From an optimization exercise on the open Yosys and OpenROAD flow, aimed at small area, a short achievable clock period and few clock cycles; shortcuts taken in it are not production practice. The RTL was checked by simulation tests, not by an equivalence proof against the original design. Some runs may be left out. An edit can pass the tests and still lose a function that they never use.

--- flow/design.v: outline only ---
// module lr_sq: 947 lines
// module lr_mxy: 1603 lines
// module lr_q1: 267 lines
// module lr_q2: 347 lines
// module lr_dstage: 192 lines
// module lr_tm: 75 lines
// module lr_ta: 127 lines
// module lr_add28: 116 lines
// module lr_add20: 84 lines
// module lr_add10: 44 lines
// module lr_add9: 40 lines
// module lr_add8: 36 lines
// module LinearRegressor: 142 lines
// module lr_tstep: 16 lines
// module lr_b0: 14 lines
module LinearRegressor(input clk, rst, start, input [19:0] x_in, y_in, output [7:0] addr, output [19:0] Vect_E, output err_valid, output ready);
  // ...
==> flow/flow/run.sh <==
#!/bin/bash
# Layout flow: the standard synthesis, then flow/invopt.py re-chooses the inverters
# around the full adders (flip-flops, ports and cell names kept), then the standard
# layout from that netlist, with the port buffers of flow/ports.env.  Each tool's output
# goes to its own log in this folder.
set -euo pipefail
R=orfs/results/${FLOW_PLATFORM}/LinearRegressor/base
bash standard.sh synth > synth.log 2>&1
cp "$R/1_2_yosys.v" "$R/1_2_yosys.std.v"
python3 flow/invopt.py "$R/1_2_yosys.std.v" "$R/1_2_yosys.v" 3000000 > invopt.log 2>&1
if [[ -f flow/ports.env ]]; then source flow/ports.env; fi
bash standard.sh > layout.log 2>&1
==> flow/flow/invopt.py <==
#!/usr/bin/env python3
"""Inverter clean-up on the synthesized netlist.

Yosys maps full adders onto fixed fa cells after ABC has chosen signal polarities, so the
netlist carries many inverters between adders.  This pass removes every inverter and puts
back as few as it can, choosing for each full adder whether it works on inverted signals
(FA(~a,~b,~c) = (~s,~co)) and for some gates whether to use their inverting or
non-inverting form (nand2 <-> and2, ...).  Flip-flops, ports and all other cells are kept
as they are, with the same names.
usage: invopt.py in.v out.v"""
import re, sys, collections

src = open(sys.argv[1]).read()
m = re.search(r'module\s+(\w+)\s*\((.*?)\);(.*)endmodule', src, re.S)
mod_name, portlist, body = m.group(1), m.group(2), m.group(3)
item_re = re.compile(r'(\s*(?:input|output|wire|inout)\b[^;]*;)|(\s*(sky130_fd_sc_hd__\w+)\s+(\\\S+|\S+)\s*\((.*?)\);)', re.S)
pin_re = re.compile(r'\.(\w+)\(\s*(\\\S+\s|[^()\s]+)\s*\)')
decls, cells = [], []
for im in item_re.finditer(body):
    if im.group(1):
        decls.append(im.group(1).strip())
    else:
        cells.append([im.group(3), im.group(4), {p: n.strip() for p, n in pin_re.findall(im.group(5))}])
assert item_re.sub('', body).strip() == ''

ports = set()
for d in decls:
    dm = re.match(r'(input|output|inout)\s*(\[(\d+):(\d+)\])?\s*(\S+)\s*;', d)
    if dm:
        if dm.group(2):
            a, b = int(dm.group(3)), int(dm.group(4))
            ports.update(f"{dm.group(5)}[{i}]" for i in range(min(a, b), max(a, b) + 1))
        else:
            ports.add(dm.group(5))

P = 'sky130_fd_sc_hd__'
INV_AREA = 3.7536
# inverting form (output Y) <-> non-inverting form (output X), with areas
SIB = {}
for a, b, aa, ba in [
        ('nand2_1', 'and2_1', 3.7536, 6.256), ('nor2_1', 'or2_1', 3.7536, 6.256),
        ('nand3_1', 'and3_1', 5.0048, 6.256), ('nor3_1', 'or3_1', 5.0048, 6.256),
        ('nand4_1', 'and4_1', 6.256, 8.7584), ('nor4_1', 'or4_1', 6.256, 7.5072),
        ('a21oi_1', 'a21o_1', 5.0048, 7.5072), ('o21ai_0', 'o21a_1', 5.0048, 7.5072),
        ('o21ai_1', 'o21a_1', 5.0048, 7.5072), ('a22oi_1', 'a22o_1', 7.5072, 8.7584),
        ('o22ai_1', 'o22a_1', 6.256, 8.7584), ('a211oi_1', 'a211o_1', 7.5072, 8.7584),
        ('o211ai_1', 'o211a_1', 7.5072, 10.0096), ('a31oi_1', 'a31o_1', 6.256, 8.7584),
        ('o31ai_1', 'o31a_1', 7.5072, 8.7584), ('nand2b_1', 'and2b_1', 6.256, 7.5072),
        ('nor2b_1', 'or2b_1', 6.256, 7.5072), ('a32oi_1', 'a32o_1', 8.7584, 10.0096),
        ('o32ai_1', 'o32a_1', 8.7584, 10.0096), ('a221oi_1', 'a221o_1', 8.7584, 10.0096),
        ('o221ai_1', 'o221a_1', 8.7584, 11.2608), ('a2bb2oi_1', 'a2bb2o_1', 8.7584, 10.0096),
        ('o2bb2ai_1', 'o2bb2a_1', 8.7584, 10.0096), ('a21boi_0', 'a21bo_1', 7.5072, 10.0096),
        ('o21bai_1', 'o21ba_1', 7.5072, 10.0096), ('a311oi_1', 'a311o_1', 8.7584, 10.0096),
        ('o311ai_0', 'o311a_1', 8.7584, 10.0096), ('a41oi_1', 'a41o_1', 8.7584, 10.0096),
        ('o41ai_1', 'o41a_1', 8.7584, 11.2608), ('nand3b_1', 'and3b_1', 7.5072, 8.7584),
        ('nor3b_1', 'or3b_1', 7.5072, 8.7584)]:
    SIB[P + a] = (P + b, 'Y', 'X', ba - aa)
    SIB[P + b] = (P + a, 'X', 'Y', aa - ba)
SIB[P + 'xor2_1'] = (P + 'xnor2_1', 'X', 'Y', 0.0)
SIB[P + 'xnor2_1'] = (P + 'xor2_1', 'Y', 'X', 0.0)

OUT = {'X', 'Y', 'Q', 'Q_N', 'COUT', 'SUM', 'HI', 'LO'}
def is_inv(t): return re.match(P + r'(inv|clkinv|clkinvlp)_\d+$', t) is not None
def is_fa(t): return t == P + 'fa_1'

drv = {}
for ci, (t, n, p) in enumerate(cells):
    for pin, net in p.items():
        if pin in OUT: drv[net] = ci

def root(net):
    par = 0
    while net in drv and is_inv(cells[drv[net]][0]):
        net = cells[drv[net]][2]['A']; par ^= 1
    return net, par

keep_inv = {ci for ci, c in enumerate(cells) if is_inv(c[0]) and c[2]['Y'] in ports}
cons = collections.defaultdict(list)   # root -> [(ci, pin, parity)]
for ci, (t, n, p) in enumerate(cells):
    if is_inv(t) and ci not in keep_inv: continue
    for pin, net in p.items():
        if pin in OUT: continue
        r, par = root(net)
        cons[r].append((ci, pin, par))

var = {}          # ci -> 0/1  (FA flip, or gate swap)
frozen = set()
for ci, (t, n, p) in enumerate(cells):
    if is_fa(t) or (t in SIB and ci not in keep_inv):
        var[ci] = 0
        if any(net in ports for pin, net in p.items() if pin in OUT): frozen.add(ci)
def avail(r):
    d = drv.get(r)
    return var.get(d, 0) if d is not None else 0
def need(r):
    a = avail(r)
    for ci, pin, par in cons[r]:
        f = var[ci] if is_fa(cells[ci][0]) else 0
        if par ^ f != a: return 1
    return 0
def affected(ci):
    t, n, p = cells[ci]
    rs = {net for pin, net in p.items() if pin in OUT}
    if is_fa(t): rs |= {root(p[x])[0] for x in ('A', 'B', 'CIN')}
    return rs
def local_cost(ci, rs):
    c = sum(need(r) for r in rs) * INV_AREA
    if cells[ci][0] in SIB and var[ci]: c += SIB[cells[ci][0]][3]
    return c
import random, math
rng = random.Random(1)
order = [ci for ci in var if ci not in frozen]
aff = {ci: affected(ci) for ci in order}
def total():
    return sum(need(r) for r in cons) * INV_AREA + sum(SIB[cells[ci][0]][3] for ci in var if var[ci] and cells[ci][0] in SIB)
def delta(ci):
    rs = aff[ci]
    before = local_cost(ci, rs)
    var[ci] ^= 1
    after = local_cost(ci, rs)
    var[ci] ^= 1
    return after - before
def descend():
    for it in range(100):
        improved = False
        rng.shuffle(order)
        for ci in order:
            if delta(ci) < -1e-9: var[ci] ^= 1; improved = True
        if not improved: break
descend()
moves = int(sys.argv[3]) if len(sys.argv) > 3 else 300000
cur = total(); best = dict(var); bestc = cur
T0, T1 = 3.0, 0.1
n = len(order)
for k in range(moves):
    T = T0 * (T1 / T0) ** (k / moves)
    ci = order[rng.randrange(n)]
    d = delta(ci)
    if d <= 0 or rng.random() < math.exp(-d / T):
        var[ci] ^= 1; cur += d
        if cur < bestc - 1e-9 and (k & 255) == 0 or cur < bestc - 3:
            bestc = cur; best = dict(var)
var.update(best)
descend()
# rebuild
newcells, newwires, invnet = [], [], {}
def phys(r, want):
    if want == avail(r): return r
    if r not in invnet:
        nm = f"_invopt_{len(invnet)}_"
        invnet[r] = nm
        newwires.append(nm)
        newcells.append([P + 'inv_1', nm + 'i', {'A': r, 'Y': nm}])
    return invnet[r]
nflip = nswap = 0
for ci, (t, n, p) in enumerate(cells):
    if is_inv(t) and ci not in keep_inv: continue
    f = var.get(ci, 0)
    q = {}
    for pin, net in p.items():
        if pin in OUT: q[pin] = net
        else:
            r, par = root(net)
            q[pin] = phys(r, par ^ (f if is_fa(t) else 0))
    if f and t in SIB:
        nt, o_old, o_new, _ = SIB[t]
        q[o_new] = q.pop(o_old); t = nt; nswap += 1
    elif f: nflip += 1
    newcells.append([t, n, q])
def fmt(x): return x + ' ' if x.startswith('\\') else x
out = [f"/* inverters re-chosen by invopt.py */", f"module {mod_name}({portlist});"]
out += ["  " + d for d in decls] + [f"  wire {w};" for w in newwires]
for t, n, p in newcells:
    out.append(f"  {t} {fmt(n)} (" + ", ".join(f".{k}({fmt(v)})" for k, v in p.items()) + ");")
out.append("endmodule")
open(sys.argv[2], 'w').write("\n".join(out) + "\n")
ninv = sum(1 for c in cells if is_inv(c[0]))
print(f"invopt: inverters {ninv} -> {len(invnet) + len(keep_inv)}; "
      f"full adders flipped {nflip}, gates swapped {nswap}", file=sys.stderr)
==> flow/flow/ports.env <==
export BUFFER_PORTS_ARGS="-buffer_cell sky130_fd_sc_hd__buf_2"
==> flow/standard.sh <==
#!/bin/bash
# synth_recipe.tcl (not shown) runs the flow's synth.tcl, then flattens the netlist and writes it again
# the make line also repeats each setting of config.mk as NAME=value (left out here)
make -C /OpenROAD-flow-scripts/flow DESIGN_CONFIG=/design/flow/config.mk WORK_HOME=/design/flow/orfs CLKGATE_MAP_FILE= SYNTH_SCRIPT=/design/flow/synth_recipe.tcl "${@:-finish}"
==> flow/config.mk <==
export PLATFORM = sky130hd
export DESIGN_NAME = LinearRegressor
export DESIGN_NICKNAME = LinearRegressor
export VERILOG_FILES = /design/flow/design.v
export SDC_FILE = /design/flow/constraint.sdc
export NUM_CORES = 8
export LEC_CHECK = 0
export ABC_AREA = 1
export CAP_MARGIN = 20
export CORE_MARGIN = 2
export CORE_UTILIZATION = 45
export CTS_CLUSTER_DIAMETER = 150
export CTS_CLUSTER_SIZE = 16
export GPL_TIMING_DRIVEN = 0
export PLACE_DENSITY = 0.6
export SLEW_MARGIN = 20
==> flow/constraint.sdc <==
create_clock -name core_clock -period 360.0 [get_ports {clk}]
set_input_delay 72.0000 -clock core_clock [delete_from_list [all_inputs] [get_ports {clk}]]
set_output_delay 72.0000 -clock core_clock [all_outputs]
set_load 0.01 [all_outputs]
**Run 1: clock nets**

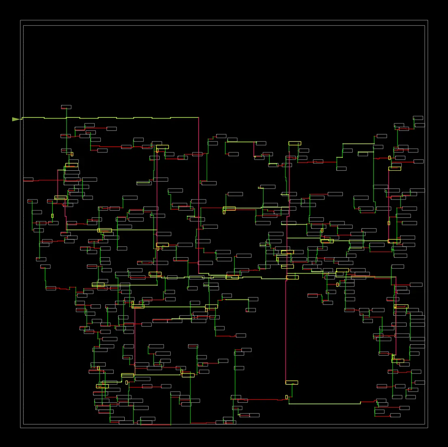
worst skew pair latency: 0.61 ns
Clock Skew: 0.0487 ns

**Run 1: the metal 2 layer**

Scale: 1 px per um.
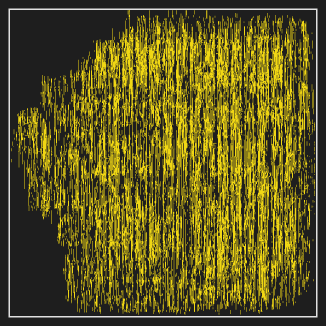
share of all routed wire: 40%
nets with wire on the layer: 4541
wire length on this layer: 63.6 mm
longest straight run: 114 um

**Run 1: met3 routing**

Scale: 2 px per um.
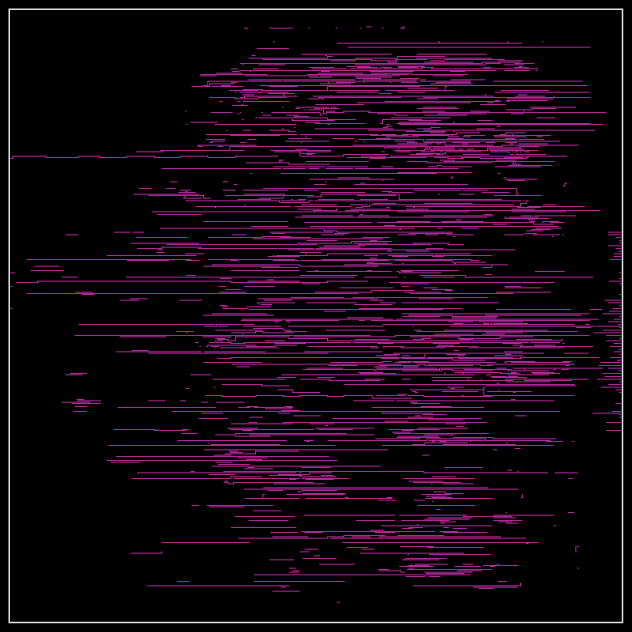
share of all routed wire: 14%
nets with wire on the layer: 630
wire length on this layer: 23.3 mm
longest straight run: 194 um
main direction: horizontal

**Run 1: register map, names as in the netlist**

Scale: 2 px per um. Other sequential cells in the stronger grey, the rest of the logic in the fainter grey.
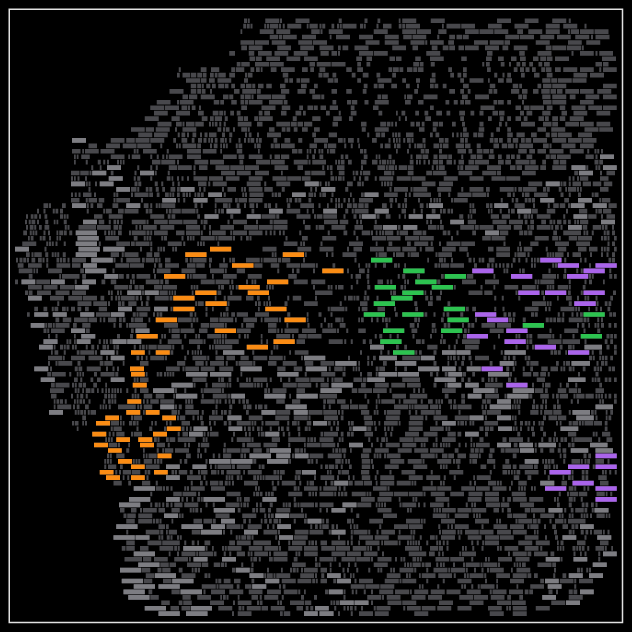
legend:
  SY:
    colour: purple
    placed_flops: 28
    where: right middle
  yr:
    colour: green
    placed_flops: 20
  QN:
    colour: orange
    placed_flops: 46

==> results.tsv, run 1 <==
stage	metric	value	unit
sta	fin_crit_sh	20.4	%
placed_design	routabilityCongestion	1.04	
critical_path	reg2reg_slack	304.75	ns
sta	relSlewSlack	13.3	%
yosys	syn_area	41000	sq um
sta	max_freq	13.6	MHz
flow_run	max_cap_viol_count	0	
floorplan	die_w	306	um
route	wl_per_cell	28.6	um
sta	setup_viol	0	
critical_path	path_cells	buf_2	
critical_path	worstPathMaxFanout	11	
route	wl	161000	um
yosys	synth_fp_nets	5360	
clock_tree	ctsHoldBuffers	0	
global_routing	grt_overflow	0	
route	first_pass_iters	6	
floorplan	io_pins	73	
clock_tree	root_buffer	clkbuf_16	
route	route.antenna.remaining_nets	0	
critical_path	path_class	register to primary output	
floorplan	die-height	306	um
cells_and_area	design_area	43700	sq um
critical_path	worst_r2r_path_depth	161	
route	vias	32700	
yosys	synthCells	4315	
global_routing	grt_pass1_vias	32800	
clock_tree	numCtsBuffers	24	
cells_and_area	nFillCells	8746	
global_routing	grt_max_degree	32	
critical_path	worst_setup_path_end_kind	primary output	
critical_path	critPathArrivalTime	1.53	ns
clock_tree	cts_tree	done	
status	outcome	finished clean	
placed_design	dpl.hpwl	131000	um
worst_hold_path	hold_depth	2	
global_routing	grt_usage	34.6	%
global_routing	grt_first_pass_wirelength	232000	um
route	drt_iter0_drc	4057	
clock_tree	cts_htree_levels	1	
placed_design	port_buffers	72	
sta	rsz0062_at_grt	false	
critical_path	start_kind	register	
critical_path	max_stage_delay	0.70	ns
worst_hold_path	hold_class	register to register	
critical_path	cp_top_family	flip-flops	
clock_tree	cts_sinks	335	
cells_and_area	nets	5465	
clock_tree	clock_path_buffers	3	
floorplan	core_area	90100	sq um
clock_tree	path_clk_slew	0.08	ns
clock_tree	post-cts-setup-buffers	0	
placed_design	place_area	43000	sq um
global_routing	grt_antenna_before_repair	9	
sta	worstMarginPinSlew	1.30	ns
critical_path	worstPathRequired	288.00	ns
critical_path	path_depth	1	
cells_and_area	syn_to_final_growth	6.57	%
route	drc	0	
clock_tree	ctsResizeCount	0	
critical_path	worst-path-buf-inv	1	
floorplan	rows	110	
sta	setup_tns	0	ns
yosys	ys.warnings.count	1	
route	viasPerCell	5.82	
floorplan	start_util	45.5	%
critical_path	cp_slowest_cell	dfrtp_1	
sta	maxSlewViolCount	0	
Testbench counts for the RTL of run 1, summed over its fixed seeds: cycles 27,427.
==> run 1: layout by cell type (no fill, tap or decap), types with 25 or more instances in the layout <==
| cell | n |
|---|---|
| nand2_1 | 772 |
| xnor2_1 | 109 |
| a21oi_1 | 71 |
| o21ai_0 | 271 |
| buf_2 | 123 |
| buf_1 | 27 |
| xor2_1 | 126 |
| o22ai_1 | 168 |
| and2_1 | 88 |
| nor2_1 | 276 |
| o22ai_2 | 34 |
| or2_1 | 29 |
| nand3_1 | 71 |
| edfxtp_1 | 132 |
| clkbuf_16 | 25 |
| fa_1 | 749 |
| ha_1 | 253 |
| dfxtp_1 | 189 |
| inv_1 | 508 |
| clkbuf_1 | 171 |
==> run 1: area by class of cell <==
class	count	area (sq um)	area share, %
timing repair buffer	79	462	1.06
multi-input combinational	3214	29900	68.5
buffer	258	1120	2.55
tap	1176	1470	3.37
sequential	335	8100	18.5
inverter	508	1910	4.36
clock buffer	44	697	1.59
antenna	9	22.5	0.0515
==> run 1: routing by layer <==
metal / part of all wire [%] / track usage, % / vias up
li1: - / - / 14000
met1: 42 / 50.1 / 16400
met2: 40 / 47.1 / 2011
met3: 15 / 13.1 / 275
met4: 4.1 / 11.8 / 4
met5: 0.017 / 0 / -
==> run 1: per-stage QoR <==
step / instances / setup slack, ns / utilization (%) / hold WS (ns)
after detailed placement: 5569 / 287.12 / 47.7 / 0.439
after CTS: 5613 / 286.48 / 48.4 / 0.454
after global placement: 5563 / 287.12 / 47.5 / 0.438
after global routing: 5614 / 286.46 / 48.5 / 0.477
after floorplan: 4315 / 287.46 / - / 0.423
final: 5623 / 286.47 / 48.5 / 0.452
## Run 2: what changed since run 1
--- a/flow/config.mk
+++ b/flow/config.mk
@@ -8,9 +8,8 @@
 export ABC_AREA = 1
 export CAP_MARGIN = 20
 export CORE_MARGIN = 2
-export CORE_UTILIZATION = 45
+export CORE_UTILIZATION = 65
 export CTS_CLUSTER_DIAMETER = 150
 export CTS_CLUSTER_SIZE = 16
-export GPL_TIMING_DRIVEN = 0
-export PLACE_DENSITY = 0.6
+export PLACE_DENSITY = 0.8
 export SLEW_MARGIN = 20
==> run 2 against run 1 <==
  * Setup slack better by 0.069 ns
  * Final cell count decreased by 9.0%
  * Sequential share of layout area grew 0.39 points
  * Worst hold slack got worse by 0.0044 ns
  * Via count shrank 1.5%
  * Register-to-register slack gained 0.86 ns
  * Largest cell class unchanged
==> results.tsv, run 2 <==
stage	metric	value	unit	change
critical_path	path_class	register to primary output		
route	first_pass_iters	8		+2
critical_path	reg2reg_slack	305.61	ns	+0.86 ns
cells_and_area	multi_input_area	30000	sq um	+0.15%
clock_tree	cts_tree	done		
clock_tree	root_buffer	clkbuf_16		
sta	timing.final.ws_setup	286.54	ns	+0.0690 ns
cells_and_area	layout_common_cells	nand2_1, fa_1, inv_1		
cells_and_area	final_common_cell	nand2_1		
clock_tree	ctsHoldBuffers	0		unchanged
critical_path	cp_slowest_cell	dfrtp_1		
clock_tree	ctsResizeCount	0		unchanged
floorplan	die-height	255	um	-17%
route	route.antenna.remaining_nets	0		unchanged
global_routing	grt_pass1_vias	33400		+1.8%
sta	max_freq	13.6	MHz	about the same
route	drc	0		unchanged
clock_tree	cts_htree_levels	1		unchanged
sta	setup_tns	0	ns	unchanged
placed_design	routabilityCongestion	1.02		-1.3%
worst_hold_path	hold_class	register to register		
route	viasPerCell	6.31		+8.3%
clock_tree	cts_sinks	335		unchanged
sta	maxSlewViolCount	0		unchanged
sta	layout_min_cycle_time	73.46	ns	
critical_path	worst_setup_path_end_kind	primary output		
clock_tree	path_clk_slew	0.08	ns	about the same
clock_tree	post-cts-setup-buffers	0		unchanged
critical_path	worst_r2r_path_depth	160		-0.62%
placed_design	place_ws	287.20	ns	+0.0870 ns
route	drt_iter0_drc	3860		-4.9%
floorplan	start_util	65.4	%	+20 points
flow_run	max_cap_viol_count	0		unchanged
cells_and_area	nets	5293		-3.1%
route	wl	127000	um	-21%
critical_path	path_cells	buf_2		
cells_and_area	syn_to_final_growth	4.46	%	
critical_path	start_kind	register		
sta	setup_viol	0		unchanged
critical_path	worst-path-buf-inv	1		unchanged
floorplan	die_w	255	um	-17%
critical_path	max_stage_delay	0.64	ns	-0.06 ns
sta	relSlewSlack	26.0	%	+13 points
worst_hold_path	hold_depth	2		unchanged
floorplan	io_pins	73		unchanged
sta	hold_violations	0		
cells_and_area	utilization	68.3	%	+20 points
yosys	avgSynthCellArea	9.51	sq um	
yosys	ys.warnings.count	1		unchanged
yosys	synthCells	4315		unchanged
clock_tree	worstSkewPairLatency	0.63	ns	+0.02 ns
sta	fin_crit_sh	20.4	%	about the same
placed_design	port_buffers	72		unchanged
floorplan	die-area	65100	sq um	
floorplan	core_area	62700	sq um	-30%
cells_and_area	nFillCells	4823		-45%
critical_path	worstPathMaxFanout	11		unchanged
critical_path	cp_top_family	flip-flops		
route	wl_per_cell	24.8	um	-13%
sta	whs	0.447	ns	-0.00436 ns
sta	rsz0062_at_grt	false		
critical_path	worstPathRequired	288.00	ns	about the same
sta	worstMarginPinSlew	1.10	ns	-0.199 ns
global_routing	grt_overflow	0		unchanged
global_routing	grt_antenna_before_repair	4		-5
global_routing	grt_usage	40.5	%	+5.9 points
floorplan	rows	92		-16%
status	outcome	finished clean		
critical_path	critPathArrivalTime	1.46	ns	-0.07 ns
yosys	syn_area	41000	sq um	unchanged
yosys	synth_fp_nets	5360		unchanged
placed_design	dpl.hpwl	93800	um	-28%
global_routing	grt_first_pass_wirelength	196000	um	-16%
cells_and_area	register_area	8110	sq um	about the same
cells_and_area	drive_gt1_share	6.59	%	
clock_tree	clock_path_buffers	3		unchanged
global_routing	grt_max_degree	81		+150%
route	vias	32300		-1.5%
critical_path	path_depth	1		unchanged
## run 2: area by class of cell
cell class,instances,area share [%]
Antenna cell,3,0.0175
Clock buffer,43,1.62
Clock inverter,3,0.0964
Inverter,508,4.45
Multi-Input combinational cell,3214,70.0
Sequential cell,335,18.9
Tap cell,846,2.47
Timing Repair Buffer,164,2.45
## run 2: stage by stage
stage / instances / cell area, sq um
global placement: 5067 / 42100
global route: 5114 / 42800
CTS: 5113 / 42800
detailed placement: 5067 / 42100
floorplan: 4315 / 41000
finish: 5116 / 42800
## run 2: routing by layer
metal | vias up | track usage (%) | share of wire, %
met4 | 6 | 17.6 | 5.4
met5 | - | 1.43 | 0.12
met2 | 2388 | 59.4 | 43
met3 | 440 | 14.7 | 16
li1 | 13600 | - | -
met1 | 15800 | 54.4 | 36
## run 2: tightest hold or removal path: stages (launching register included)
cell and delay (ns):
dfxtp_1 0.32, nand2_1 0.06, nand2_1 0.04
**Run 2: register map, names as in the netlist**

Scale: 2 px per um. Other sequential cells in the stronger grey, the rest of the logic in the fainter grey.
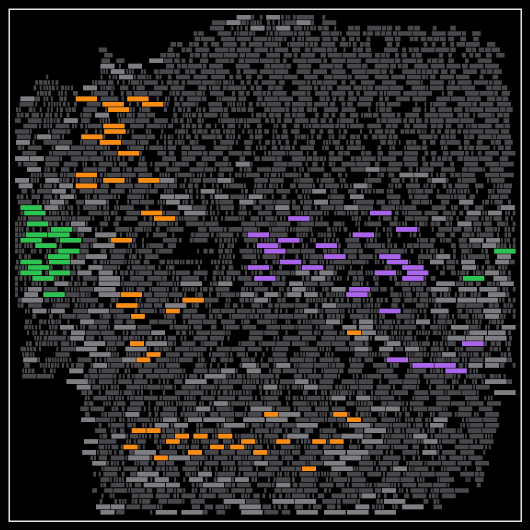
legend:
  yr:
    colour: green
    placed_flops: 20
    where: left middle
  QN:
    colour: orange
    placed_flops: 46
  SY:
    colour: purple
    placed_flops: 28
not coloured: 241

**Run 2: the metal 2 layer**

Scale: 1.5 px per um.
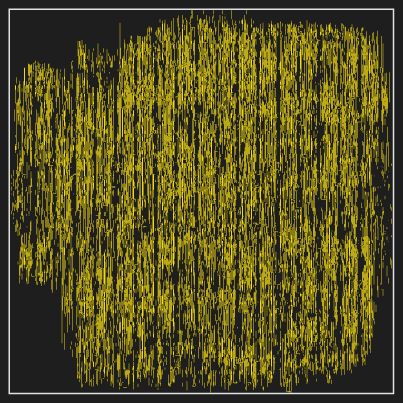
share of all routed wire: 43%
wire length on this layer: 54.0 mm
nets with wire on the layer: 4479
longest straight run: 67.8 um

**Run 2: clock nets**

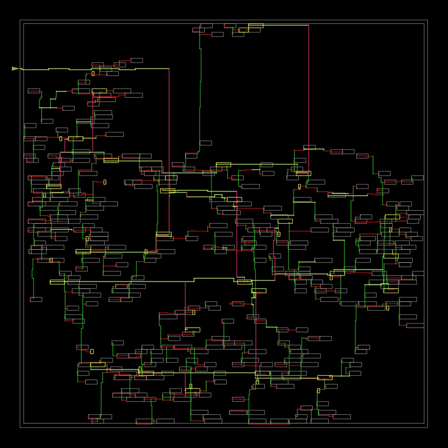
Clock Skew: 0.0383 ns
CTS Buf Count: 25

## Run 3: what changed since run 2
--- a/flow/config.mk
+++ b/flow/config.mk
@@ -8,8 +8,8 @@
 export ABC_AREA = 1
 export CAP_MARGIN = 20
 export CORE_MARGIN = 2
-export CORE_UTILIZATION = 65
+export CORE_UTILIZATION = 72
 export CTS_CLUSTER_DIAMETER = 150
 export CTS_CLUSTER_SIZE = 16
-export PLACE_DENSITY = 0.8
+export PLACE_DENSITY = 0.86
 export SLEW_MARGIN = 20
==> run 3 against run 2 <==
  * Still clean
  * Register-to-register slack improved by 0.22 ns
  * Design area decreased by 0.25%
  * Final cell count decreased by 1.6%
  * Clock skew decreased by 0.0034 ns
  * Worst hold slack improved by 0.0080 ns
  * Clock-buffer cell count decreased by 1
  * Largest cell class unchanged
  * Highest routed layer unchanged
==> results.tsv, run 3 <==
stage	metric	value	unit	change
status	outcome	finished clean		
sta	fin_crit_sh	20.4	%	+0.027 points
placed_design	dpl.hpwl	93000	um	-0.85%
sta	rsz0062_at_grt	false		
yosys	syn_area	41000	sq um	unchanged
clock_tree	numCtsBuffers	25		unchanged
sta	relSlewSlack	20.0	%	-6.0 points
sta	worstMarginPinSlew	1.20	ns	+0.0960 ns
critical_path	path_depth	2		+1
critical_path	critPathArrivalTime	1.56	ns	+0.10 ns
sta	maxSlewViolCount	0		unchanged
route	route.antenna.remaining_nets	0		unchanged
clock_tree	ctsResizeCount	0		unchanged
yosys	synth_fp_nets	5360		unchanged
clock_tree	clock_path_buffers	3		unchanged
sta	max_freq	13.6	MHz	-0.13%
cells_and_area	register_area	8100	sq um	about the same
placed_design	port_buffers	72		unchanged
global_routing	grt_antenna_before_repair	8		+4
sta	setup_viol	0		unchanged
worst_hold_path	hold_depth	2		unchanged
sta	skew	0.0350	ns	-0.00335 ns
critical_path	worst_setup_path_end_kind	primary output		
cells_and_area	syn_to_final_growth	4.19	%	
critical_path	path_cells	buf_4 -> buf_2		
sta	hold_violations	0		unchanged
critical_path	cp_slowest_cell	buf_4		
floorplan	io_pins	73		unchanged
worst_hold_path	hold_class	register to register		
cells_and_area	drive_gt1_share	6.61	%	+0.020 points
floorplan	rows	87		-5.4%
clock_tree	path_clk_slew	0.09	ns	about the same
yosys	avgSynthCellArea	9.51	sq um	unchanged
clock_tree	cts_tree	done		
route	first_pass_iters	7		-1
route	wl_per_cell	25.7	um	+3.4%
critical_path	worstPathMaxFanout	45		+34
sta	layout_min_cycle_time	73.56	ns	+0.0990 ns
cells_and_area	layout_common_cells	nand2_1, fa_1, inv_1		
floorplan	start_util	72.7	%	+7.4 points
critical_path	cp_top_family	buffers and inverters		
yosys	synthCells	4315		unchanged
cells_and_area	nFillCells	3829		-21%
floorplan	die_w	243	um	-4.9%
critical_path	worst-path-buf-inv	2		+1
yosys	ys.warnings.count	1		unchanged
critical_path	worst_r2r_path_depth	159		-0.63%
global_routing	grt_overflow	0		unchanged
clock_tree	ctsHoldBuffers	0		unchanged
critical_path	max_stage_delay	0.40	ns	-0.24 ns
flow_run	max_cap_viol_count	0		unchanged
global_routing	grt_first_pass_wirelength	200000	um	+2.0%
clock_tree	root_buffer	clkbuf_16		
clock_tree	post-cts-setup-buffers	0		unchanged
critical_path	start_kind	register		
critical_path	worstPathRequired	288.00	ns	about the same
global_routing	grt_usage	44.9	%	+4.4 points
floorplan	core_area	56400	sq um	-10%
route	viasPerCell	6.56		+4.0%
global_routing	grt_max_degree	82		+1.2%
cells_and_area	multi_input_area	30000	sq um	about the same
global_routing	grt_pass1_vias	34800		+4.4%
floorplan	die-area	58900	sq um	-9.6%
critical_path	reg2reg_slack	305.83	ns	+0.22 ns
placed_design	routabilityCongestion	1.05		+2.9%
sta	setup_tns	0	ns	unchanged
route	drt_iter0_drc	4646		+20%
floorplan	die-height	243	um	-4.9%
route	drc	0		unchanged
clock_tree	cts_htree_levels	1		unchanged
critical_path	path_class	register to primary output		
cells_and_area	final_common_cell	nand2_1		
cells_and_area	nets	5296		+0.057%
[run 3: area by class of cell]
type	count	share of cell area (%)
Antenna cell	9	0.0527
Clock buffer	42	1.61
Clock inverter	3	0.0966
Inverter	508	4.46
Multi-Input combinational cell	3214	70.1
Sequential cell	335	19.0
Tap cell	756	2.21
Timing Repair Buffer	167	2.51
[run 3: tightest hold or removal path, cell delays in order (launching register included)]
cell and delay (ns):
dfxtp_1 0.32, nand2_1 0.06, nand2_1 0.04
[run 3: layer usage]
layer / vias to the layer above / share of wire (%) / track usage [%]
li1: 13700 / - / -
met1: 15900 / 34 / 59.0
met2: 2752 / 42 / 65.2
met3: 651 / 17 / 17.2
met4: 10 / 6.4 / 23.3
met5: - / 0.054 / 0
[run 3: per-stage QoR]
stage | std cells | setup slack, ns | hold WS (ns) | util [%] | area, sq um
after detailed placement | 4980 | 287.08 | 0.439 | 74.5 | 42000
after floorplan | 4315 | 287.46 | 0.423 | - | 41000
after CTS | 5025 | 286.44 | 0.458 | 75.8 | 42700
after global routing | 5025 | 286.37 | 0.473 | 75.8 | 42700
after global placement | 4980 | 287.11 | 0.431 | 74.5 | 42000
final | 5034 | 286.44 | 0.455 | 75.8 | 42700
**Run 3: selected gate families**

Scale: 2 px per um.
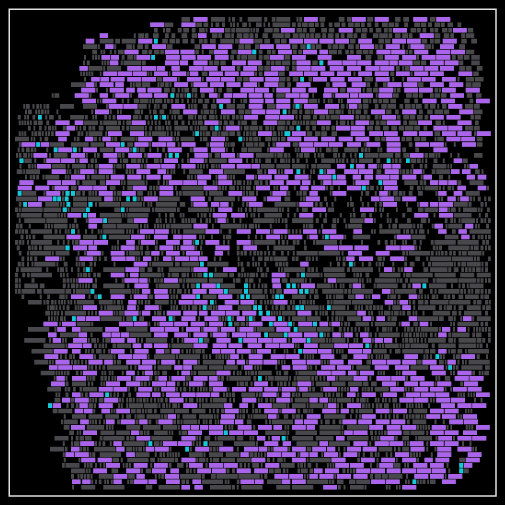
legend:
  AND and OR gates:
    colour: cyan
    cells: 121
  adder and majority cells:
    colour: purple
    cells: 1002
    where: all over the die

**Run 3: met3 routing**

Scale: 2 px per um.
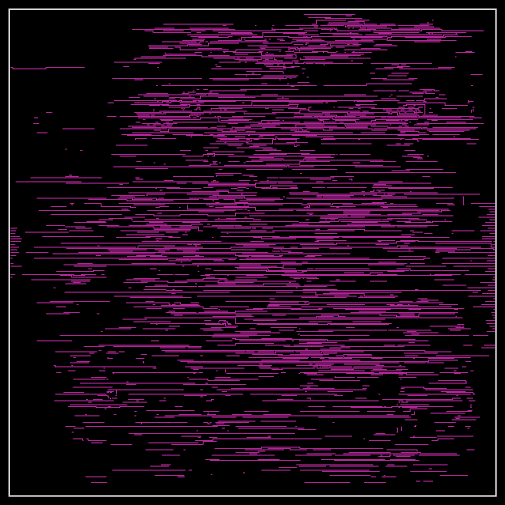
via count: 33000
total wire length: 129000 um
met3 usage: 17.2%

**Run 3: clock nets**

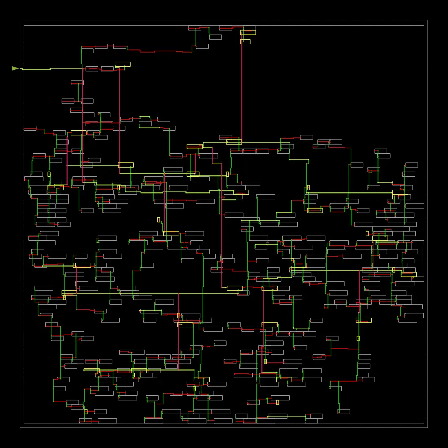
worst skew pair latency: 0.62 ns
# clock sinks: 335
seq_cells: 335

## Run 4: what changed since run 3
--- a/flow/config.mk
+++ b/flow/config.mk
@@ -8,8 +8,8 @@
 export ABC_AREA = 1
 export CAP_MARGIN = 20
 export CORE_MARGIN = 2
-export CORE_UTILIZATION = 72
+export CORE_UTILIZATION = 55
 export CTS_CLUSTER_DIAMETER = 150
 export CTS_CLUSTER_SIZE = 16
-export PLACE_DENSITY = 0.86
+export PLACE_DENSITY = 0.7
 export SLEW_MARGIN = 20
==> run 4 against run 3 <==
  * Setup slack improved by 0.12 ns
  * Clock-buffer cell count did not move
  * Core utilization fell by 18 points
  * Final cell count rose by 4.2%
  * Register-to-register slack improved by 0.37 ns
  * Synthesized area did not move
  * Die area rose by 30%
  * First-iteration DRC count fell by 25%
  * Non-clock buffer count rose by 1
  * Highest routed layer unchanged
==> results.tsv, run 4 <==
stage	metric	value	unit	change
status	outcome	finished clean		
cells_and_area	drive_gt1_share	6.70	%	+0.091 points
cells_and_area	layout_common_cells	nand2_1, fa_1, inv_1		
clock_tree	path_clk_slew	0.09	ns	about the same
critical_path	start_kind	register		
placed_design	port_buffers	72		unchanged
floorplan	start_util	55.3	%	-17 points
sta	skew	0.0281	ns	-0.00692 ns
route	first_pass_iters	6		-1
cells_and_area	syn_to_final_growth	4.88	%	
clock_tree	post-cts-setup-buffers	0		unchanged
clock_tree	ctsHoldBuffers	0		unchanged
sta	hold_violations	0		unchanged
yosys	avgSynthCellArea	9.51	sq um	unchanged
global_routing	grt_pass1_vias	32700		-6.1%
route	route.antenna.remaining_nets	0		unchanged
critical_path	cp_slowest_cell	dfrtp_1		
floorplan	die-area	76800	sq um	+30%
global_routing	grt_overflow	0		unchanged
sta	layout_min_cycle_time	73.44	ns	-0.123 ns
critical_path	worst-path-buf-inv	1		-1
route	wl_per_cell	24.3	um	-5.2%
clock_tree	cts_sinks	335		unchanged
sta	relSlewSlack	33.6	%	+14 points
floorplan	rows	100		+15%
sta	maxSlewViolCount	0		unchanged
critical_path	critPathArrivalTime	1.44	ns	-0.12 ns
critical_path	max_stage_delay	0.61	ns	+0.21 ns
placed_design	routabilityCongestion	0.989		-6.2%
critical_path	worst_setup_path_end_kind	primary output		
critical_path	path_depth	1		-1
clock_tree	cts_tree	done		
sta	worstMarginPinSlew	0.994	ns	-0.204 ns
cells_and_area	utilization	58.0	%	-18 points
yosys	syn_area	41000	sq um	unchanged
clock_tree	root_buffer	clkbuf_16		
worst_hold_path	hold_class	register to register		
placed_design	place_ws	287.22	ns	+0.134 ns
clock_tree	clock_path_buffers	3		unchanged
route	viasPerCell	6.04		-7.9%
clock_tree	ctsResizeCount	0		unchanged
yosys	synthCells	4315		unchanged
sta	setup_tns	0	ns	unchanged
route	vias	31700		-4.1%
yosys	ys.warnings.count	1		unchanged
yosys	synth_fp_nets	5360		unchanged
clock_tree	worstSkewPairLatency	0.62	ns	about the same
global_routing	grt_usage	34.0	%	-11 points
sta	rsz0062_at_grt	false		
placed_design	dp_cells	5194		+4.3%
cells_and_area	nFillCells	6450		+68%
route	drt_iter0_drc	3469		-25%
cells_and_area	fin_cells	5244		+4.2%
global_routing	grt_antenna_before_repair	6		-2
global_routing	grt_max_degree	81		-1.2%
sta	max_freq	13.6	MHz	+0.17%
critical_path	path_cells	buf_2		
flow_run	max_cap_viol_count	0		unchanged
critical_path	worstPathRequired	288.00	ns	about the same
route	wl	128000	um	-1.2%
worst_hold_path	hold_depth	2		unchanged
critical_path	worstPathMaxFanout	11		-76%
route	drc	0		unchanged
clock_tree	cts_htree_levels	1		unchanged
critical_path	path_class	register to primary output		
critical_path	reg2reg_slack	306.20	ns	+0.37 ns
sta	fin_crit_sh	20.4	%	-0.034 points
floorplan	core_area	74200	sq um	+32%
floorplan	io_pins	73		unchanged
global_routing	grt_first_pass_wirelength	198000	um	-0.66%
sta	timing.final.ws_setup	286.56	ns	+0.123 ns
-- run 4: metal layers --
layer / wire (um) / vias up / track usage (%)
li1: - / 13600 / -
met5: 39 / - / 0
met3: 17000 / 335 / 10.3
met1: 50100 / 15700 / 47.3
met4: 6200 / 6 / 13.8
met2: 54300 / 1953 / 50.0
-- run 4: stage by stage --
stage               hold WS, ns  cell area [sq um]
floorplan                 0.423              41000
global placement          0.436              42300
detailed placement        0.436              42300
CTS                       0.442              43000
global route              0.456              43000
finish                    0.445              43000
-- run 4: cell type report --
cell class / instances / area [sq um] / area share (%)
Multi-Input combinational cell: 3214 / 30000 / 69.7
Timing Repair Buffer: 168 / 1080 / 2.51
Inverter: 508 / 1910 / 4.43
Tap cell: 969 / 1210 / 2.82
Clock inverter: 4 / 42.5 / 0.0989
Sequential cell: 335 / 8110 / 18.8
Clock buffer: 42 / 689 / 1.60
Antenna cell: 4 / 10.0 / 0.0233
**Run 4: the metal 2 layer**

Scale: 1.5 px per um.
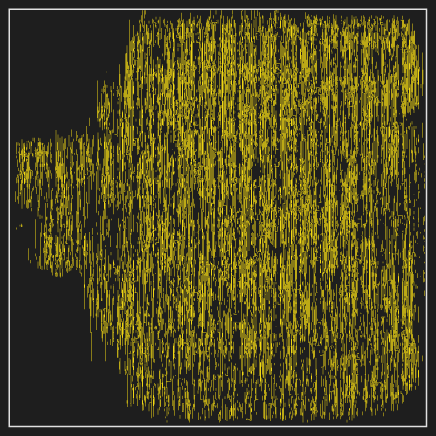
share of all routed wire: 43%
nets with wire on the layer: 4344

**Run 4: register map, names as in the netlist**

Scale: 2 px per um. Other sequential cells in the stronger grey, the rest of the logic in the fainter grey.
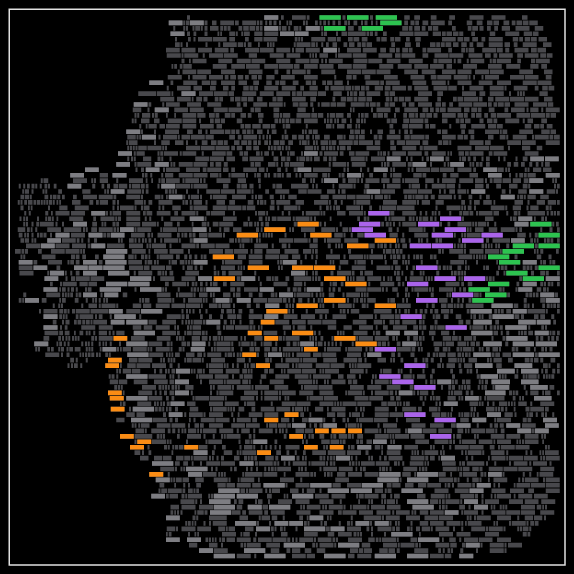
legend:
  yr:
    colour: green
    placed_flops: 20
  QN:
    colour: orange
    placed_flops: 46
  SY:
    colour: purple
    placed_flops: 28
    where: right middle

**Run 4: met3 routing**

Scale: 2 px per um.
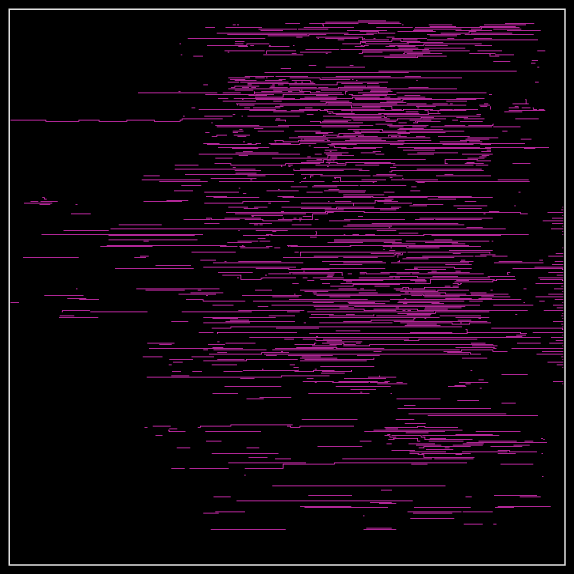
main direction: horizontal
wire length on this layer: 17000 um

## Run 5: what changed since run 4
==> flow/flow/run.sh (replaced) <==
#!/bin/bash
# Layout flow: the standard synthesis; then, on its netlist, two rounds of
#   flow/invopt.py  - choose the polarity of each full adder (and inverting or plain form of
#                     some gates) so that as few inverters as possible are needed
#   flow/resyn.py   - map the plain logic gates again with an area-oriented ABC script
# (flip-flops, full/half adders, tie cells and ports keep their cells and names); then
# the standard layout from that netlist, with the port buffers of flow/ports.env.
# Each tool's output goes to its own log in this folder.
set -euo pipefail
R=orfs/results/${FLOW_PLATFORM}/LinearRegressor/base
PD=${FLOW_HOME}/platforms/${FLOW_PLATFORM}
LIB=${PD}/lib/sky130_fd_sc_hd__tt_025C_1v80.lib
DONT_USE=$(sed -n '/^export DONT_USE_CELLS/,/^$/p' "${PD}/config.mk" | grep -oE 'sky130_fd_sc_hd__[A-Za-z0-9_]+' | tr '\n' ' ')
bash standard.sh synth > synth.log 2>&1
mkdir -p netopt
cp "$R/1_2_yosys.v" netopt/0_std.v
python3 flow/invopt.py netopt/0_std.v netopt/1_inv.v 3000000 > invopt1.log 2>&1
python3 flow/resyn.py netopt/1_inv.v netopt/2_resyn.v netopt/w2 "$LIB" $DONT_USE > resyn1.log 2>&1
python3 flow/invopt.py netopt/2_resyn.v netopt/3_inv.v 3000000 > invopt2.log 2>&1
python3 flow/resyn.py netopt/3_inv.v netopt/4_resyn.v netopt/w4 "$LIB" $DONT_USE > resyn2.log 2>&1
cp netopt/4_resyn.v "$R/1_2_yosys.v"
if [[ -f flow/ports.env ]]; then source flow/ports.env; fi
bash standard.sh > layout.log 2>&1
--- a/flow/flow/invopt.py
+++ b/flow/flow/invopt.py
@@ -7,7 +7,7 @@
 (FA(~a,~b,~c) = (~s,~co)) and for some gates whether to use their inverting or
 non-inverting form (nand2 <-> and2, ...).  Flip-flops, ports and all other cells are kept
 as they are, with the same names.
-usage: invopt.py in.v out.v"""
+usage: invopt.py in.v out.v [annealing moves]"""
 import re, sys, collections
 
 src = open(sys.argv[1]).read()
@@ -15,12 +15,31 @@
 mod_name, portlist, body = m.group(1), m.group(2), m.group(3)
 item_re = re.compile(r'(\s*(?:input|output|wire|inout)\b[^;]*;)|(\s*(sky130_fd_sc_hd__\w+)\s+(\\\S+|\S+)\s*\((.*?)\);)', re.S)
 pin_re = re.compile(r'\.(\w+)\(\s*(\\\S+\s|[^()\s]+)\s*\)')
+# "assign port = {nets};" aliases (left by a resynthesis): rename the nets to the port bits
+alias = {}
+def bits_of(expr):
+    expr = expr.strip()
+    if expr.startswith('{'):
+        out = []
+        for part in re.findall(r'\\\S+\s|[^\s{},]+', expr[1:-1]):
+            out.extend(bits_of(part))
+        return out
+    m2 = re.match(r'(\S+)\[(\d+):(\d+)\]$', expr)
+    if m2:
+        a, b = int(m2.group(2)), int(m2.group(3))
+        return [f"{m2.group(1)}[{i}]" for i in (range(a, b - 1, -1) if a >= b else range(a, b + 1))]
+    return [expr]
+for am in re.finditer(r'\s*assign\s+(.*?)\s*=\s*(.*?);', body, re.S):
+    lhs, rhs = bits_of(am.group(1)), bits_of(am.group(2))
+    assert len(lhs) == len(rhs), am.group(0)
+    for l, r in zip(lhs, rhs): alias[r] = l
+body = re.sub(r'\s*assign\s+.*?;', '', body, flags=re.S)
 decls, cells = [], []
 for im in item_re.finditer(body):
     if im.group(1):
         decls.append(im.group(1).strip())
     else:
-        cells.append([im.group(3), im.group(4), {p: n.strip() for p, n in pin_re.findall(im.group(5))}])
+        cells.append([im.group(3), im.group(4), {p: alias.get(n.strip(), n.strip()) for p, n in pin_re.findall(im.group(5))}])
 assert item_re.sub('', body).strip() == ''
 
 ports = set()
@@ -33,7 +52,9 @@
         else:
             ports.add(dm.group(5))
 
-P = 'sky130_fd_sc_hd__'
+P = "sky130_fd_sc_hd__"
+import zlib
+PFX = "iv%05d_" % (zlib.crc32(src.encode()) % 100000)
 INV_AREA = 3.7536
 # inverting form (output Y) <-> non-inverting form (output X), with areas
 SIB = {}
@@ -147,7 +168,7 @@
 def phys(r, want):
     if want == avail(r): return r
     if r not in invnet:
-        nm = f"_invopt_{len(invnet)}_"
+        nm = f"_{PFX}{len(invnet)}_"
         invnet[r] = nm
         newwires.append(nm)
         newcells.append([P + 'inv_1', nm + 'i', {'A': r, 'Y': nm}])
==> flow/flow/resyn.py (new file) <==
#!/usr/bin/env python3
"""Re-maps the plain logic gates of a synthesized netlist with an area-oriented ABC script.
Flip-flops, full and half adders, tie cells and ports stay as they are (same cells, same
instance names); only the other gates are turned back into logic and mapped again.
usage: resyn.py in.v out.v workdir liberty [dont_use cells...]"""
import os, re, subprocess, sys

src, dst, work, lib = sys.argv[1:5]
dont_use = sys.argv[5:]
os.makedirs(work, exist_ok=True)
yosys = os.environ.get("YOSYS_EXE") or "yosys"

def run(script, log):
    path = os.path.join(work, log + ".ys")
    open(path, "w").write(script)
    with open(os.path.join(work, log + ".log"), "w") as f:
        subprocess.run([yosys, "-q", "-s", path], stdout=f, stderr=subprocess.STDOUT, check=True)

# functional models of every library cell
models = os.path.join(work, "cells.v")
run(f"read_liberty -ignore_miss_func {lib}\nproc\nopt_clean\nwrite_verilog -noattr {models}\n", "models")
text = open(models).read()
keep = re.compile(r"sky130_fd_sc_hd__(fa_|ha_|conb|df|edf|sdf|dl|lpflow|probe|tap|fill|decap|diode|ebuf|einv)")
comb, bb = [], []
for full, name, ports, body in re.findall(r"(module (sky130_fd_sc_hd__\w+)\((.*?)\);(.*?)endmodule)", text, re.S):
    if keep.match(name) or "reg " in body or "always" in body:
        decl = "\n".join(l for l in body.split("\n") if re.match(r"\s*(input|output)\b", l))
        bb.append(f"(* blackbox *)\nmodule {name}({ports});\n{decl}\nendmodule\n")
    else:
        comb.append(full)
open(os.path.join(work, "bb.v"), "w").write("\n".join(bb))
open(os.path.join(work, "comb.v"), "w").write("\n".join(comb))
open(os.path.join(work, "area.abc"), "w").write("strash\ndc2\ndch -f\nmap -a\ntopo\n")
du = " ".join(f"-dont_use {c}" for c in dont_use)
top = re.search(r"module\s+(\w+)", open(src).read()).group(1)
run(f"""read_verilog -lib {work}/bb.v
read_verilog {work}/comb.v
read_verilog {src}
hierarchy -top {top}
flatten
rename -hide w:*.*
opt_clean -purge
techmap
opt -fast
abc -liberty {lib} {du} -script {work}/area.abc
opt_clean -purge
stat -liberty {lib}
write_verilog -noattr {dst}
""", "resyn")
==> run 5 against run 4 <==
  * Synthesized cell count down 11%
  * Worst hold slack better by 0.0058 ns
  * Setup slack worse by 0.094 ns
  * Routed wire length down 0.25%
  * Still clean
  * Critical path type unchanged
  * Die area down 6.4%
  * Critical path depth unchanged
  * Fmax down 0.13%
  * Largest cell class unchanged
  * Non-clock buffer count unchanged
  * Final cell count down 5.2%
  * Synthesized area down 6.5%
==> results.tsv, run 5 <==
stage	metric	value	unit	change
critical_path	path_cells	buf_2		
clock_tree	cts_tree	done		
sta	max_freq	13.6	MHz	-0.13%
placed_design	port_buffers	72		unchanged
critical_path	worst-path-buf-inv	1		unchanged
clock_tree	root_buffer	clkbuf_16		
critical_path	reg2reg_slack	303.93	ns	-2.27 ns
critical_path	worst_setup_path_end_kind	primary output		
clock_tree	ctsHoldBuffers	0		unchanged
sta	setup_tns	0	ns	unchanged
yosys	syn_area	38400	sq um	-6.5%
cells_and_area	nets	5066		
sta	worstMarginPinSlew	1.05	ns	+0.0562 ns
clock_tree	post-cts-setup-buffers	0		unchanged
floorplan	start_util	55.7	%	+0.45 points
critical_path	critPathArrivalTime	1.53	ns	+0.09 ns
global_routing	grt_usage	36.9	%	+2.8 points
cells_and_area	utilization	60.2	%	+2.2 points
sta	rsz0062_at_grt	false		
critical_path	path_depth	1		unchanged
cells_and_area	layout_common_cells	fa_1, nand2_1, clkinv_1		
critical_path	worstPathRequired	288.00	ns	about the same
yosys	ys.warnings.count	1		unchanged
route	vias	30800		-2.6%
cells_and_area	register_area	8100	sq um	about the same
sta	layout_min_cycle_time	73.53	ns	+0.0940 ns
floorplan	die-area	71900	sq um	-6.4%
placed_design	place_area	40700	sq um	-3.7%
floorplan	die-height	268	um	
placed_design	dpl.hpwl	94500	um	
route	viasPerCell	6.20		+2.7%
clock_tree	clock_path_buffers	3		unchanged
sta	fin_crit_sh	20.4	%	+0.026 points
worst_hold_path	hold_depth	2		unchanged
route	route.antenna.remaining_nets	0		unchanged
critical_path	cp_slowest_cell	dfrtp_1		
route	drc	0		unchanged
yosys	synth_fp_nets	4871		-9.1%
route	first_pass_iters	8		+2
global_routing	grt_pass1_vias	32200		-1.6%
cells_and_area	multi_input_area	28800	sq um	-4.0%
yosys	synthCells	3826		-11%
global_routing	grt_overflow	0		unchanged
cells_and_area	final_common_cell	fa_1		
status	outcome	finished clean		
floorplan	io_pins	73		unchanged
sta	setup_viol	0		
floorplan	rows	96		-4.0%
critical_path	max_stage_delay	0.69	ns	+0.08 ns
route	drt_iter0_drc	3457		-0.35%
critical_path	worstPathMaxFanout	13		+2
floorplan	die_w	268	um	
yosys	avgSynthCellArea	10.0	sq um	+5.5%
clock_tree	cts_htree_levels	1		unchanged
clock_tree	numCtsBuffers	25		
route	wl_per_cell	25.6	um	+5.2%
sta	relSlewSlack	29.9	%	-3.7 points
global_routing	grt_max_degree	80		-1.2%
cells_and_area	drive_gt1_share	5.69	%	-1.0 points
sta	whs	0.451	ns	+0.00580 ns
global_routing	grt_antenna_before_repair	2		-4
critical_path	path_class	register to primary output		
global_routing	grt_first_pass_wirelength	195000	um	-1.4%
placed_design	routabilityCongestion	0.974		-1.5%
cells_and_area	nFillCells	5891		-8.7%
clock_tree	cts_sinks	335		unchanged
cells_and_area	syn_to_final_growth	7.95	%	
clock_tree	path_clk_slew	0.09	ns	about the same
flow_run	max_cap_viol_count	0		unchanged
sta	hold_violations	0		unchanged
critical_path	start_kind	register		
route	wl	127000	um	-0.25%
clock_tree	ctsResizeCount	0		unchanged
worst_hold_path	hold_class	register to register		
critical_path	worst_r2r_path_depth	157		
sta	maxSlewViolCount	0		unchanged
floorplan	core_area	68800	sq um	-7.2%
cells_and_area	design_area	41400	sq um	-3.7%
critical_path	cp_top_family	flip-flops		
==> run 5: routing by layer <==
metal	GRT usage, %	vias to the layer above	part of all wire, %
met2	54.5	2004	43
met3	13.8	482	14
li1	-	13100	-
met4	17.7	6	6.2
met5	0	-	0.035
met1	48.1	15200	37
==> run 5: layout make-up <==
cell class              count  area share, %
clock buffers              42           1.66
diodes                      2         0.0121
inverters                 416           3.77
multi-input cells        3075           69.5
clock inverters             4         0.0755
well taps                 931           2.81
flip-flops and latches    335           19.6
repair buffers            168           2.61
==> run 5: per-stage QoR <==
step,instances,worst slack (ns)
6_report,4973,286.47
5_1_grt,4971,286.43
4_1_cts,4971,286.45
3_5_place_dp,4925,287.11
3_3_place_gp,4925,287.15
2_1_floorplan,3826,287.46
**Run 5: clock nets**

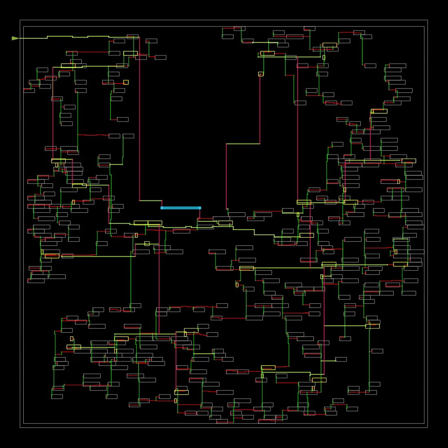
worst skew pair latency: 0.61 ns
CLK BUF: 42
Clock Skew: 0.0375 ns

**Run 5: register map, names as in the netlist**

Scale: 2 px per um. Other sequential cells in the stronger grey, the rest of the logic in the fainter grey.
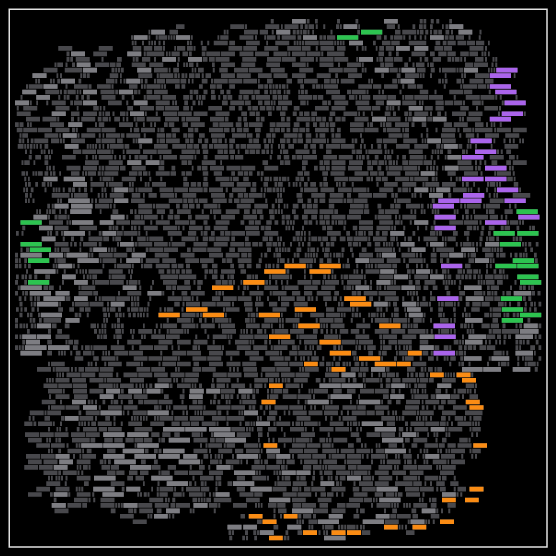
legend:
  QN:
    colour: orange
    placed_flops: 46
  SY:
    colour: purple
    placed_flops: 28
  yr:
    colour: green
    placed_flops: 20
not coloured: 241

**Run 5: met3 routing**

Scale: 2 px per um.
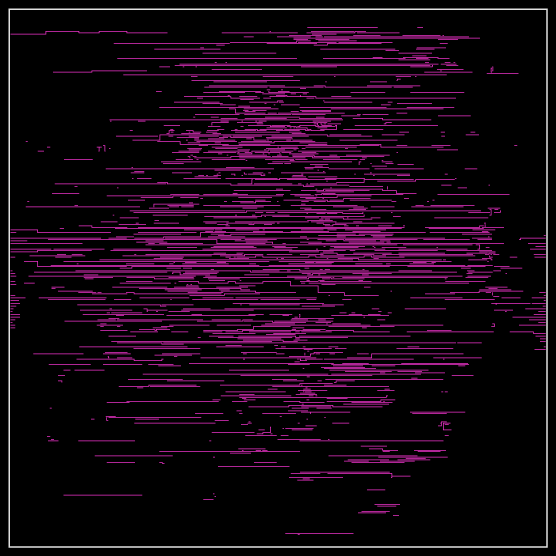
longest straight run: 162 um
wire length on this layer: 18400 um

## Run 6: what changed since run 5
--- a/flow/flow/run.sh
+++ b/flow/flow/run.sh
@@ -3,6 +3,7 @@
 #   flow/invopt.py  - choose the polarity of each full adder (and inverting or plain form of
 #                     some gates) so that as few inverters as possible are needed
 #   flow/resyn.py   - map the plain logic gates again with an area-oriented ABC script
+#                     (map -a in the first round, amap in the second)
 # (flip-flops, full/half adders, tie cells and ports keep their cells and names); then
 # the standard layout from that netlist, with the port buffers of flow/ports.env.
 # Each tool's output goes to its own log in this folder.
@@ -15,9 +16,9 @@
 mkdir -p netopt
 cp "$R/1_2_yosys.v" netopt/0_std.v
 python3 flow/invopt.py netopt/0_std.v netopt/1_inv.v 3000000 > invopt1.log 2>&1
-python3 flow/resyn.py netopt/1_inv.v netopt/2_resyn.v netopt/w2 "$LIB" $DONT_USE > resyn1.log 2>&1
+python3 flow/resyn.py netopt/1_inv.v netopt/2_resyn.v netopt/w2 "$LIB" map $DONT_USE > resyn1.log 2>&1
 python3 flow/invopt.py netopt/2_resyn.v netopt/3_inv.v 3000000 > invopt2.log 2>&1
-python3 flow/resyn.py netopt/3_inv.v netopt/4_resyn.v netopt/w4 "$LIB" $DONT_USE > resyn2.log 2>&1
+python3 flow/resyn.py netopt/3_inv.v netopt/4_resyn.v netopt/w4 "$LIB" amap $DONT_USE > resyn2.log 2>&1
 cp netopt/4_resyn.v "$R/1_2_yosys.v"
 if [[ -f flow/ports.env ]]; then source flow/ports.env; fi
 bash standard.sh > layout.log 2>&1
--- a/flow/flow/resyn.py
+++ b/flow/flow/resyn.py
@@ -2,11 +2,12 @@
 """Re-maps the plain logic gates of a synthesized netlist with an area-oriented ABC script.
 Flip-flops, full and half adders, tie cells and ports stay as they are (same cells, same
 instance names); only the other gates are turned back into logic and mapped again.
-usage: resyn.py in.v out.v workdir liberty [dont_use cells...]"""
+usage: resyn.py in.v out.v workdir liberty script dont_use_cells...
+script: "map" (strash; dc2; dch; map -a) or "amap" (the same with amap, twice)"""
 import os, re, subprocess, sys
 
-src, dst, work, lib = sys.argv[1:5]
-dont_use = sys.argv[5:]
+src, dst, work, lib, mode = sys.argv[1:6]
+dont_use = sys.argv[6:]
 os.makedirs(work, exist_ok=True)
 yosys = os.environ.get("YOSYS_EXE") or "yosys"
 
@@ -30,7 +31,9 @@
         comb.append(full)
 open(os.path.join(work, "bb.v"), "w").write("\n".join(bb))
 open(os.path.join(work, "comb.v"), "w").write("\n".join(comb))
-open(os.path.join(work, "area.abc"), "w").write("strash\ndc2\ndch -f\nmap -a\ntopo\n")
+scripts = {"map": "strash\ndc2\ndch -f\nmap -a\ntopo\n",
+           "amap": "strash\ndc2\ndch -f\namap\nstrash\ndch -f\namap\ntopo\n"}
+open(os.path.join(work, "area.abc"), "w").write(scripts[mode])
 du = " ".join(f"-dont_use {c}" for c in dont_use)
 top = re.search(r"module\s+(\w+)", open(src).read()).group(1)
 run(f"""read_verilog -lib {work}/bb.v
==> run 6 against run 5 <==
  * Final cell count shrank 3.4%
  * Routed wire length hardly changed
  * Largest cell class unchanged
==> results.tsv, run 6 <==
stage	metric	value	unit	change
route	route.antenna.remaining_nets	0		unchanged
clock_tree	path_clk_slew	0.08	ns	about the same
sta	maxSlewViolCount	0		unchanged
status	outcome	finished clean		
sta	setup_tns	0	ns	unchanged
critical_path	worst-path-buf-inv	1		unchanged
yosys	avgSynthCellArea	10.3	sq um	+2.6%
critical_path	cp_slowest_cell	dfrtp_1		
flow_run	max_cap_viol_count	0		unchanged
placed_design	port_buffers	72		unchanged
sta	skew	0.0275	ns	-0.0100 ns
floorplan	rows	96		unchanged
placed_design	dpl.hpwl	94300	um	-0.24%
sta	hold_violations	0		unchanged
critical_path	worstPathRequired	288.00	ns	about the same
sta	rsz0062_at_grt	false		
yosys	synth_fp_nets	4742		-2.6%
clock_tree	clock_path_buffers	3		unchanged
sta	fin_crit_sh	20.4	%	about the same
cells_and_area	antenna_cells	0		-2
yosys	syn_area	38000	sq um	-0.90%
clock_tree	post-cts-setup-buffers	0		unchanged
floorplan	core_area	68500	sq um	-0.52%
cells_and_area	syn_to_final_growth	8.08	%	
global_routing	grt_antenna_before_repair	4		+2
critical_path	start_kind	register		
yosys	ys.warnings.count	1		unchanged
cells_and_area	layout_common_cells	fa_1, nand2_1, nor2_1		
clock_tree	ctsHoldBuffers	0		unchanged
sta	layout_min_cycle_time	73.60	ns	+0.0640 ns
global_routing	grt_overflow	0		unchanged
clock_tree	worstSkewPairLatency	0.61	ns	about the same
global_routing	grt_first_pass_wirelength	196000	um	+0.11%
floorplan	die-height	267	um	-0.44%
critical_path	worstPathMaxFanout	21		+8
clock_tree	numCtsBuffers	25		unchanged
clock_tree	root_buffer	clkbuf_16		
sta	relSlewSlack	22.8	%	-7.1 points
critical_path	critPathArrivalTime	1.60	ns	+0.07 ns
global_routing	grt_max_degree	82		+2.5%
critical_path	cp_top_family	flip-flops		
critical_path	path_class	register to primary output		
floorplan	die_w	267	um	-0.44%
placed_design	routabilityCongestion	0.952		-2.2%
worst_hold_path	hold_depth	2		unchanged
floorplan	io_pins	73		unchanged
route	wl_per_cell	26.5	um	+3.6%
sta	max_freq	13.6	MHz	about the same
critical_path	worst_r2r_path_depth	162		+3.2%
worst_hold_path	hold_class	register to register		
floorplan	die-area	71200	sq um	-0.89%
clock_tree	cts_sinks	335		unchanged
critical_path	reg2reg_slack	303.58	ns	-0.35 ns
sta	setup_viol	0		unchanged
clock_tree	cts_tree	done		
cells_and_area	nets	4946		-2.4%
critical_path	max_stage_delay	0.76	ns	+0.07 ns
clock_tree	cts_htree_levels	1		unchanged
route	drt_iter0_drc	3518		+1.8%
route	first_pass_iters	9		+1
critical_path	worst_setup_path_end_kind	primary output		
sta	whs	0.443	ns	-0.00754 ns
sta	worstMarginPinSlew	1.15	ns	+0.101 ns
critical_path	path_depth	1		unchanged
global_routing	grt_usage	37.0	%	+0.13 points
cells_and_area	drive_gt1_share	5.71	%	+0.021 points
floorplan	start_util	55.5	%	-0.21 points
clock_tree	ctsResizeCount	0		unchanged
route	drc	0		unchanged
cells_and_area	final_common_cell	fa_1		
route	viasPerCell	6.46		+4.3%
critical_path	path_cells	buf_2		
yosys	synthCells	3697		-3.4%
global_routing	grt_pass1_vias	31800		-1.0%
==> run 6: routing by layer <==
| metal | track usage (%) | wire length [um] |
|---|---|---|
| met5 | 1.32 | 185 |
| met4 | 18.1 | 7720 |
| met3 | 10.4 | 16900 |
| met2 | 54.8 | 54500 |
| met1 | 50.2 | 48000 |
==> run 6: cell type report <==
| class | count | area [sq um] |
|---|---|---|
| timing repair buffer | 177 | 1150 |
| fill | 5815 | 27400 |
| multi-input combinational | 2999 | 28600 |
| inverter | 363 | 1360 |
| clock inverter | 3 | 37.5 |
| sequential | 335 | 8100 |
| tap | 882 | 1100 |
| clock buffer | 43 | 703 |
==> run 6: worst reg2reg max path, delay by kind of cell (launching register included) <==
| kind | cells | cell delay, ns |
|---|---|---|
| fa+ha+maj | 130 | 50.81 |
| buf+inv | 16 | 2.07 |
| compound gates | 10 | 2.05 |
| flops | 1 | 0.76 |
| simple gates | 6 | 0.66 |
==> run 6: through the flow <==
step	std cells	setup WS, ns	cell area [sq um]	util, %
final	4802	286.40	41100	60.0
after global routing	4802	286.34	41100	60.0
after CTS	4802	286.40	41100	60.0
after detailed placement	4756	287.03	40300	58.9
after global placement	4756	287.06	40300	58.9
after floorplan	3697	287.34	38000	-
**Run 6: selected gate families**

Scale: 2 px per um.
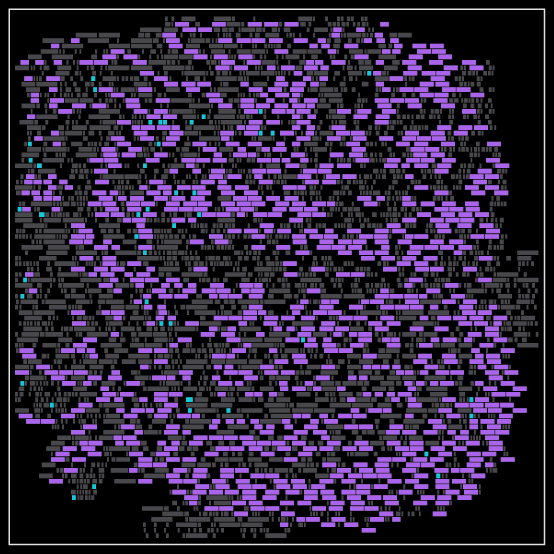
legend:
  adder and majority cells:
    colour: purple
    cells: 1002
    where: all over the die
  AND and OR gates:
    colour: cyan
    cells: 43

**Run 6: register map, names as in the netlist**

Scale: 2 px per um. Other sequential cells in the stronger grey, the rest of the logic in the fainter grey.
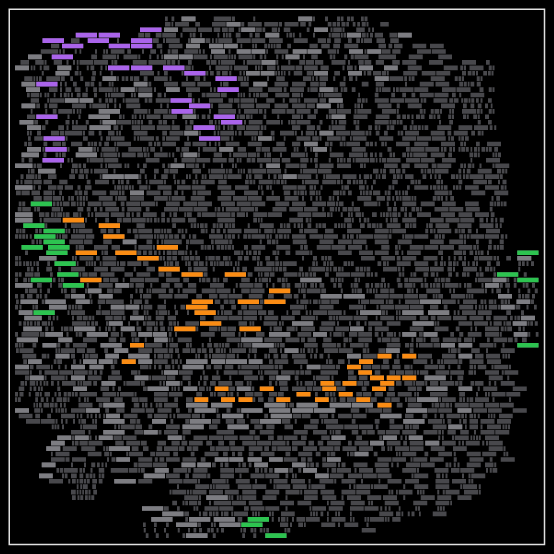
legend:
  yr:
    colour: green
    placed_flops: 20
  SY:
    colour: purple
    placed_flops: 28
  QN:
    colour: orange
    placed_flops: 46

**Run 6: the metal 2 layer**

Scale: 1.5 px per um.
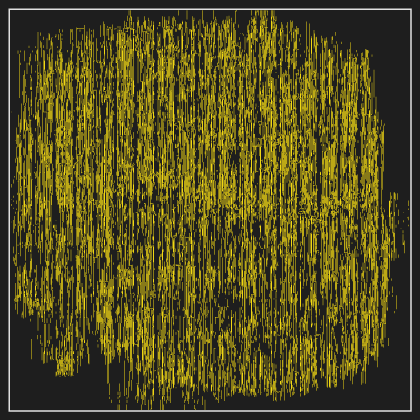
met2 usage: 54.8%
via count: 31000
total wire length: 127000 um

## Run 7: what changed since run 6
--- a/flow/flow/run.sh
+++ b/flow/flow/run.sh
@@ -2,9 +2,10 @@
 # Layout flow: the standard synthesis; then, on its netlist, two rounds of
 #   flow/invopt.py  - choose the polarity of each full adder (and inverting or plain form of
 #                     some gates) so that as few inverters as possible are needed
-#   flow/resyn.py   - map the plain logic gates again with an area-oriented ABC script
+#   flow/resyn.py   - map the logic gates (half adders included) again with an
+#                     area-oriented ABC script
 #                     (map -a in the first round, amap in the second)
-# (flip-flops, full/half adders, tie cells and ports keep their cells and names); then
+# (flip-flops, full adders, tie cells and ports keep their cells and names); then
 # the standard layout from that netlist, with the port buffers of flow/ports.env.
 # Each tool's output goes to its own log in this folder.
 set -euo pipefail
--- a/flow/flow/resyn.py
+++ b/flow/flow/resyn.py
@@ -1,7 +1,7 @@
 #!/usr/bin/env python3
-"""Re-maps the plain logic gates of a synthesized netlist with an area-oriented ABC script.
-Flip-flops, full and half adders, tie cells and ports stay as they are (same cells, same
-instance names); only the other gates are turned back into logic and mapped again.
+"""Re-maps the logic gates of a synthesized netlist with an area-oriented ABC script.
+Flip-flops, full adders, tie cells and ports stay as they are (same cells, same instance
+names); the other gates, half adders included, are turned back into logic and mapped again.
 usage: resyn.py in.v out.v workdir liberty script dont_use_cells...
 script: "map" (strash; dc2; dch; map -a) or "amap" (the same with amap, twice)"""
 import os, re, subprocess, sys
@@ -21,7 +21,7 @@
 models = os.path.join(work, "cells.v")
 run(f"read_liberty -ignore_miss_func {lib}\nproc\nopt_clean\nwrite_verilog -noattr {models}\n", "models")
 text = open(models).read()
-keep = re.compile(r"sky130_fd_sc_hd__(fa_|ha_|conb|df|edf|sdf|dl|lpflow|probe|tap|fill|decap|diode|ebuf|einv)")
+keep = re.compile(r"sky130_fd_sc_hd__(fa_|conb|df|edf|sdf|dl|lpflow|probe|tap|fill|decap|diode|ebuf|einv)")
 comb, bb = [], []
 for full, name, ports, body in re.findall(r"(module (sky130_fd_sc_hd__\w+)\((.*?)\);(.*?)endmodule)", text, re.S):
     if keep.match(name) or "reg " in body or "always" in body:
--- a/flow/config.mk
+++ b/flow/config.mk
@@ -9,7 +9,8 @@
 export CAP_MARGIN = 20
 export CORE_MARGIN = 2
 export CORE_UTILIZATION = 55
-export CTS_CLUSTER_DIAMETER = 150
-export CTS_CLUSTER_SIZE = 16
+export CTS_BUF_LIST = sky130_fd_sc_hd__clkbuf_8
+export CTS_CLUSTER_DIAMETER = 100
+export CTS_CLUSTER_SIZE = 12
 export PLACE_DENSITY = 0.7
 export SLEW_MARGIN = 20
==> run 7 against run 6 <==
  * Still clean on timing, DRC and antenna
  * Critical path type unchanged
  * Critical path depth unchanged
  * Highest routed layer unchanged
  * Clock skew increased by 0.025 ns
  * Die area decreased by 2.6%
  * Routed wire length decreased by 3.3%
  * Fmax about the same
  * Design area decreased by 2.7%
==> results.tsv, run 7 <==
stage	metric	value	unit	change
route	wl_per_cell	24.3	um	-8.2%
cells_and_area	utilization	59.7	%	-0.27 points
placed_design	port_buffers	72		unchanged
critical_path	path_class	register to primary output		
critical_path	path_depth	1		unchanged
sta	worstMarginPinSlew	1.20	ns	+0.0465 ns
global_routing	grt_pass1_vias	32700		+2.6%
critical_path	worst_r2r_path_depth	160		-1.2%
critical_path	path_cells	buf_2		
route	viasPerCell	6.37		-1.4%
sta	setup_tns	0	ns	unchanged
cells_and_area	nets	4953		+0.14%
floorplan	die_w	263	um	-1.3%
cells_and_area	syn_to_final_growth	8.03	%	about the same
clock_tree	cts_sinks	335		unchanged
clock_tree	path_clk_slew	0.09	ns	about the same
cells_and_area	final_common_cell	fa_1		
global_routing	gr-usage-met1	50.0	%	-0.12 points
yosys	synthCells	3953		+6.9%
critical_path	critPathArrivalTime	1.59	ns	about the same
clock_tree	ctsHoldBuffers	0		unchanged
global_routing	grt_usage	36.6	%	-0.37 points
yosys	syn_area	37000	sq um	-2.6%
clock_tree	root_buffer	clkbuf_8		
worst_hold_path	hold_depth	2		unchanged
floorplan	die-height	263	um	-1.3%
route	drt_iter0_drc	3880		+10%
global_routing	grt_overflow	0		unchanged
sta	relSlewSlack	19.7	%	-3.1 points
sta	layout_min_cycle_time	73.59	ns	-0.00700 ns
critical_path	worstPathMaxFanout	15		-29%
flow_run	max_cap_viol_count	0		unchanged
critical_path	worst-path-buf-inv	1		unchanged
sta	whs	0.462	ns	+0.0187 ns
critical_path	worst_setup_path_end_kind	primary output		
route	route.antenna.remaining_nets	0		unchanged
clock_tree	post-cts-setup-buffers	0		unchanged
floorplan	die-area	69400	sq um	-2.6%
sta	hold_violations	0		unchanged
critical_path	start_kind	register		
floorplan	core_area	66900	sq um	-2.3%
cells_and_area	multi_input_area	27500	sq um	-3.8%
clock_tree	cts_htree_levels	2		+1
cells_and_area	layout_common_cells	fa_1, nand2_1, nor2_1		
sta	rsz0062_at_grt	false		
clock_tree	clock_path_buffers	3		unchanged
yosys	ys.warnings.count	1		unchanged
cells_and_area	register_area	8100	sq um	unchanged
yosys	avgSynthCellArea	9.36	sq um	-9.0%
worst_hold_path	hold_class	register to register		
floorplan	rows	95		-1.0%
global_routing	grt_first_pass_wirelength	193000	um	-1.3%
critical_path	cp_slowest_cell	dfrtp_1		
route	first_pass_iters	6		-3
sta	setup_viol	0		unchanged
critical_path	cp_top_family	flip-flops		
status	outcome	finished clean		
yosys	synth_fp_nets	4745		+0.063%
placed_design	routabilityCongestion	0.962		+1.0%
cells_and_area	nFillCells	5869		+0.93%
floorplan	start_util	55.3	%	-0.22 points
route	drc	0		unchanged
cells_and_area	drive_gt1_share	5.66	%	-0.053 points
global_routing	busiest_layer	met2		
clock_tree	ctsResizeCount	0		unchanged
global_routing	grt_use_met2	55.1	%	+0.28 points
global_routing	grt_antenna_before_repair	4		unchanged
floorplan	io_pins	73		unchanged
sta	max_freq	13.6	MHz	about the same
global_routing	grtUsageMet3	8.57	%	-1.9 points
sta	fin_crit_sh	20.4	%	about the same
clock_tree	cts_tree	done		
critical_path	reg2reg_slack	304.28	ns	+0.70 ns
critical_path	max_stage_delay	0.68	ns	-0.08 ns
critical_path	worstPathRequired	288.00	ns	about the same
sta	maxSlewViolCount	0		unchanged
global_routing	grt_max_degree	80		-2.4%
placed_design	dpl.hpwl	89300	um	-5.3%
run 7: cell count changes in the layout (fill, tap and decap cells not counted), moves of 46 or more:
cell | previous run | this run
o22a_1 | 101 | 35
nor2_1 | 411 | 542
o21ai_0 | 252 | 351
ha_1 | 253 | 0
nand2_1 | 470 | 640
o22ai_1 | 249 | 295
run 7: metrics by stage:
step           cell area [sq um]  worst slack (ns)  instances
2_1_floorplan              37000            287.43       3953
3_3_place_gp               39300            287.20       4998
3_5_place_dp               39300            287.17       4998
4_1_cts                    40000            286.44       5059
5_1_grt                    40000            286.38       5060
6_report                   40000            286.41       5062
run 7: final cells by class:
| type | instances | area share, % |
|---|---|---|
| multi-input cells | 3223 | 68.9 |
| well taps | 873 | 2.73 |
| clock inverters | 25 | 0.363 |
| clock buffers | 36 | 1.24 |
| inverters | 395 | 3.71 |
| flip-flops and latches | 335 | 20.3 |
| repair buffers | 172 | 2.81 |
| diodes | 3 | 0.0188 |
run 7: routing by layer:
metal  wire [um]  vias up
met1       47500    15900
met2       54400     1862
li1            -    14200
met5          27        -
met3       14400      373
met4        6890        4
**Run 7: clock nets**

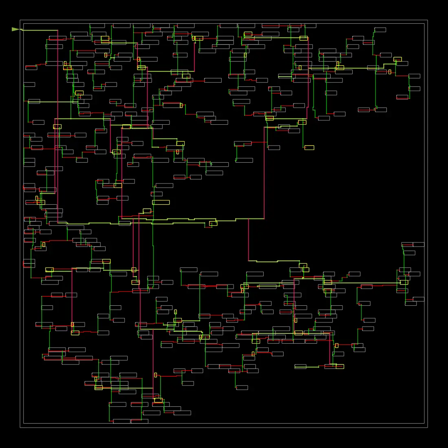
CTS Buf Count: 34
Clock Skew: 0.0522 ns
worst skew pair latency: 0.68 ns
CLK BUF: 36

**Run 7: selected gate families**

Scale: 2 px per um.
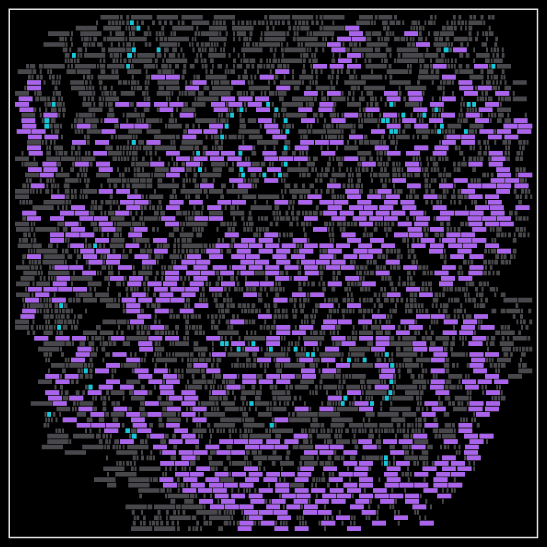
legend:
  adder and majority cells:
    colour: purple
    cells: 749
    where: all over the die
  AND and OR gates:
    colour: cyan
    cells: 73
    where: all over the die

**Run 7: met3 routing**

Scale: 2 px per um.
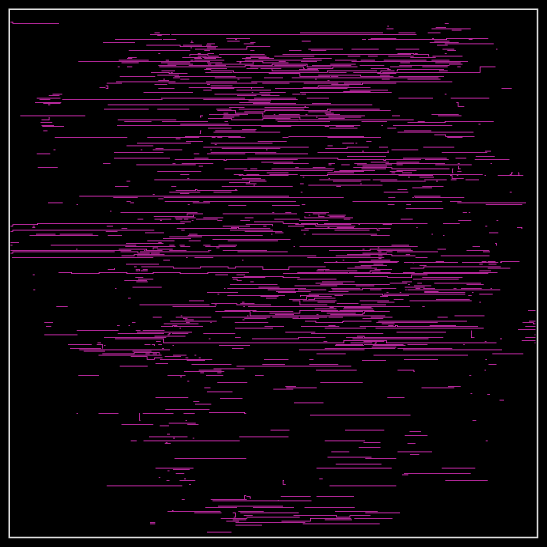
via count: 32300
total wire length: 123000 um

## Run 8: what changed since run 7
--- a/flow/config.mk
+++ b/flow/config.mk
@@ -9,8 +9,7 @@
 export CAP_MARGIN = 20
 export CORE_MARGIN = 2
 export CORE_UTILIZATION = 55
-export CTS_BUF_LIST = sky130_fd_sc_hd__clkbuf_8
-export CTS_CLUSTER_DIAMETER = 100
-export CTS_CLUSTER_SIZE = 12
+export CTS_CLUSTER_DIAMETER = 150
+export CTS_CLUSTER_SIZE = 16
 export PLACE_DENSITY = 0.7
 export SLEW_MARGIN = 20
==> run 8 against run 7 <==
  * Still clean on timing, DRC and antenna
  * Register-to-register slack got worse by 0.10 ns
  * Via count decreased by 0.26%
  * Design area increased by 0.20%
  * Routed wire length about the same
==> results.tsv, run 8 <==
stage	metric	value	unit	change
critical_path	path_cells	buf_2		
sta	setup_viol	0		unchanged
flow_run	max_cap_viol_count	0		unchanged
critical_path	reg2reg_slack	304.18	ns	-0.10 ns
critical_path	cp_top_family	flip-flops		
clock_tree	ctsHoldBuffers	0		unchanged
sta	rsz0062_at_grt	false		
critical_path	worstPathMaxFanout	15		unchanged
cells_and_area	nets	4944		-0.18%
global_routing	grt_overflow	0		unchanged
clock_tree	root_buffer	clkbuf_16		
yosys	synthCells	3953		unchanged
critical_path	worstPathRequired	288.00	ns	about the same
sta	setup_tns	0	ns	unchanged
yosys	ys.warnings.count	1		unchanged
route	drc	0		unchanged
critical_path	worst_r2r_path_depth	160		unchanged
floorplan	io_pins	73		unchanged
cells_and_area	drive_gt1_share	5.32	%	-0.34 points
route	wl_per_cell	24.4	um	+0.40%
sta	maxSlewViolCount	0		unchanged
global_routing	grt_usage	36.5	%	-0.12 points
critical_path	cp_slowest_cell	dfrtp_1		
critical_path	worst_setup_path_end_kind	primary output		
placed_design	port_buffers	72		unchanged
clock_tree	cts_htree_levels	1		-1
clock_tree	clock_path_buffers	3		unchanged
route	first_pass_iters	6		unchanged
route	route.antenna.remaining_nets	0		unchanged
cells_and_area	layout_common_cells	fa_1, nand2_1, nor2_1		
sta	layout_min_cycle_time	73.49	ns	-0.104 ns
sta	hold_violations	0		unchanged
yosys	avgSynthCellArea	9.36	sq um	unchanged
global_routing	grt_antenna_before_repair	2		-2
status	outcome	finished clean		
worst_hold_path	hold_depth	2		unchanged
floorplan	core_area	66900	sq um	unchanged
clock_tree	path_clk_slew	0.08	ns	about the same
worst_hold_path	hold_class	register to register		
global_routing	grt_first_pass_wirelength	193000	um	+0.14%
critical_path	path_class	register to primary output		
clock_tree	cts_tree	done		
yosys	syn_area	37000	sq um	unchanged
placed_design	routabilityCongestion	0.962		unchanged
critical_path	path_depth	1		unchanged
clock_tree	post-cts-setup-buffers	0		unchanged
run 8: area by class of cell:
cell class | instances | area (sq um) | share of cell area (%)
Inverter | 395 | 1480 | 3.70
Tap cell | 873 | 1090 | 2.73
Clock buffer | 44 | 697 | 1.74
Multi-Input combinational cell | 3223 | 27500 | 68.7
Sequential cell | 335 | 8100 | 20.2
Timing Repair Buffer | 173 | 1150 | 2.87
Antenna cell | 1 | 2.50 | 0.00625
run 8: per-stage QoR:
stage	cells	hold slack, ns	utilization [%]	worst slack, ns	area, sq um
6_report	5044	0.460	59.9	286.51	40100
3_3_place_gp	4998	0.442	58.8	287.20	39300
4_1_cts	5042	0.462	59.8	286.54	40000
5_1_grt	5043	0.489	59.9	286.50	40100
2_1_floorplan	3953	0.426	-	287.43	37000
3_5_place_dp	4998	0.446	58.8	287.17	39300
run 8: metal layers:
layer	part of all wire, %	wire, um	vias to the layer above	GRT usage (%)
met5	0.011	13	-	0
met4	5.6	6910	2	18.1
met3	12	14300	373	7.93
met2	44	54300	1934	55.1
met1	39	47700	15700	50.3
li1	-	-	14200	-
**Run 8: register map, names as in the netlist**

Scale: 2 px per um. Other sequential cells in the stronger grey, the rest of the logic in the fainter grey.
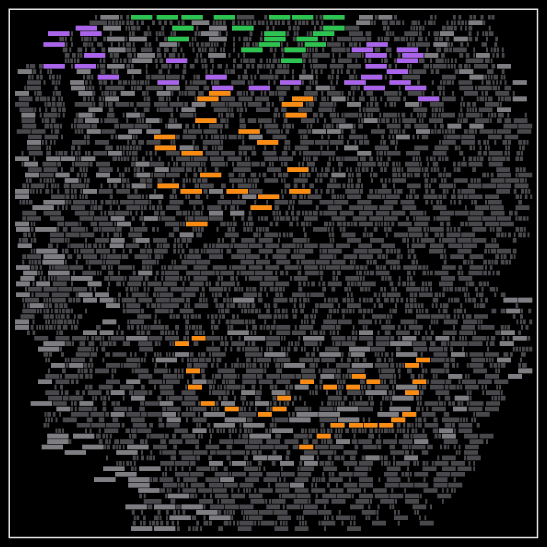
legend:
  QN:
    colour: orange
    placed_flops: 46
  SY:
    colour: purple
    placed_flops: 28
  yr:
    colour: green
    placed_flops: 20
    where: top middle
not coloured: 241

**Run 8: clock nets**

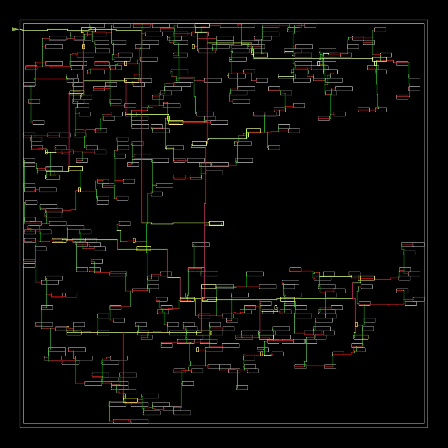
CLK BUF: 44
CTS Buf Count: 24
worst skew pair latency: 0.59 ns
Clock Skew: 0.0257 ns

**Run 8: met3 routing**

Scale: 2 px per um.
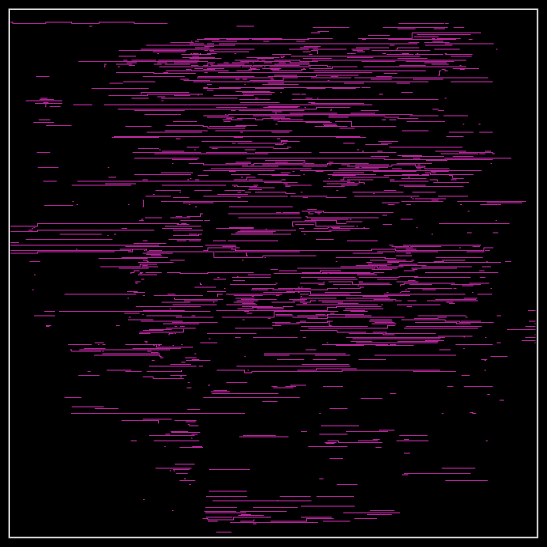
met3 usage: 7.93%
total wire length: 123000 um
via count: 32200

## Run 9: what changed since run 8
--- a/flow/config.mk
+++ b/flow/config.mk
@@ -8,8 +8,8 @@
 export ABC_AREA = 1
 export CAP_MARGIN = 20
 export CORE_MARGIN = 2
-export CORE_UTILIZATION = 55
+export CORE_UTILIZATION = 65
 export CTS_CLUSTER_DIAMETER = 150
 export CTS_CLUSTER_SIZE = 16
-export PLACE_DENSITY = 0.7
+export PLACE_DENSITY = 0.8
 export SLEW_MARGIN = 20
==> run 9 against run 8 <==
  * Still clean
  * Global-route usage increased by 5.8 points
  * Via count is 1.9% higher
  * Flip-flop and latch count unchanged
  * Critical path depth is the same
  * Sequential share of layout area up 0.079 points
  * Die area fell by 15%
  * Synthesized area is the same
  * Critical path type unchanged
  * Largest cell class unchanged
==> results.tsv, run 9 <==
stage	metric	value	unit	change
status	outcome	finished clean		
yosys	syn_area	37000	sq um	unchanged
sta	max_freq	13.6	MHz	
floorplan	start_util	65.6	%	
sta	hold_violations	0		unchanged
critical_path	start_kind	register		
yosys	synth_fp_nets	4745		
critical_path	worstPathRequired	288.00	ns	about the same
clock_tree	cts_sinks	335		
clock_tree	root_buffer	clkbuf_16		
critical_path	path_depth	1		unchanged
cells_and_area	drive_gt1_share	5.37	%	+0.044 points
route	highest_layer	met5		
cells_and_area	antenna_cells	0		-1
placed_design	dpl.hpwl	87500	um	
floorplan	io_pins	73		unchanged
floorplan	die_w	243	um	
route	wl_per_cell	24.6	um	+0.86%
cells_and_area	utilization	70.8	%	+11 points
sta	maxSlewViolCount	0		unchanged
critical_path	worst-path-buf-inv	1		
clock_tree	ctsHoldBuffers	0		unchanged
critical_path	worst_r2r_path_depth	159		-0.63%
clock_tree	ctsResizeCount	0		
global_routing	grt_first_pass_wirelength	190000	um	-1.6%
clock_tree	cts_tree	done		
global_routing	grt_antenna_before_repair	3		+1
critical_path	critPathArrivalTime	1.56	ns	
critical_path	worstPathMaxFanout	15		unchanged
critical_path	cp_top_family	flip-flops		
clock_tree	clock_path_buffers	3		unchanged
sta	setup_viol	0		unchanged
placed_design	routabilityCongestion	1.00		+3.9%
cells_and_area	nets	4947		+0.061%
route	vias	32800		+1.9%
clock_tree	numCtsBuffers	24		unchanged
route	route.antenna.remaining_nets	0		unchanged
global_routing	grt_overflow	0		unchanged
global_routing	grt_pass1_vias	33200		
cells_and_area	layout_common_cells	fa_1, nand2_1, nor2_1		
route	wl_met1	43300	um	-9.1%
route	drc	0		unchanged
sta	worstMarginPinSlew	1.22	ns	
cells_and_area	syn_to_final_growth	7.82	%	
sta	fin_crit_sh	20.4	%	
critical_path	path_cells	buf_2		
sta	whs	0.461	ns	+0.000751 ns
route	wl	121000	um	-1.4%
global_routing	grt_max_degree	80		
worst_hold_path	hold_depth	2		unchanged
route	first_pass_iters	8		+2
yosys	avgSynthCellArea	9.36	sq um	unchanged
floorplan	rows	87		
sta	setup_tns	0	ns	unchanged
global_routing	grt_usage	42.3	%	+5.8 points
flow_run	max_cap_viol_count	0		unchanged
route	dr_wl_met2	52100	um	-4.1%
yosys	synthCells	3953		unchanged
critical_path	path_class	register to primary output		
critical_path	worst_setup_path_end_kind	primary output		
floorplan	core_area	56400	sq um	-16%
critical_path	max_stage_delay	0.71	ns	
clock_tree	post-cts-setup-buffers	0		unchanged
critical_path	reg2reg_slack	304.25	ns	+0.07 ns
critical_path	cp_slowest_cell	dfrtp_1		
sta	skew	0.0349	ns	+0.00913 ns
clock_tree	path_clk_slew	0.08	ns	about the same
clock_tree	cts_htree_levels	1		unchanged
sta	rsz0062_at_grt	false		
floorplan	die-height	243	um	
worst_hold_path	hold_class	register to register		
sta	layout_min_cycle_time	73.56	ns	+0.0680 ns
placed_design	port_buffers	72		unchanged
route	drt_iter0_drc	4028		
clock_tree	worstSkewPairLatency	0.62	ns	+0.03 ns
route	viasPerCell	6.65		
cells_and_area	nFillCells	4424		
route	wl_met3	17400	um	+21%
yosys	ys.warnings.count	1		unchanged
floorplan	die-area	58900	sq um	
[run 9: final cells by class]
type	count	area, sq um	share of cell area (%)
tap	756	946	2.37
clock inverter	1	30.0	0.0753
timing repair buffer	176	1140	2.86
multi-input combinational	3223	27500	69.0
inverter	395	1480	3.72
clock buffer	43	672	1.68
sequential	335	8100	20.3
[run 9: through the flow]
stage               std cells  instance area, sq um  setup WS, ns
finish                   4929                 39900        286.45
global route             4929                 39900        286.42
CTS                      4929                 39900        286.48
detailed placement       4885                 39200        287.13
global placement         4885                 39200        287.15
floorplan                3953                 37000        287.43
[run 9: metal layers]
metal | vias to the layer above | GRT usage [%]
met5 | - | 0
met4 | 4 | 23.6
met3 | 529 | 12.8
met2 | 2370 | 62.2
met1 | 15700 | 56.6
li1 | 14100 | -
**Run 9: met3 routing**

Scale: 2 px per um.
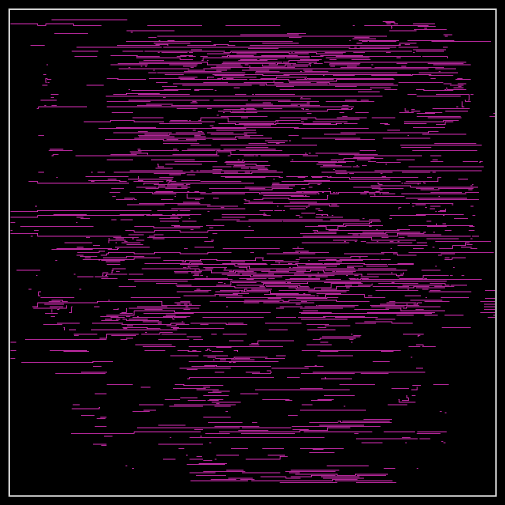
main direction: horizontal
wire length on this layer: 17400 um
nets with wire on the layer: 488

**Run 9: register map, names as in the netlist**

Scale: 2 px per um. Other sequential cells in the stronger grey, the rest of the logic in the fainter grey.
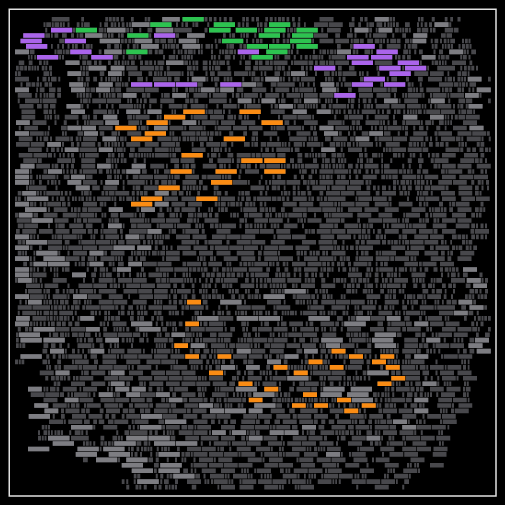
legend:
  SY:
    colour: purple
    placed_flops: 28
  QN:
    colour: orange
    placed_flops: 46
  yr:
    colour: green
    placed_flops: 20
    where: top middle
not coloured: 241

**Run 9: selected gate families**

Scale: 2 px per um.
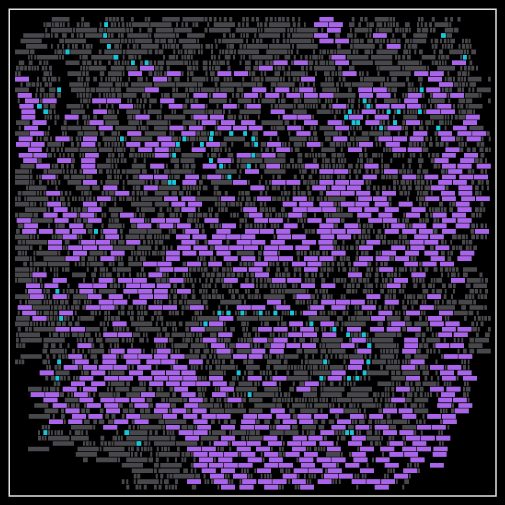
commonest non-fill, non-tap cell in the layout: fa_1
share of cell area taken by multi-input logic gates: 69.0%

## Run 10: what changed since run 9
--- a/flow/flow/run.sh
+++ b/flow/flow/run.sh
@@ -6,6 +6,8 @@
 #                     area-oriented ABC script
 #                     (map -a in the first round, amap in the second)
 # (flip-flops, full adders, tie cells and ports keep their cells and names); then
+# flow/outbuf.py gives each flip-flop that drives an output port a buffer for its other
+# loads (GPL_TIMING_DRIVEN 0 keeps global placement from removing these buffers); then
 # the standard layout from that netlist, with the port buffers of flow/ports.env.
 # Each tool's output goes to its own log in this folder.
 set -euo pipefail
@@ -20,6 +22,7 @@
 python3 flow/resyn.py netopt/1_inv.v netopt/2_resyn.v netopt/w2 "$LIB" map $DONT_USE > resyn1.log 2>&1
 python3 flow/invopt.py netopt/2_resyn.v netopt/3_inv.v 3000000 > invopt2.log 2>&1
 python3 flow/resyn.py netopt/3_inv.v netopt/4_resyn.v netopt/w4 "$LIB" amap $DONT_USE > resyn2.log 2>&1
-cp netopt/4_resyn.v "$R/1_2_yosys.v"
+python3 flow/outbuf.py netopt/4_resyn.v netopt/5_outbuf.v > outbuf.log 2>&1
+cp netopt/5_outbuf.v "$R/1_2_yosys.v"
 if [[ -f flow/ports.env ]]; then source flow/ports.env; fi
 bash standard.sh > layout.log 2>&1
==> flow/flow/outbuf.py (new file) <==
#!/usr/bin/env python3
"""Gives each flip-flop that drives an output port (directly or through one inverter) a
buffer for its other loads, so that the flip-flop output only drives the port path.
usage: outbuf.py in.v out.v [buffer cell]"""
import re, sys, collections

src = open(sys.argv[1]).read()
buf = sys.argv[3] if len(sys.argv) > 3 else "sky130_fd_sc_hd__buf_2"
m = re.search(r'module\s+(\w+)\s*\((.*?)\);(.*)endmodule', src, re.S)
name, portlist, body = m.group(1), m.group(2), m.group(3)
item_re = re.compile(r'(\s*(?:input|output|wire|inout)\b[^;]*;)|(\s*(sky130_fd_sc_hd__\w+)\s+(\\\S+|\S+)\s*\((.*?)\);)', re.S)
pin_re = re.compile(r'\.(\w+)\(\s*(\\\S+\s|[^()\s]+)\s*\)')
decls, cells = [], []
for im in item_re.finditer(body):
    if im.group(1): decls.append(im.group(1).strip())
    else: cells.append([im.group(3), im.group(4), {p: n.strip() for p, n in pin_re.findall(im.group(5))}])
assert item_re.sub('', body).strip() == '', "unexpected netlist content"
outs = set()
for d in decls:
    dm = re.match(r'output\s*(\[(\d+):(\d+)\])?\s*(\S+)\s*;', d)
    if dm:
        if dm.group(1):
            a, b = int(dm.group(2)), int(dm.group(3))
            outs.update(f"{dm.group(4)}[{i}]" for i in range(min(a, b), max(a, b) + 1))
        else: outs.add(dm.group(4))
OUT = {'X', 'Y', 'Q', 'Q_N', 'COUT', 'SUM', 'HI', 'LO'}
drv, loads = {}, collections.defaultdict(list)
for ci, (t, n, p) in enumerate(cells):
    for pin, net in p.items():
        if pin in OUT: drv[net] = ci
        else: loads[net].append((ci, pin))
def is_ff(t): return re.match(r'sky130_fd_sc_hd__(df|edf)', t) is not None
def is_inv(t): return re.match(r'sky130_fd_sc_hd__(inv|clkinv)_\d+$', t) is not None
new = []
for o in sorted(outs):
    keep_load = None
    net = o
    if net in drv and is_inv(cells[drv[net]][0]):
        keep_load = (drv[net], 'A')
        net = cells[drv[net]][2]['A']
    if net not in drv or not is_ff(cells[drv[net]][0]): continue
    others = [l for l in loads[net] if l != keep_load]
    if not others or (net == o and False): continue
    if net == o:
        pass   # the flip-flop drives the port net itself; its other loads move to the buffer
    iso = f"_obuf{len(new)}_"
    for ci, pin in others: cells[ci][2][pin] = iso
    new.append((iso, net))
def fmt(x): return x + ' ' if x.startswith('\\') else x
out = [f"module {name}({portlist});"] + ["  " + d for d in decls]
out += [f"  wire {iso};" for iso, _ in new]
for t, n, p in cells:
    out.append(f"  {t} {fmt(n)} (" + ", ".join(f".{k}({fmt(v)})" for k, v in p.items()) + ");")
for iso, net in new:
    out.append(f"  {buf} {iso}b (.A({fmt(net)}), .X({iso}));")
out.append("endmodule")
open(sys.argv[2], "w").write("\n".join(out) + "\n")
print(f"outbuf: {len(new)} buffers", file=sys.stderr)
--- a/flow/config.mk
+++ b/flow/config.mk
@@ -8,8 +8,9 @@
 export ABC_AREA = 1
 export CAP_MARGIN = 20
 export CORE_MARGIN = 2
-export CORE_UTILIZATION = 65
+export CORE_UTILIZATION = 55
 export CTS_CLUSTER_DIAMETER = 150
 export CTS_CLUSTER_SIZE = 16
-export PLACE_DENSITY = 0.8
+export GPL_TIMING_DRIVEN = 0
+export PLACE_DENSITY = 0.7
 export SLEW_MARGIN = 20
==> run 10 against run 9 <==
  * Still clean
  * Clock skew fell by 0.0024 ns
  * Sequential share of layout area fell by 0.30 points
  * Register-to-register slack got worse by 1.3 ns
  * Critical path depth rose by 1
  * Synthesized cell count rose by 0.51%
==> results.tsv, run 10 <==
stage	metric	value	unit	change
status	outcome	finished clean		
sta	layout_min_cycle_time	73.44	ns	-0.120 ns
sta	setup_viol	0		unchanged
clock_tree	post-cts-setup-buffers	0		unchanged
sta	setup_tns	0	ns	unchanged
floorplan	die-area	69600	sq um	+18%
yosys	ys.warnings.count	1		unchanged
clock_tree	clock_path_buffers	3		unchanged
floorplan	core_area	67000	sq um	+19%
placed_design	routabilityCongestion	0.930		-7.0%
clock_tree	root_buffer	clkbuf_16		
cells_and_area	antenna_cells	0		unchanged
critical_path	cp_slowest_cell	dfxtp_1		
clock_tree	path_clk_slew	0.10	ns	+0.02 ns
cells_and_area	final_common_cell	fa_1		
cells_and_area	layout_common_cells	fa_1, nand2_1, nor2_1		
worst_hold_path	hold_depth	2		unchanged
cells_and_area	design_area	40600	sq um	+1.7%
sta	skew	0.0324	ns	-0.00242 ns
placed_design	port_buffers	72		unchanged
clock_tree	cts_sinks	335		unchanged
critical_path	reg2reg_slack	302.91	ns	-1.34 ns
sta	maxSlewViolCount	0		unchanged
floorplan	rows	95		+9.2%
placed_design	place_area	39800	sq um	+1.5%
global_routing	grt_max_degree	79		-1.3%
floorplan	io_pins	73		unchanged
sta	fin_crit_sh	20.4	%	-0.033 points
critical_path	worst_setup_path_end_kind	primary output		
route	wl	121000	um	-0.40%
sta	whs	0.458	ns	-0.00264 ns
critical_path	start_kind	register		
sta	hold_violations	0		unchanged
route	drt_iter0_drc	3913		-2.9%
critical_path	path_cells	clkinv_1 -> buf_2		
yosys	synthCells	3973		+0.51%
clock_tree	cts_htree_levels	1		unchanged
clock_tree	numCtsBuffers	24		unchanged
clock_tree	worstSkewPairLatency	0.60	ns	-0.02 ns
global_routing	grt_overflow	0		unchanged
global_routing	grt_usage	35.7	%	-6.6 points
global_routing	grt_pass1_vias	32600		-1.8%
critical_path	path_class	register to primary output		
floorplan	die-height	264	um	+8.7%
placed_design	dpl.hpwl	89200	um	+2.0%
clock_tree	cts_tree	done		
## run 10: changes by cell type in the layout (fill, tap and decap cells not counted), moves of 10 or more
cell	delta
buf_16	+15
buf_2	+22
buf_4	-97
buf_6	+15
buf_8	+15
clkinv_1	-20
clkinv_2	+20
o21ai_1	-10
o21ai_2	+10
## run 10: cell type report
| type | count | area [sq um] | share of cell area [%] |
|---|---|---|---|
| Buffer | 20 | 100 | 0.247 |
| Clock buffer | 43 | 672 | 1.66 |
| Clock inverter | 1 | 16.3 | 0.0401 |
| Inverter | 395 | 1520 | 3.75 |
| Multi-Input combinational cell | 3223 | 27700 | 68.2 |
| Sequential cell | 335 | 8120 | 20.0 |
| Tap cell | 873 | 1090 | 2.69 |
| Timing Repair Buffer | 133 | 1370 | 3.38 |
## run 10: worst max-delay path, delay by kind of cell (launching register included)
| family | cells | cell delay (ns) |
|---|---|---|
| buffers and inverters | 2 | 0.49 |
| flip-flops | 1 | 0.34 |
## run 10: through the flow
step                      utilization (%)  setup WS [ns]  instances
after floorplan                         -         287.47       3973
after global placement               57.5         287.14       4918
after detailed placement             59.3         287.24       4974
after CTS                            60.4         286.58       5018
after global routing                 60.5         286.54       5023
final                                60.5         286.57       5023
## run 10: per-layer routing
layer  vias to the layer above  GRT usage, %  part of all wire (%)
met5                         -             0                     0
met4                         0          17.0                   5.5
met3                       312          7.41                    11
met2                      1902          53.2                    43
met1                     15700          50.3                    40
li1                      14100             -                     -
**Run 10: met3 routing**

Scale: 2 px per um.
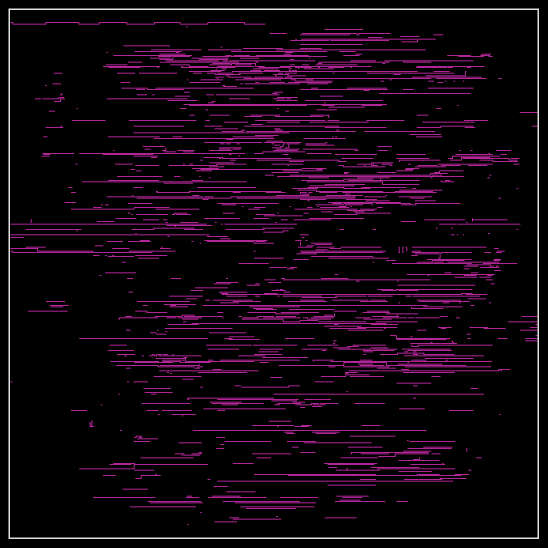
longest straight run: 120 um
nets with wire on the layer: 454
wire length on this layer: 13800 um
main direction: horizontal

**Run 10: register map, names as in the netlist**

Scale: 2 px per um. Other sequential cells in the stronger grey, the rest of the logic in the fainter grey.
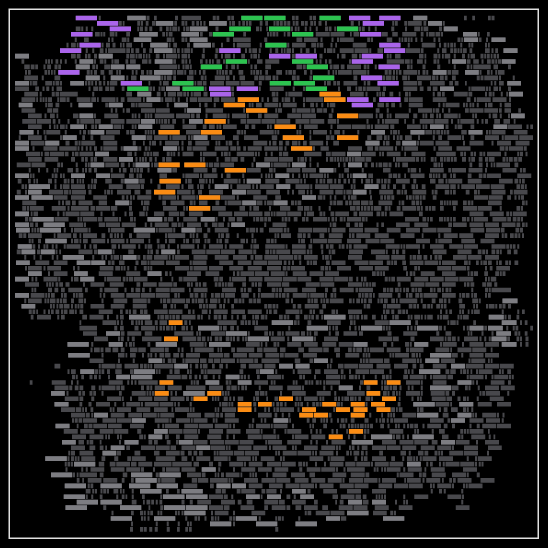
Finished Core Util: 60.5%
Seq area share: 20.0%

**Run 10: selected gate families**

Scale: 2 px per um.
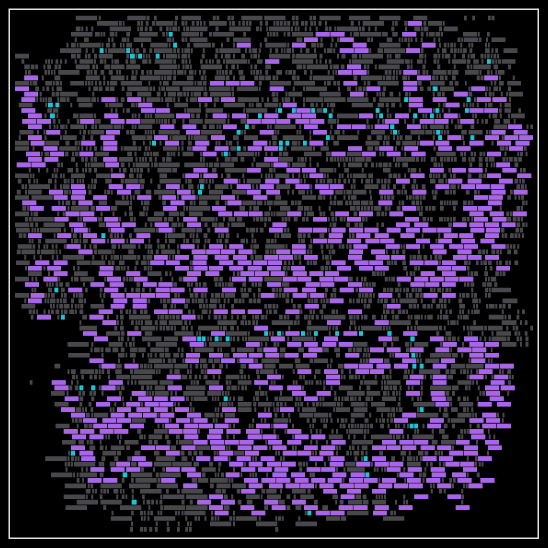
legend:
  adder and majority cells:
    colour: purple
    cells: 749
    where: all over the die
  AND and OR gates:
    colour: cyan
    cells: 73
    where: all over the die


==> gallery <==
Selected gate families.
Scale: 2 px per um.
(a)
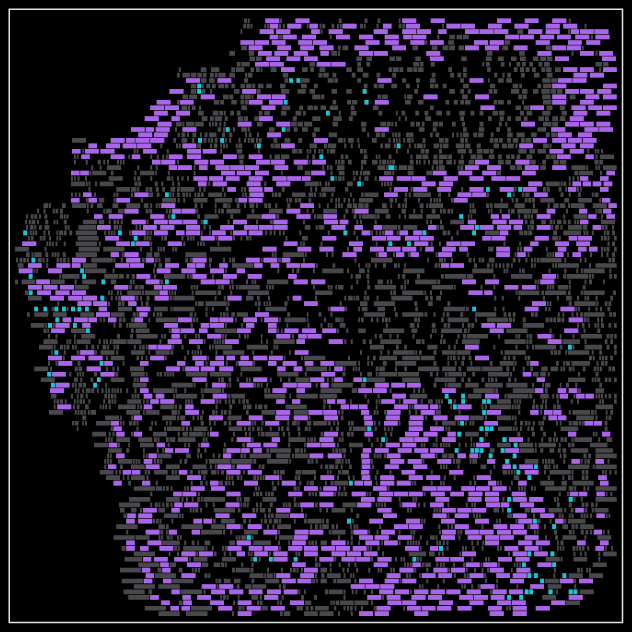
(b)
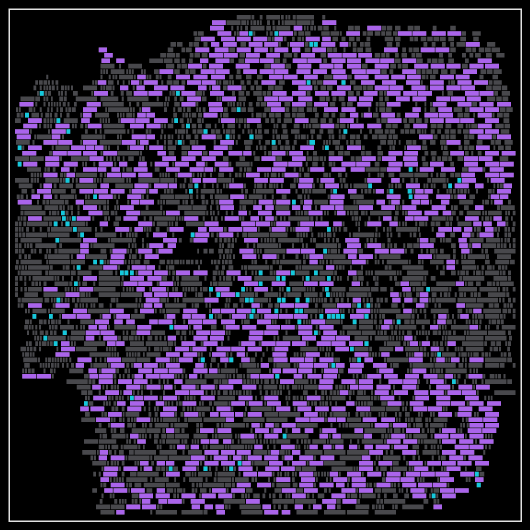
(c)
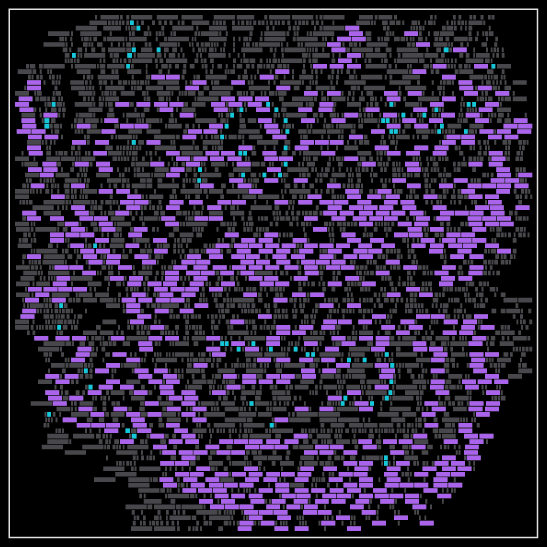
(d)
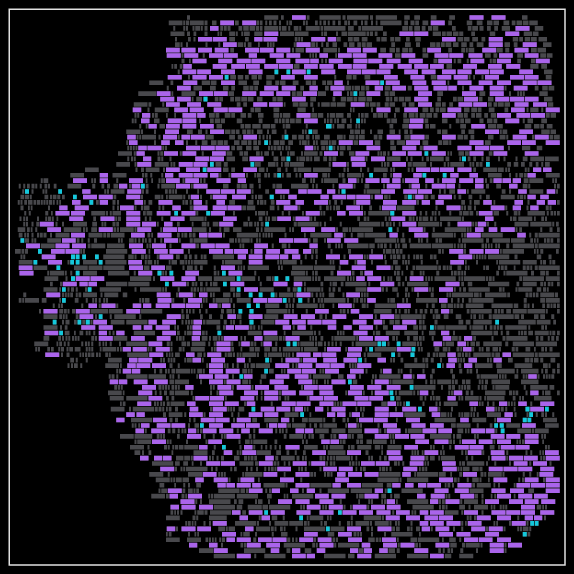
(e)
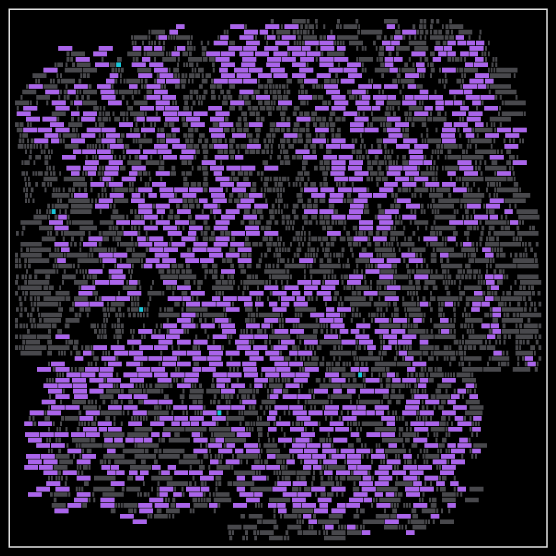
Of these, largest die: (a)
| from | picture |
|---|---|
| run 1 | (a) |
| run 4 | (d) |
| run 5 | (e) |
| run 2 | (b) |
| run 8 | (c) |

[port drivers added, routing unchanged]
How much do the figures lean on ideal ports? The routed layouts below were timed once more, with nothing changed but the port constraints.
Step 1 sets driving cells, clkbuf_16 on the clock port and buf_2 on the other inputs (assumed; they add their load-dependent delay and slew).
Step 2 also shifts input and output timing later by t, the mid clock arrival at the registers, as if the neighbouring blocks saw the same clock.
a / b / c = no drivers / after step 1 / after step 2; a / b = the first two.
run | t, ns | setup WS [ns] | clock arrival spread, ns | worst data-port slew with drivers (ns)
run 1 | 0.654 | 286.467 / 286.398 / 287.052 | 0.049 / 0.048 | 0.04
run 2 | 0.671 | 286.536 / 286.475 / 287.147 | 0.038 / 0.039 | 0.04
run 3 | 0.661 | 286.437 / 286.376 / 287.038 | 0.035 / 0.035 | 0.05
run 4 | 0.672 | 286.560 / 286.498 / 287.170 | 0.028 / 0.028 | 0.06
run 5 | 0.663 | 286.466 / 286.399 / 287.062 | 0.038 / 0.038 | 0.04
run 6 | 0.667 | 286.402 / 286.332 / 287.000 | 0.027 / 0.027 | 0.04
run 7 | 0.722 | 286.409 / 286.344 / 287.066 | 0.052 / 0.053 | 0.03
run 8 | 0.639 | 286.513 / 286.448 / 287.088 | 0.026 / 0.025 | 0.03
run 9 | 0.667 | 286.445 / 286.378 / 287.046 | 0.035 / 0.035 | 0.03
run 10 | 0.657 | 286.565 / 286.495 / 287.151 | 0.033 / 0.033 | 0.04
After both steps every run listed still meets setup and hold.
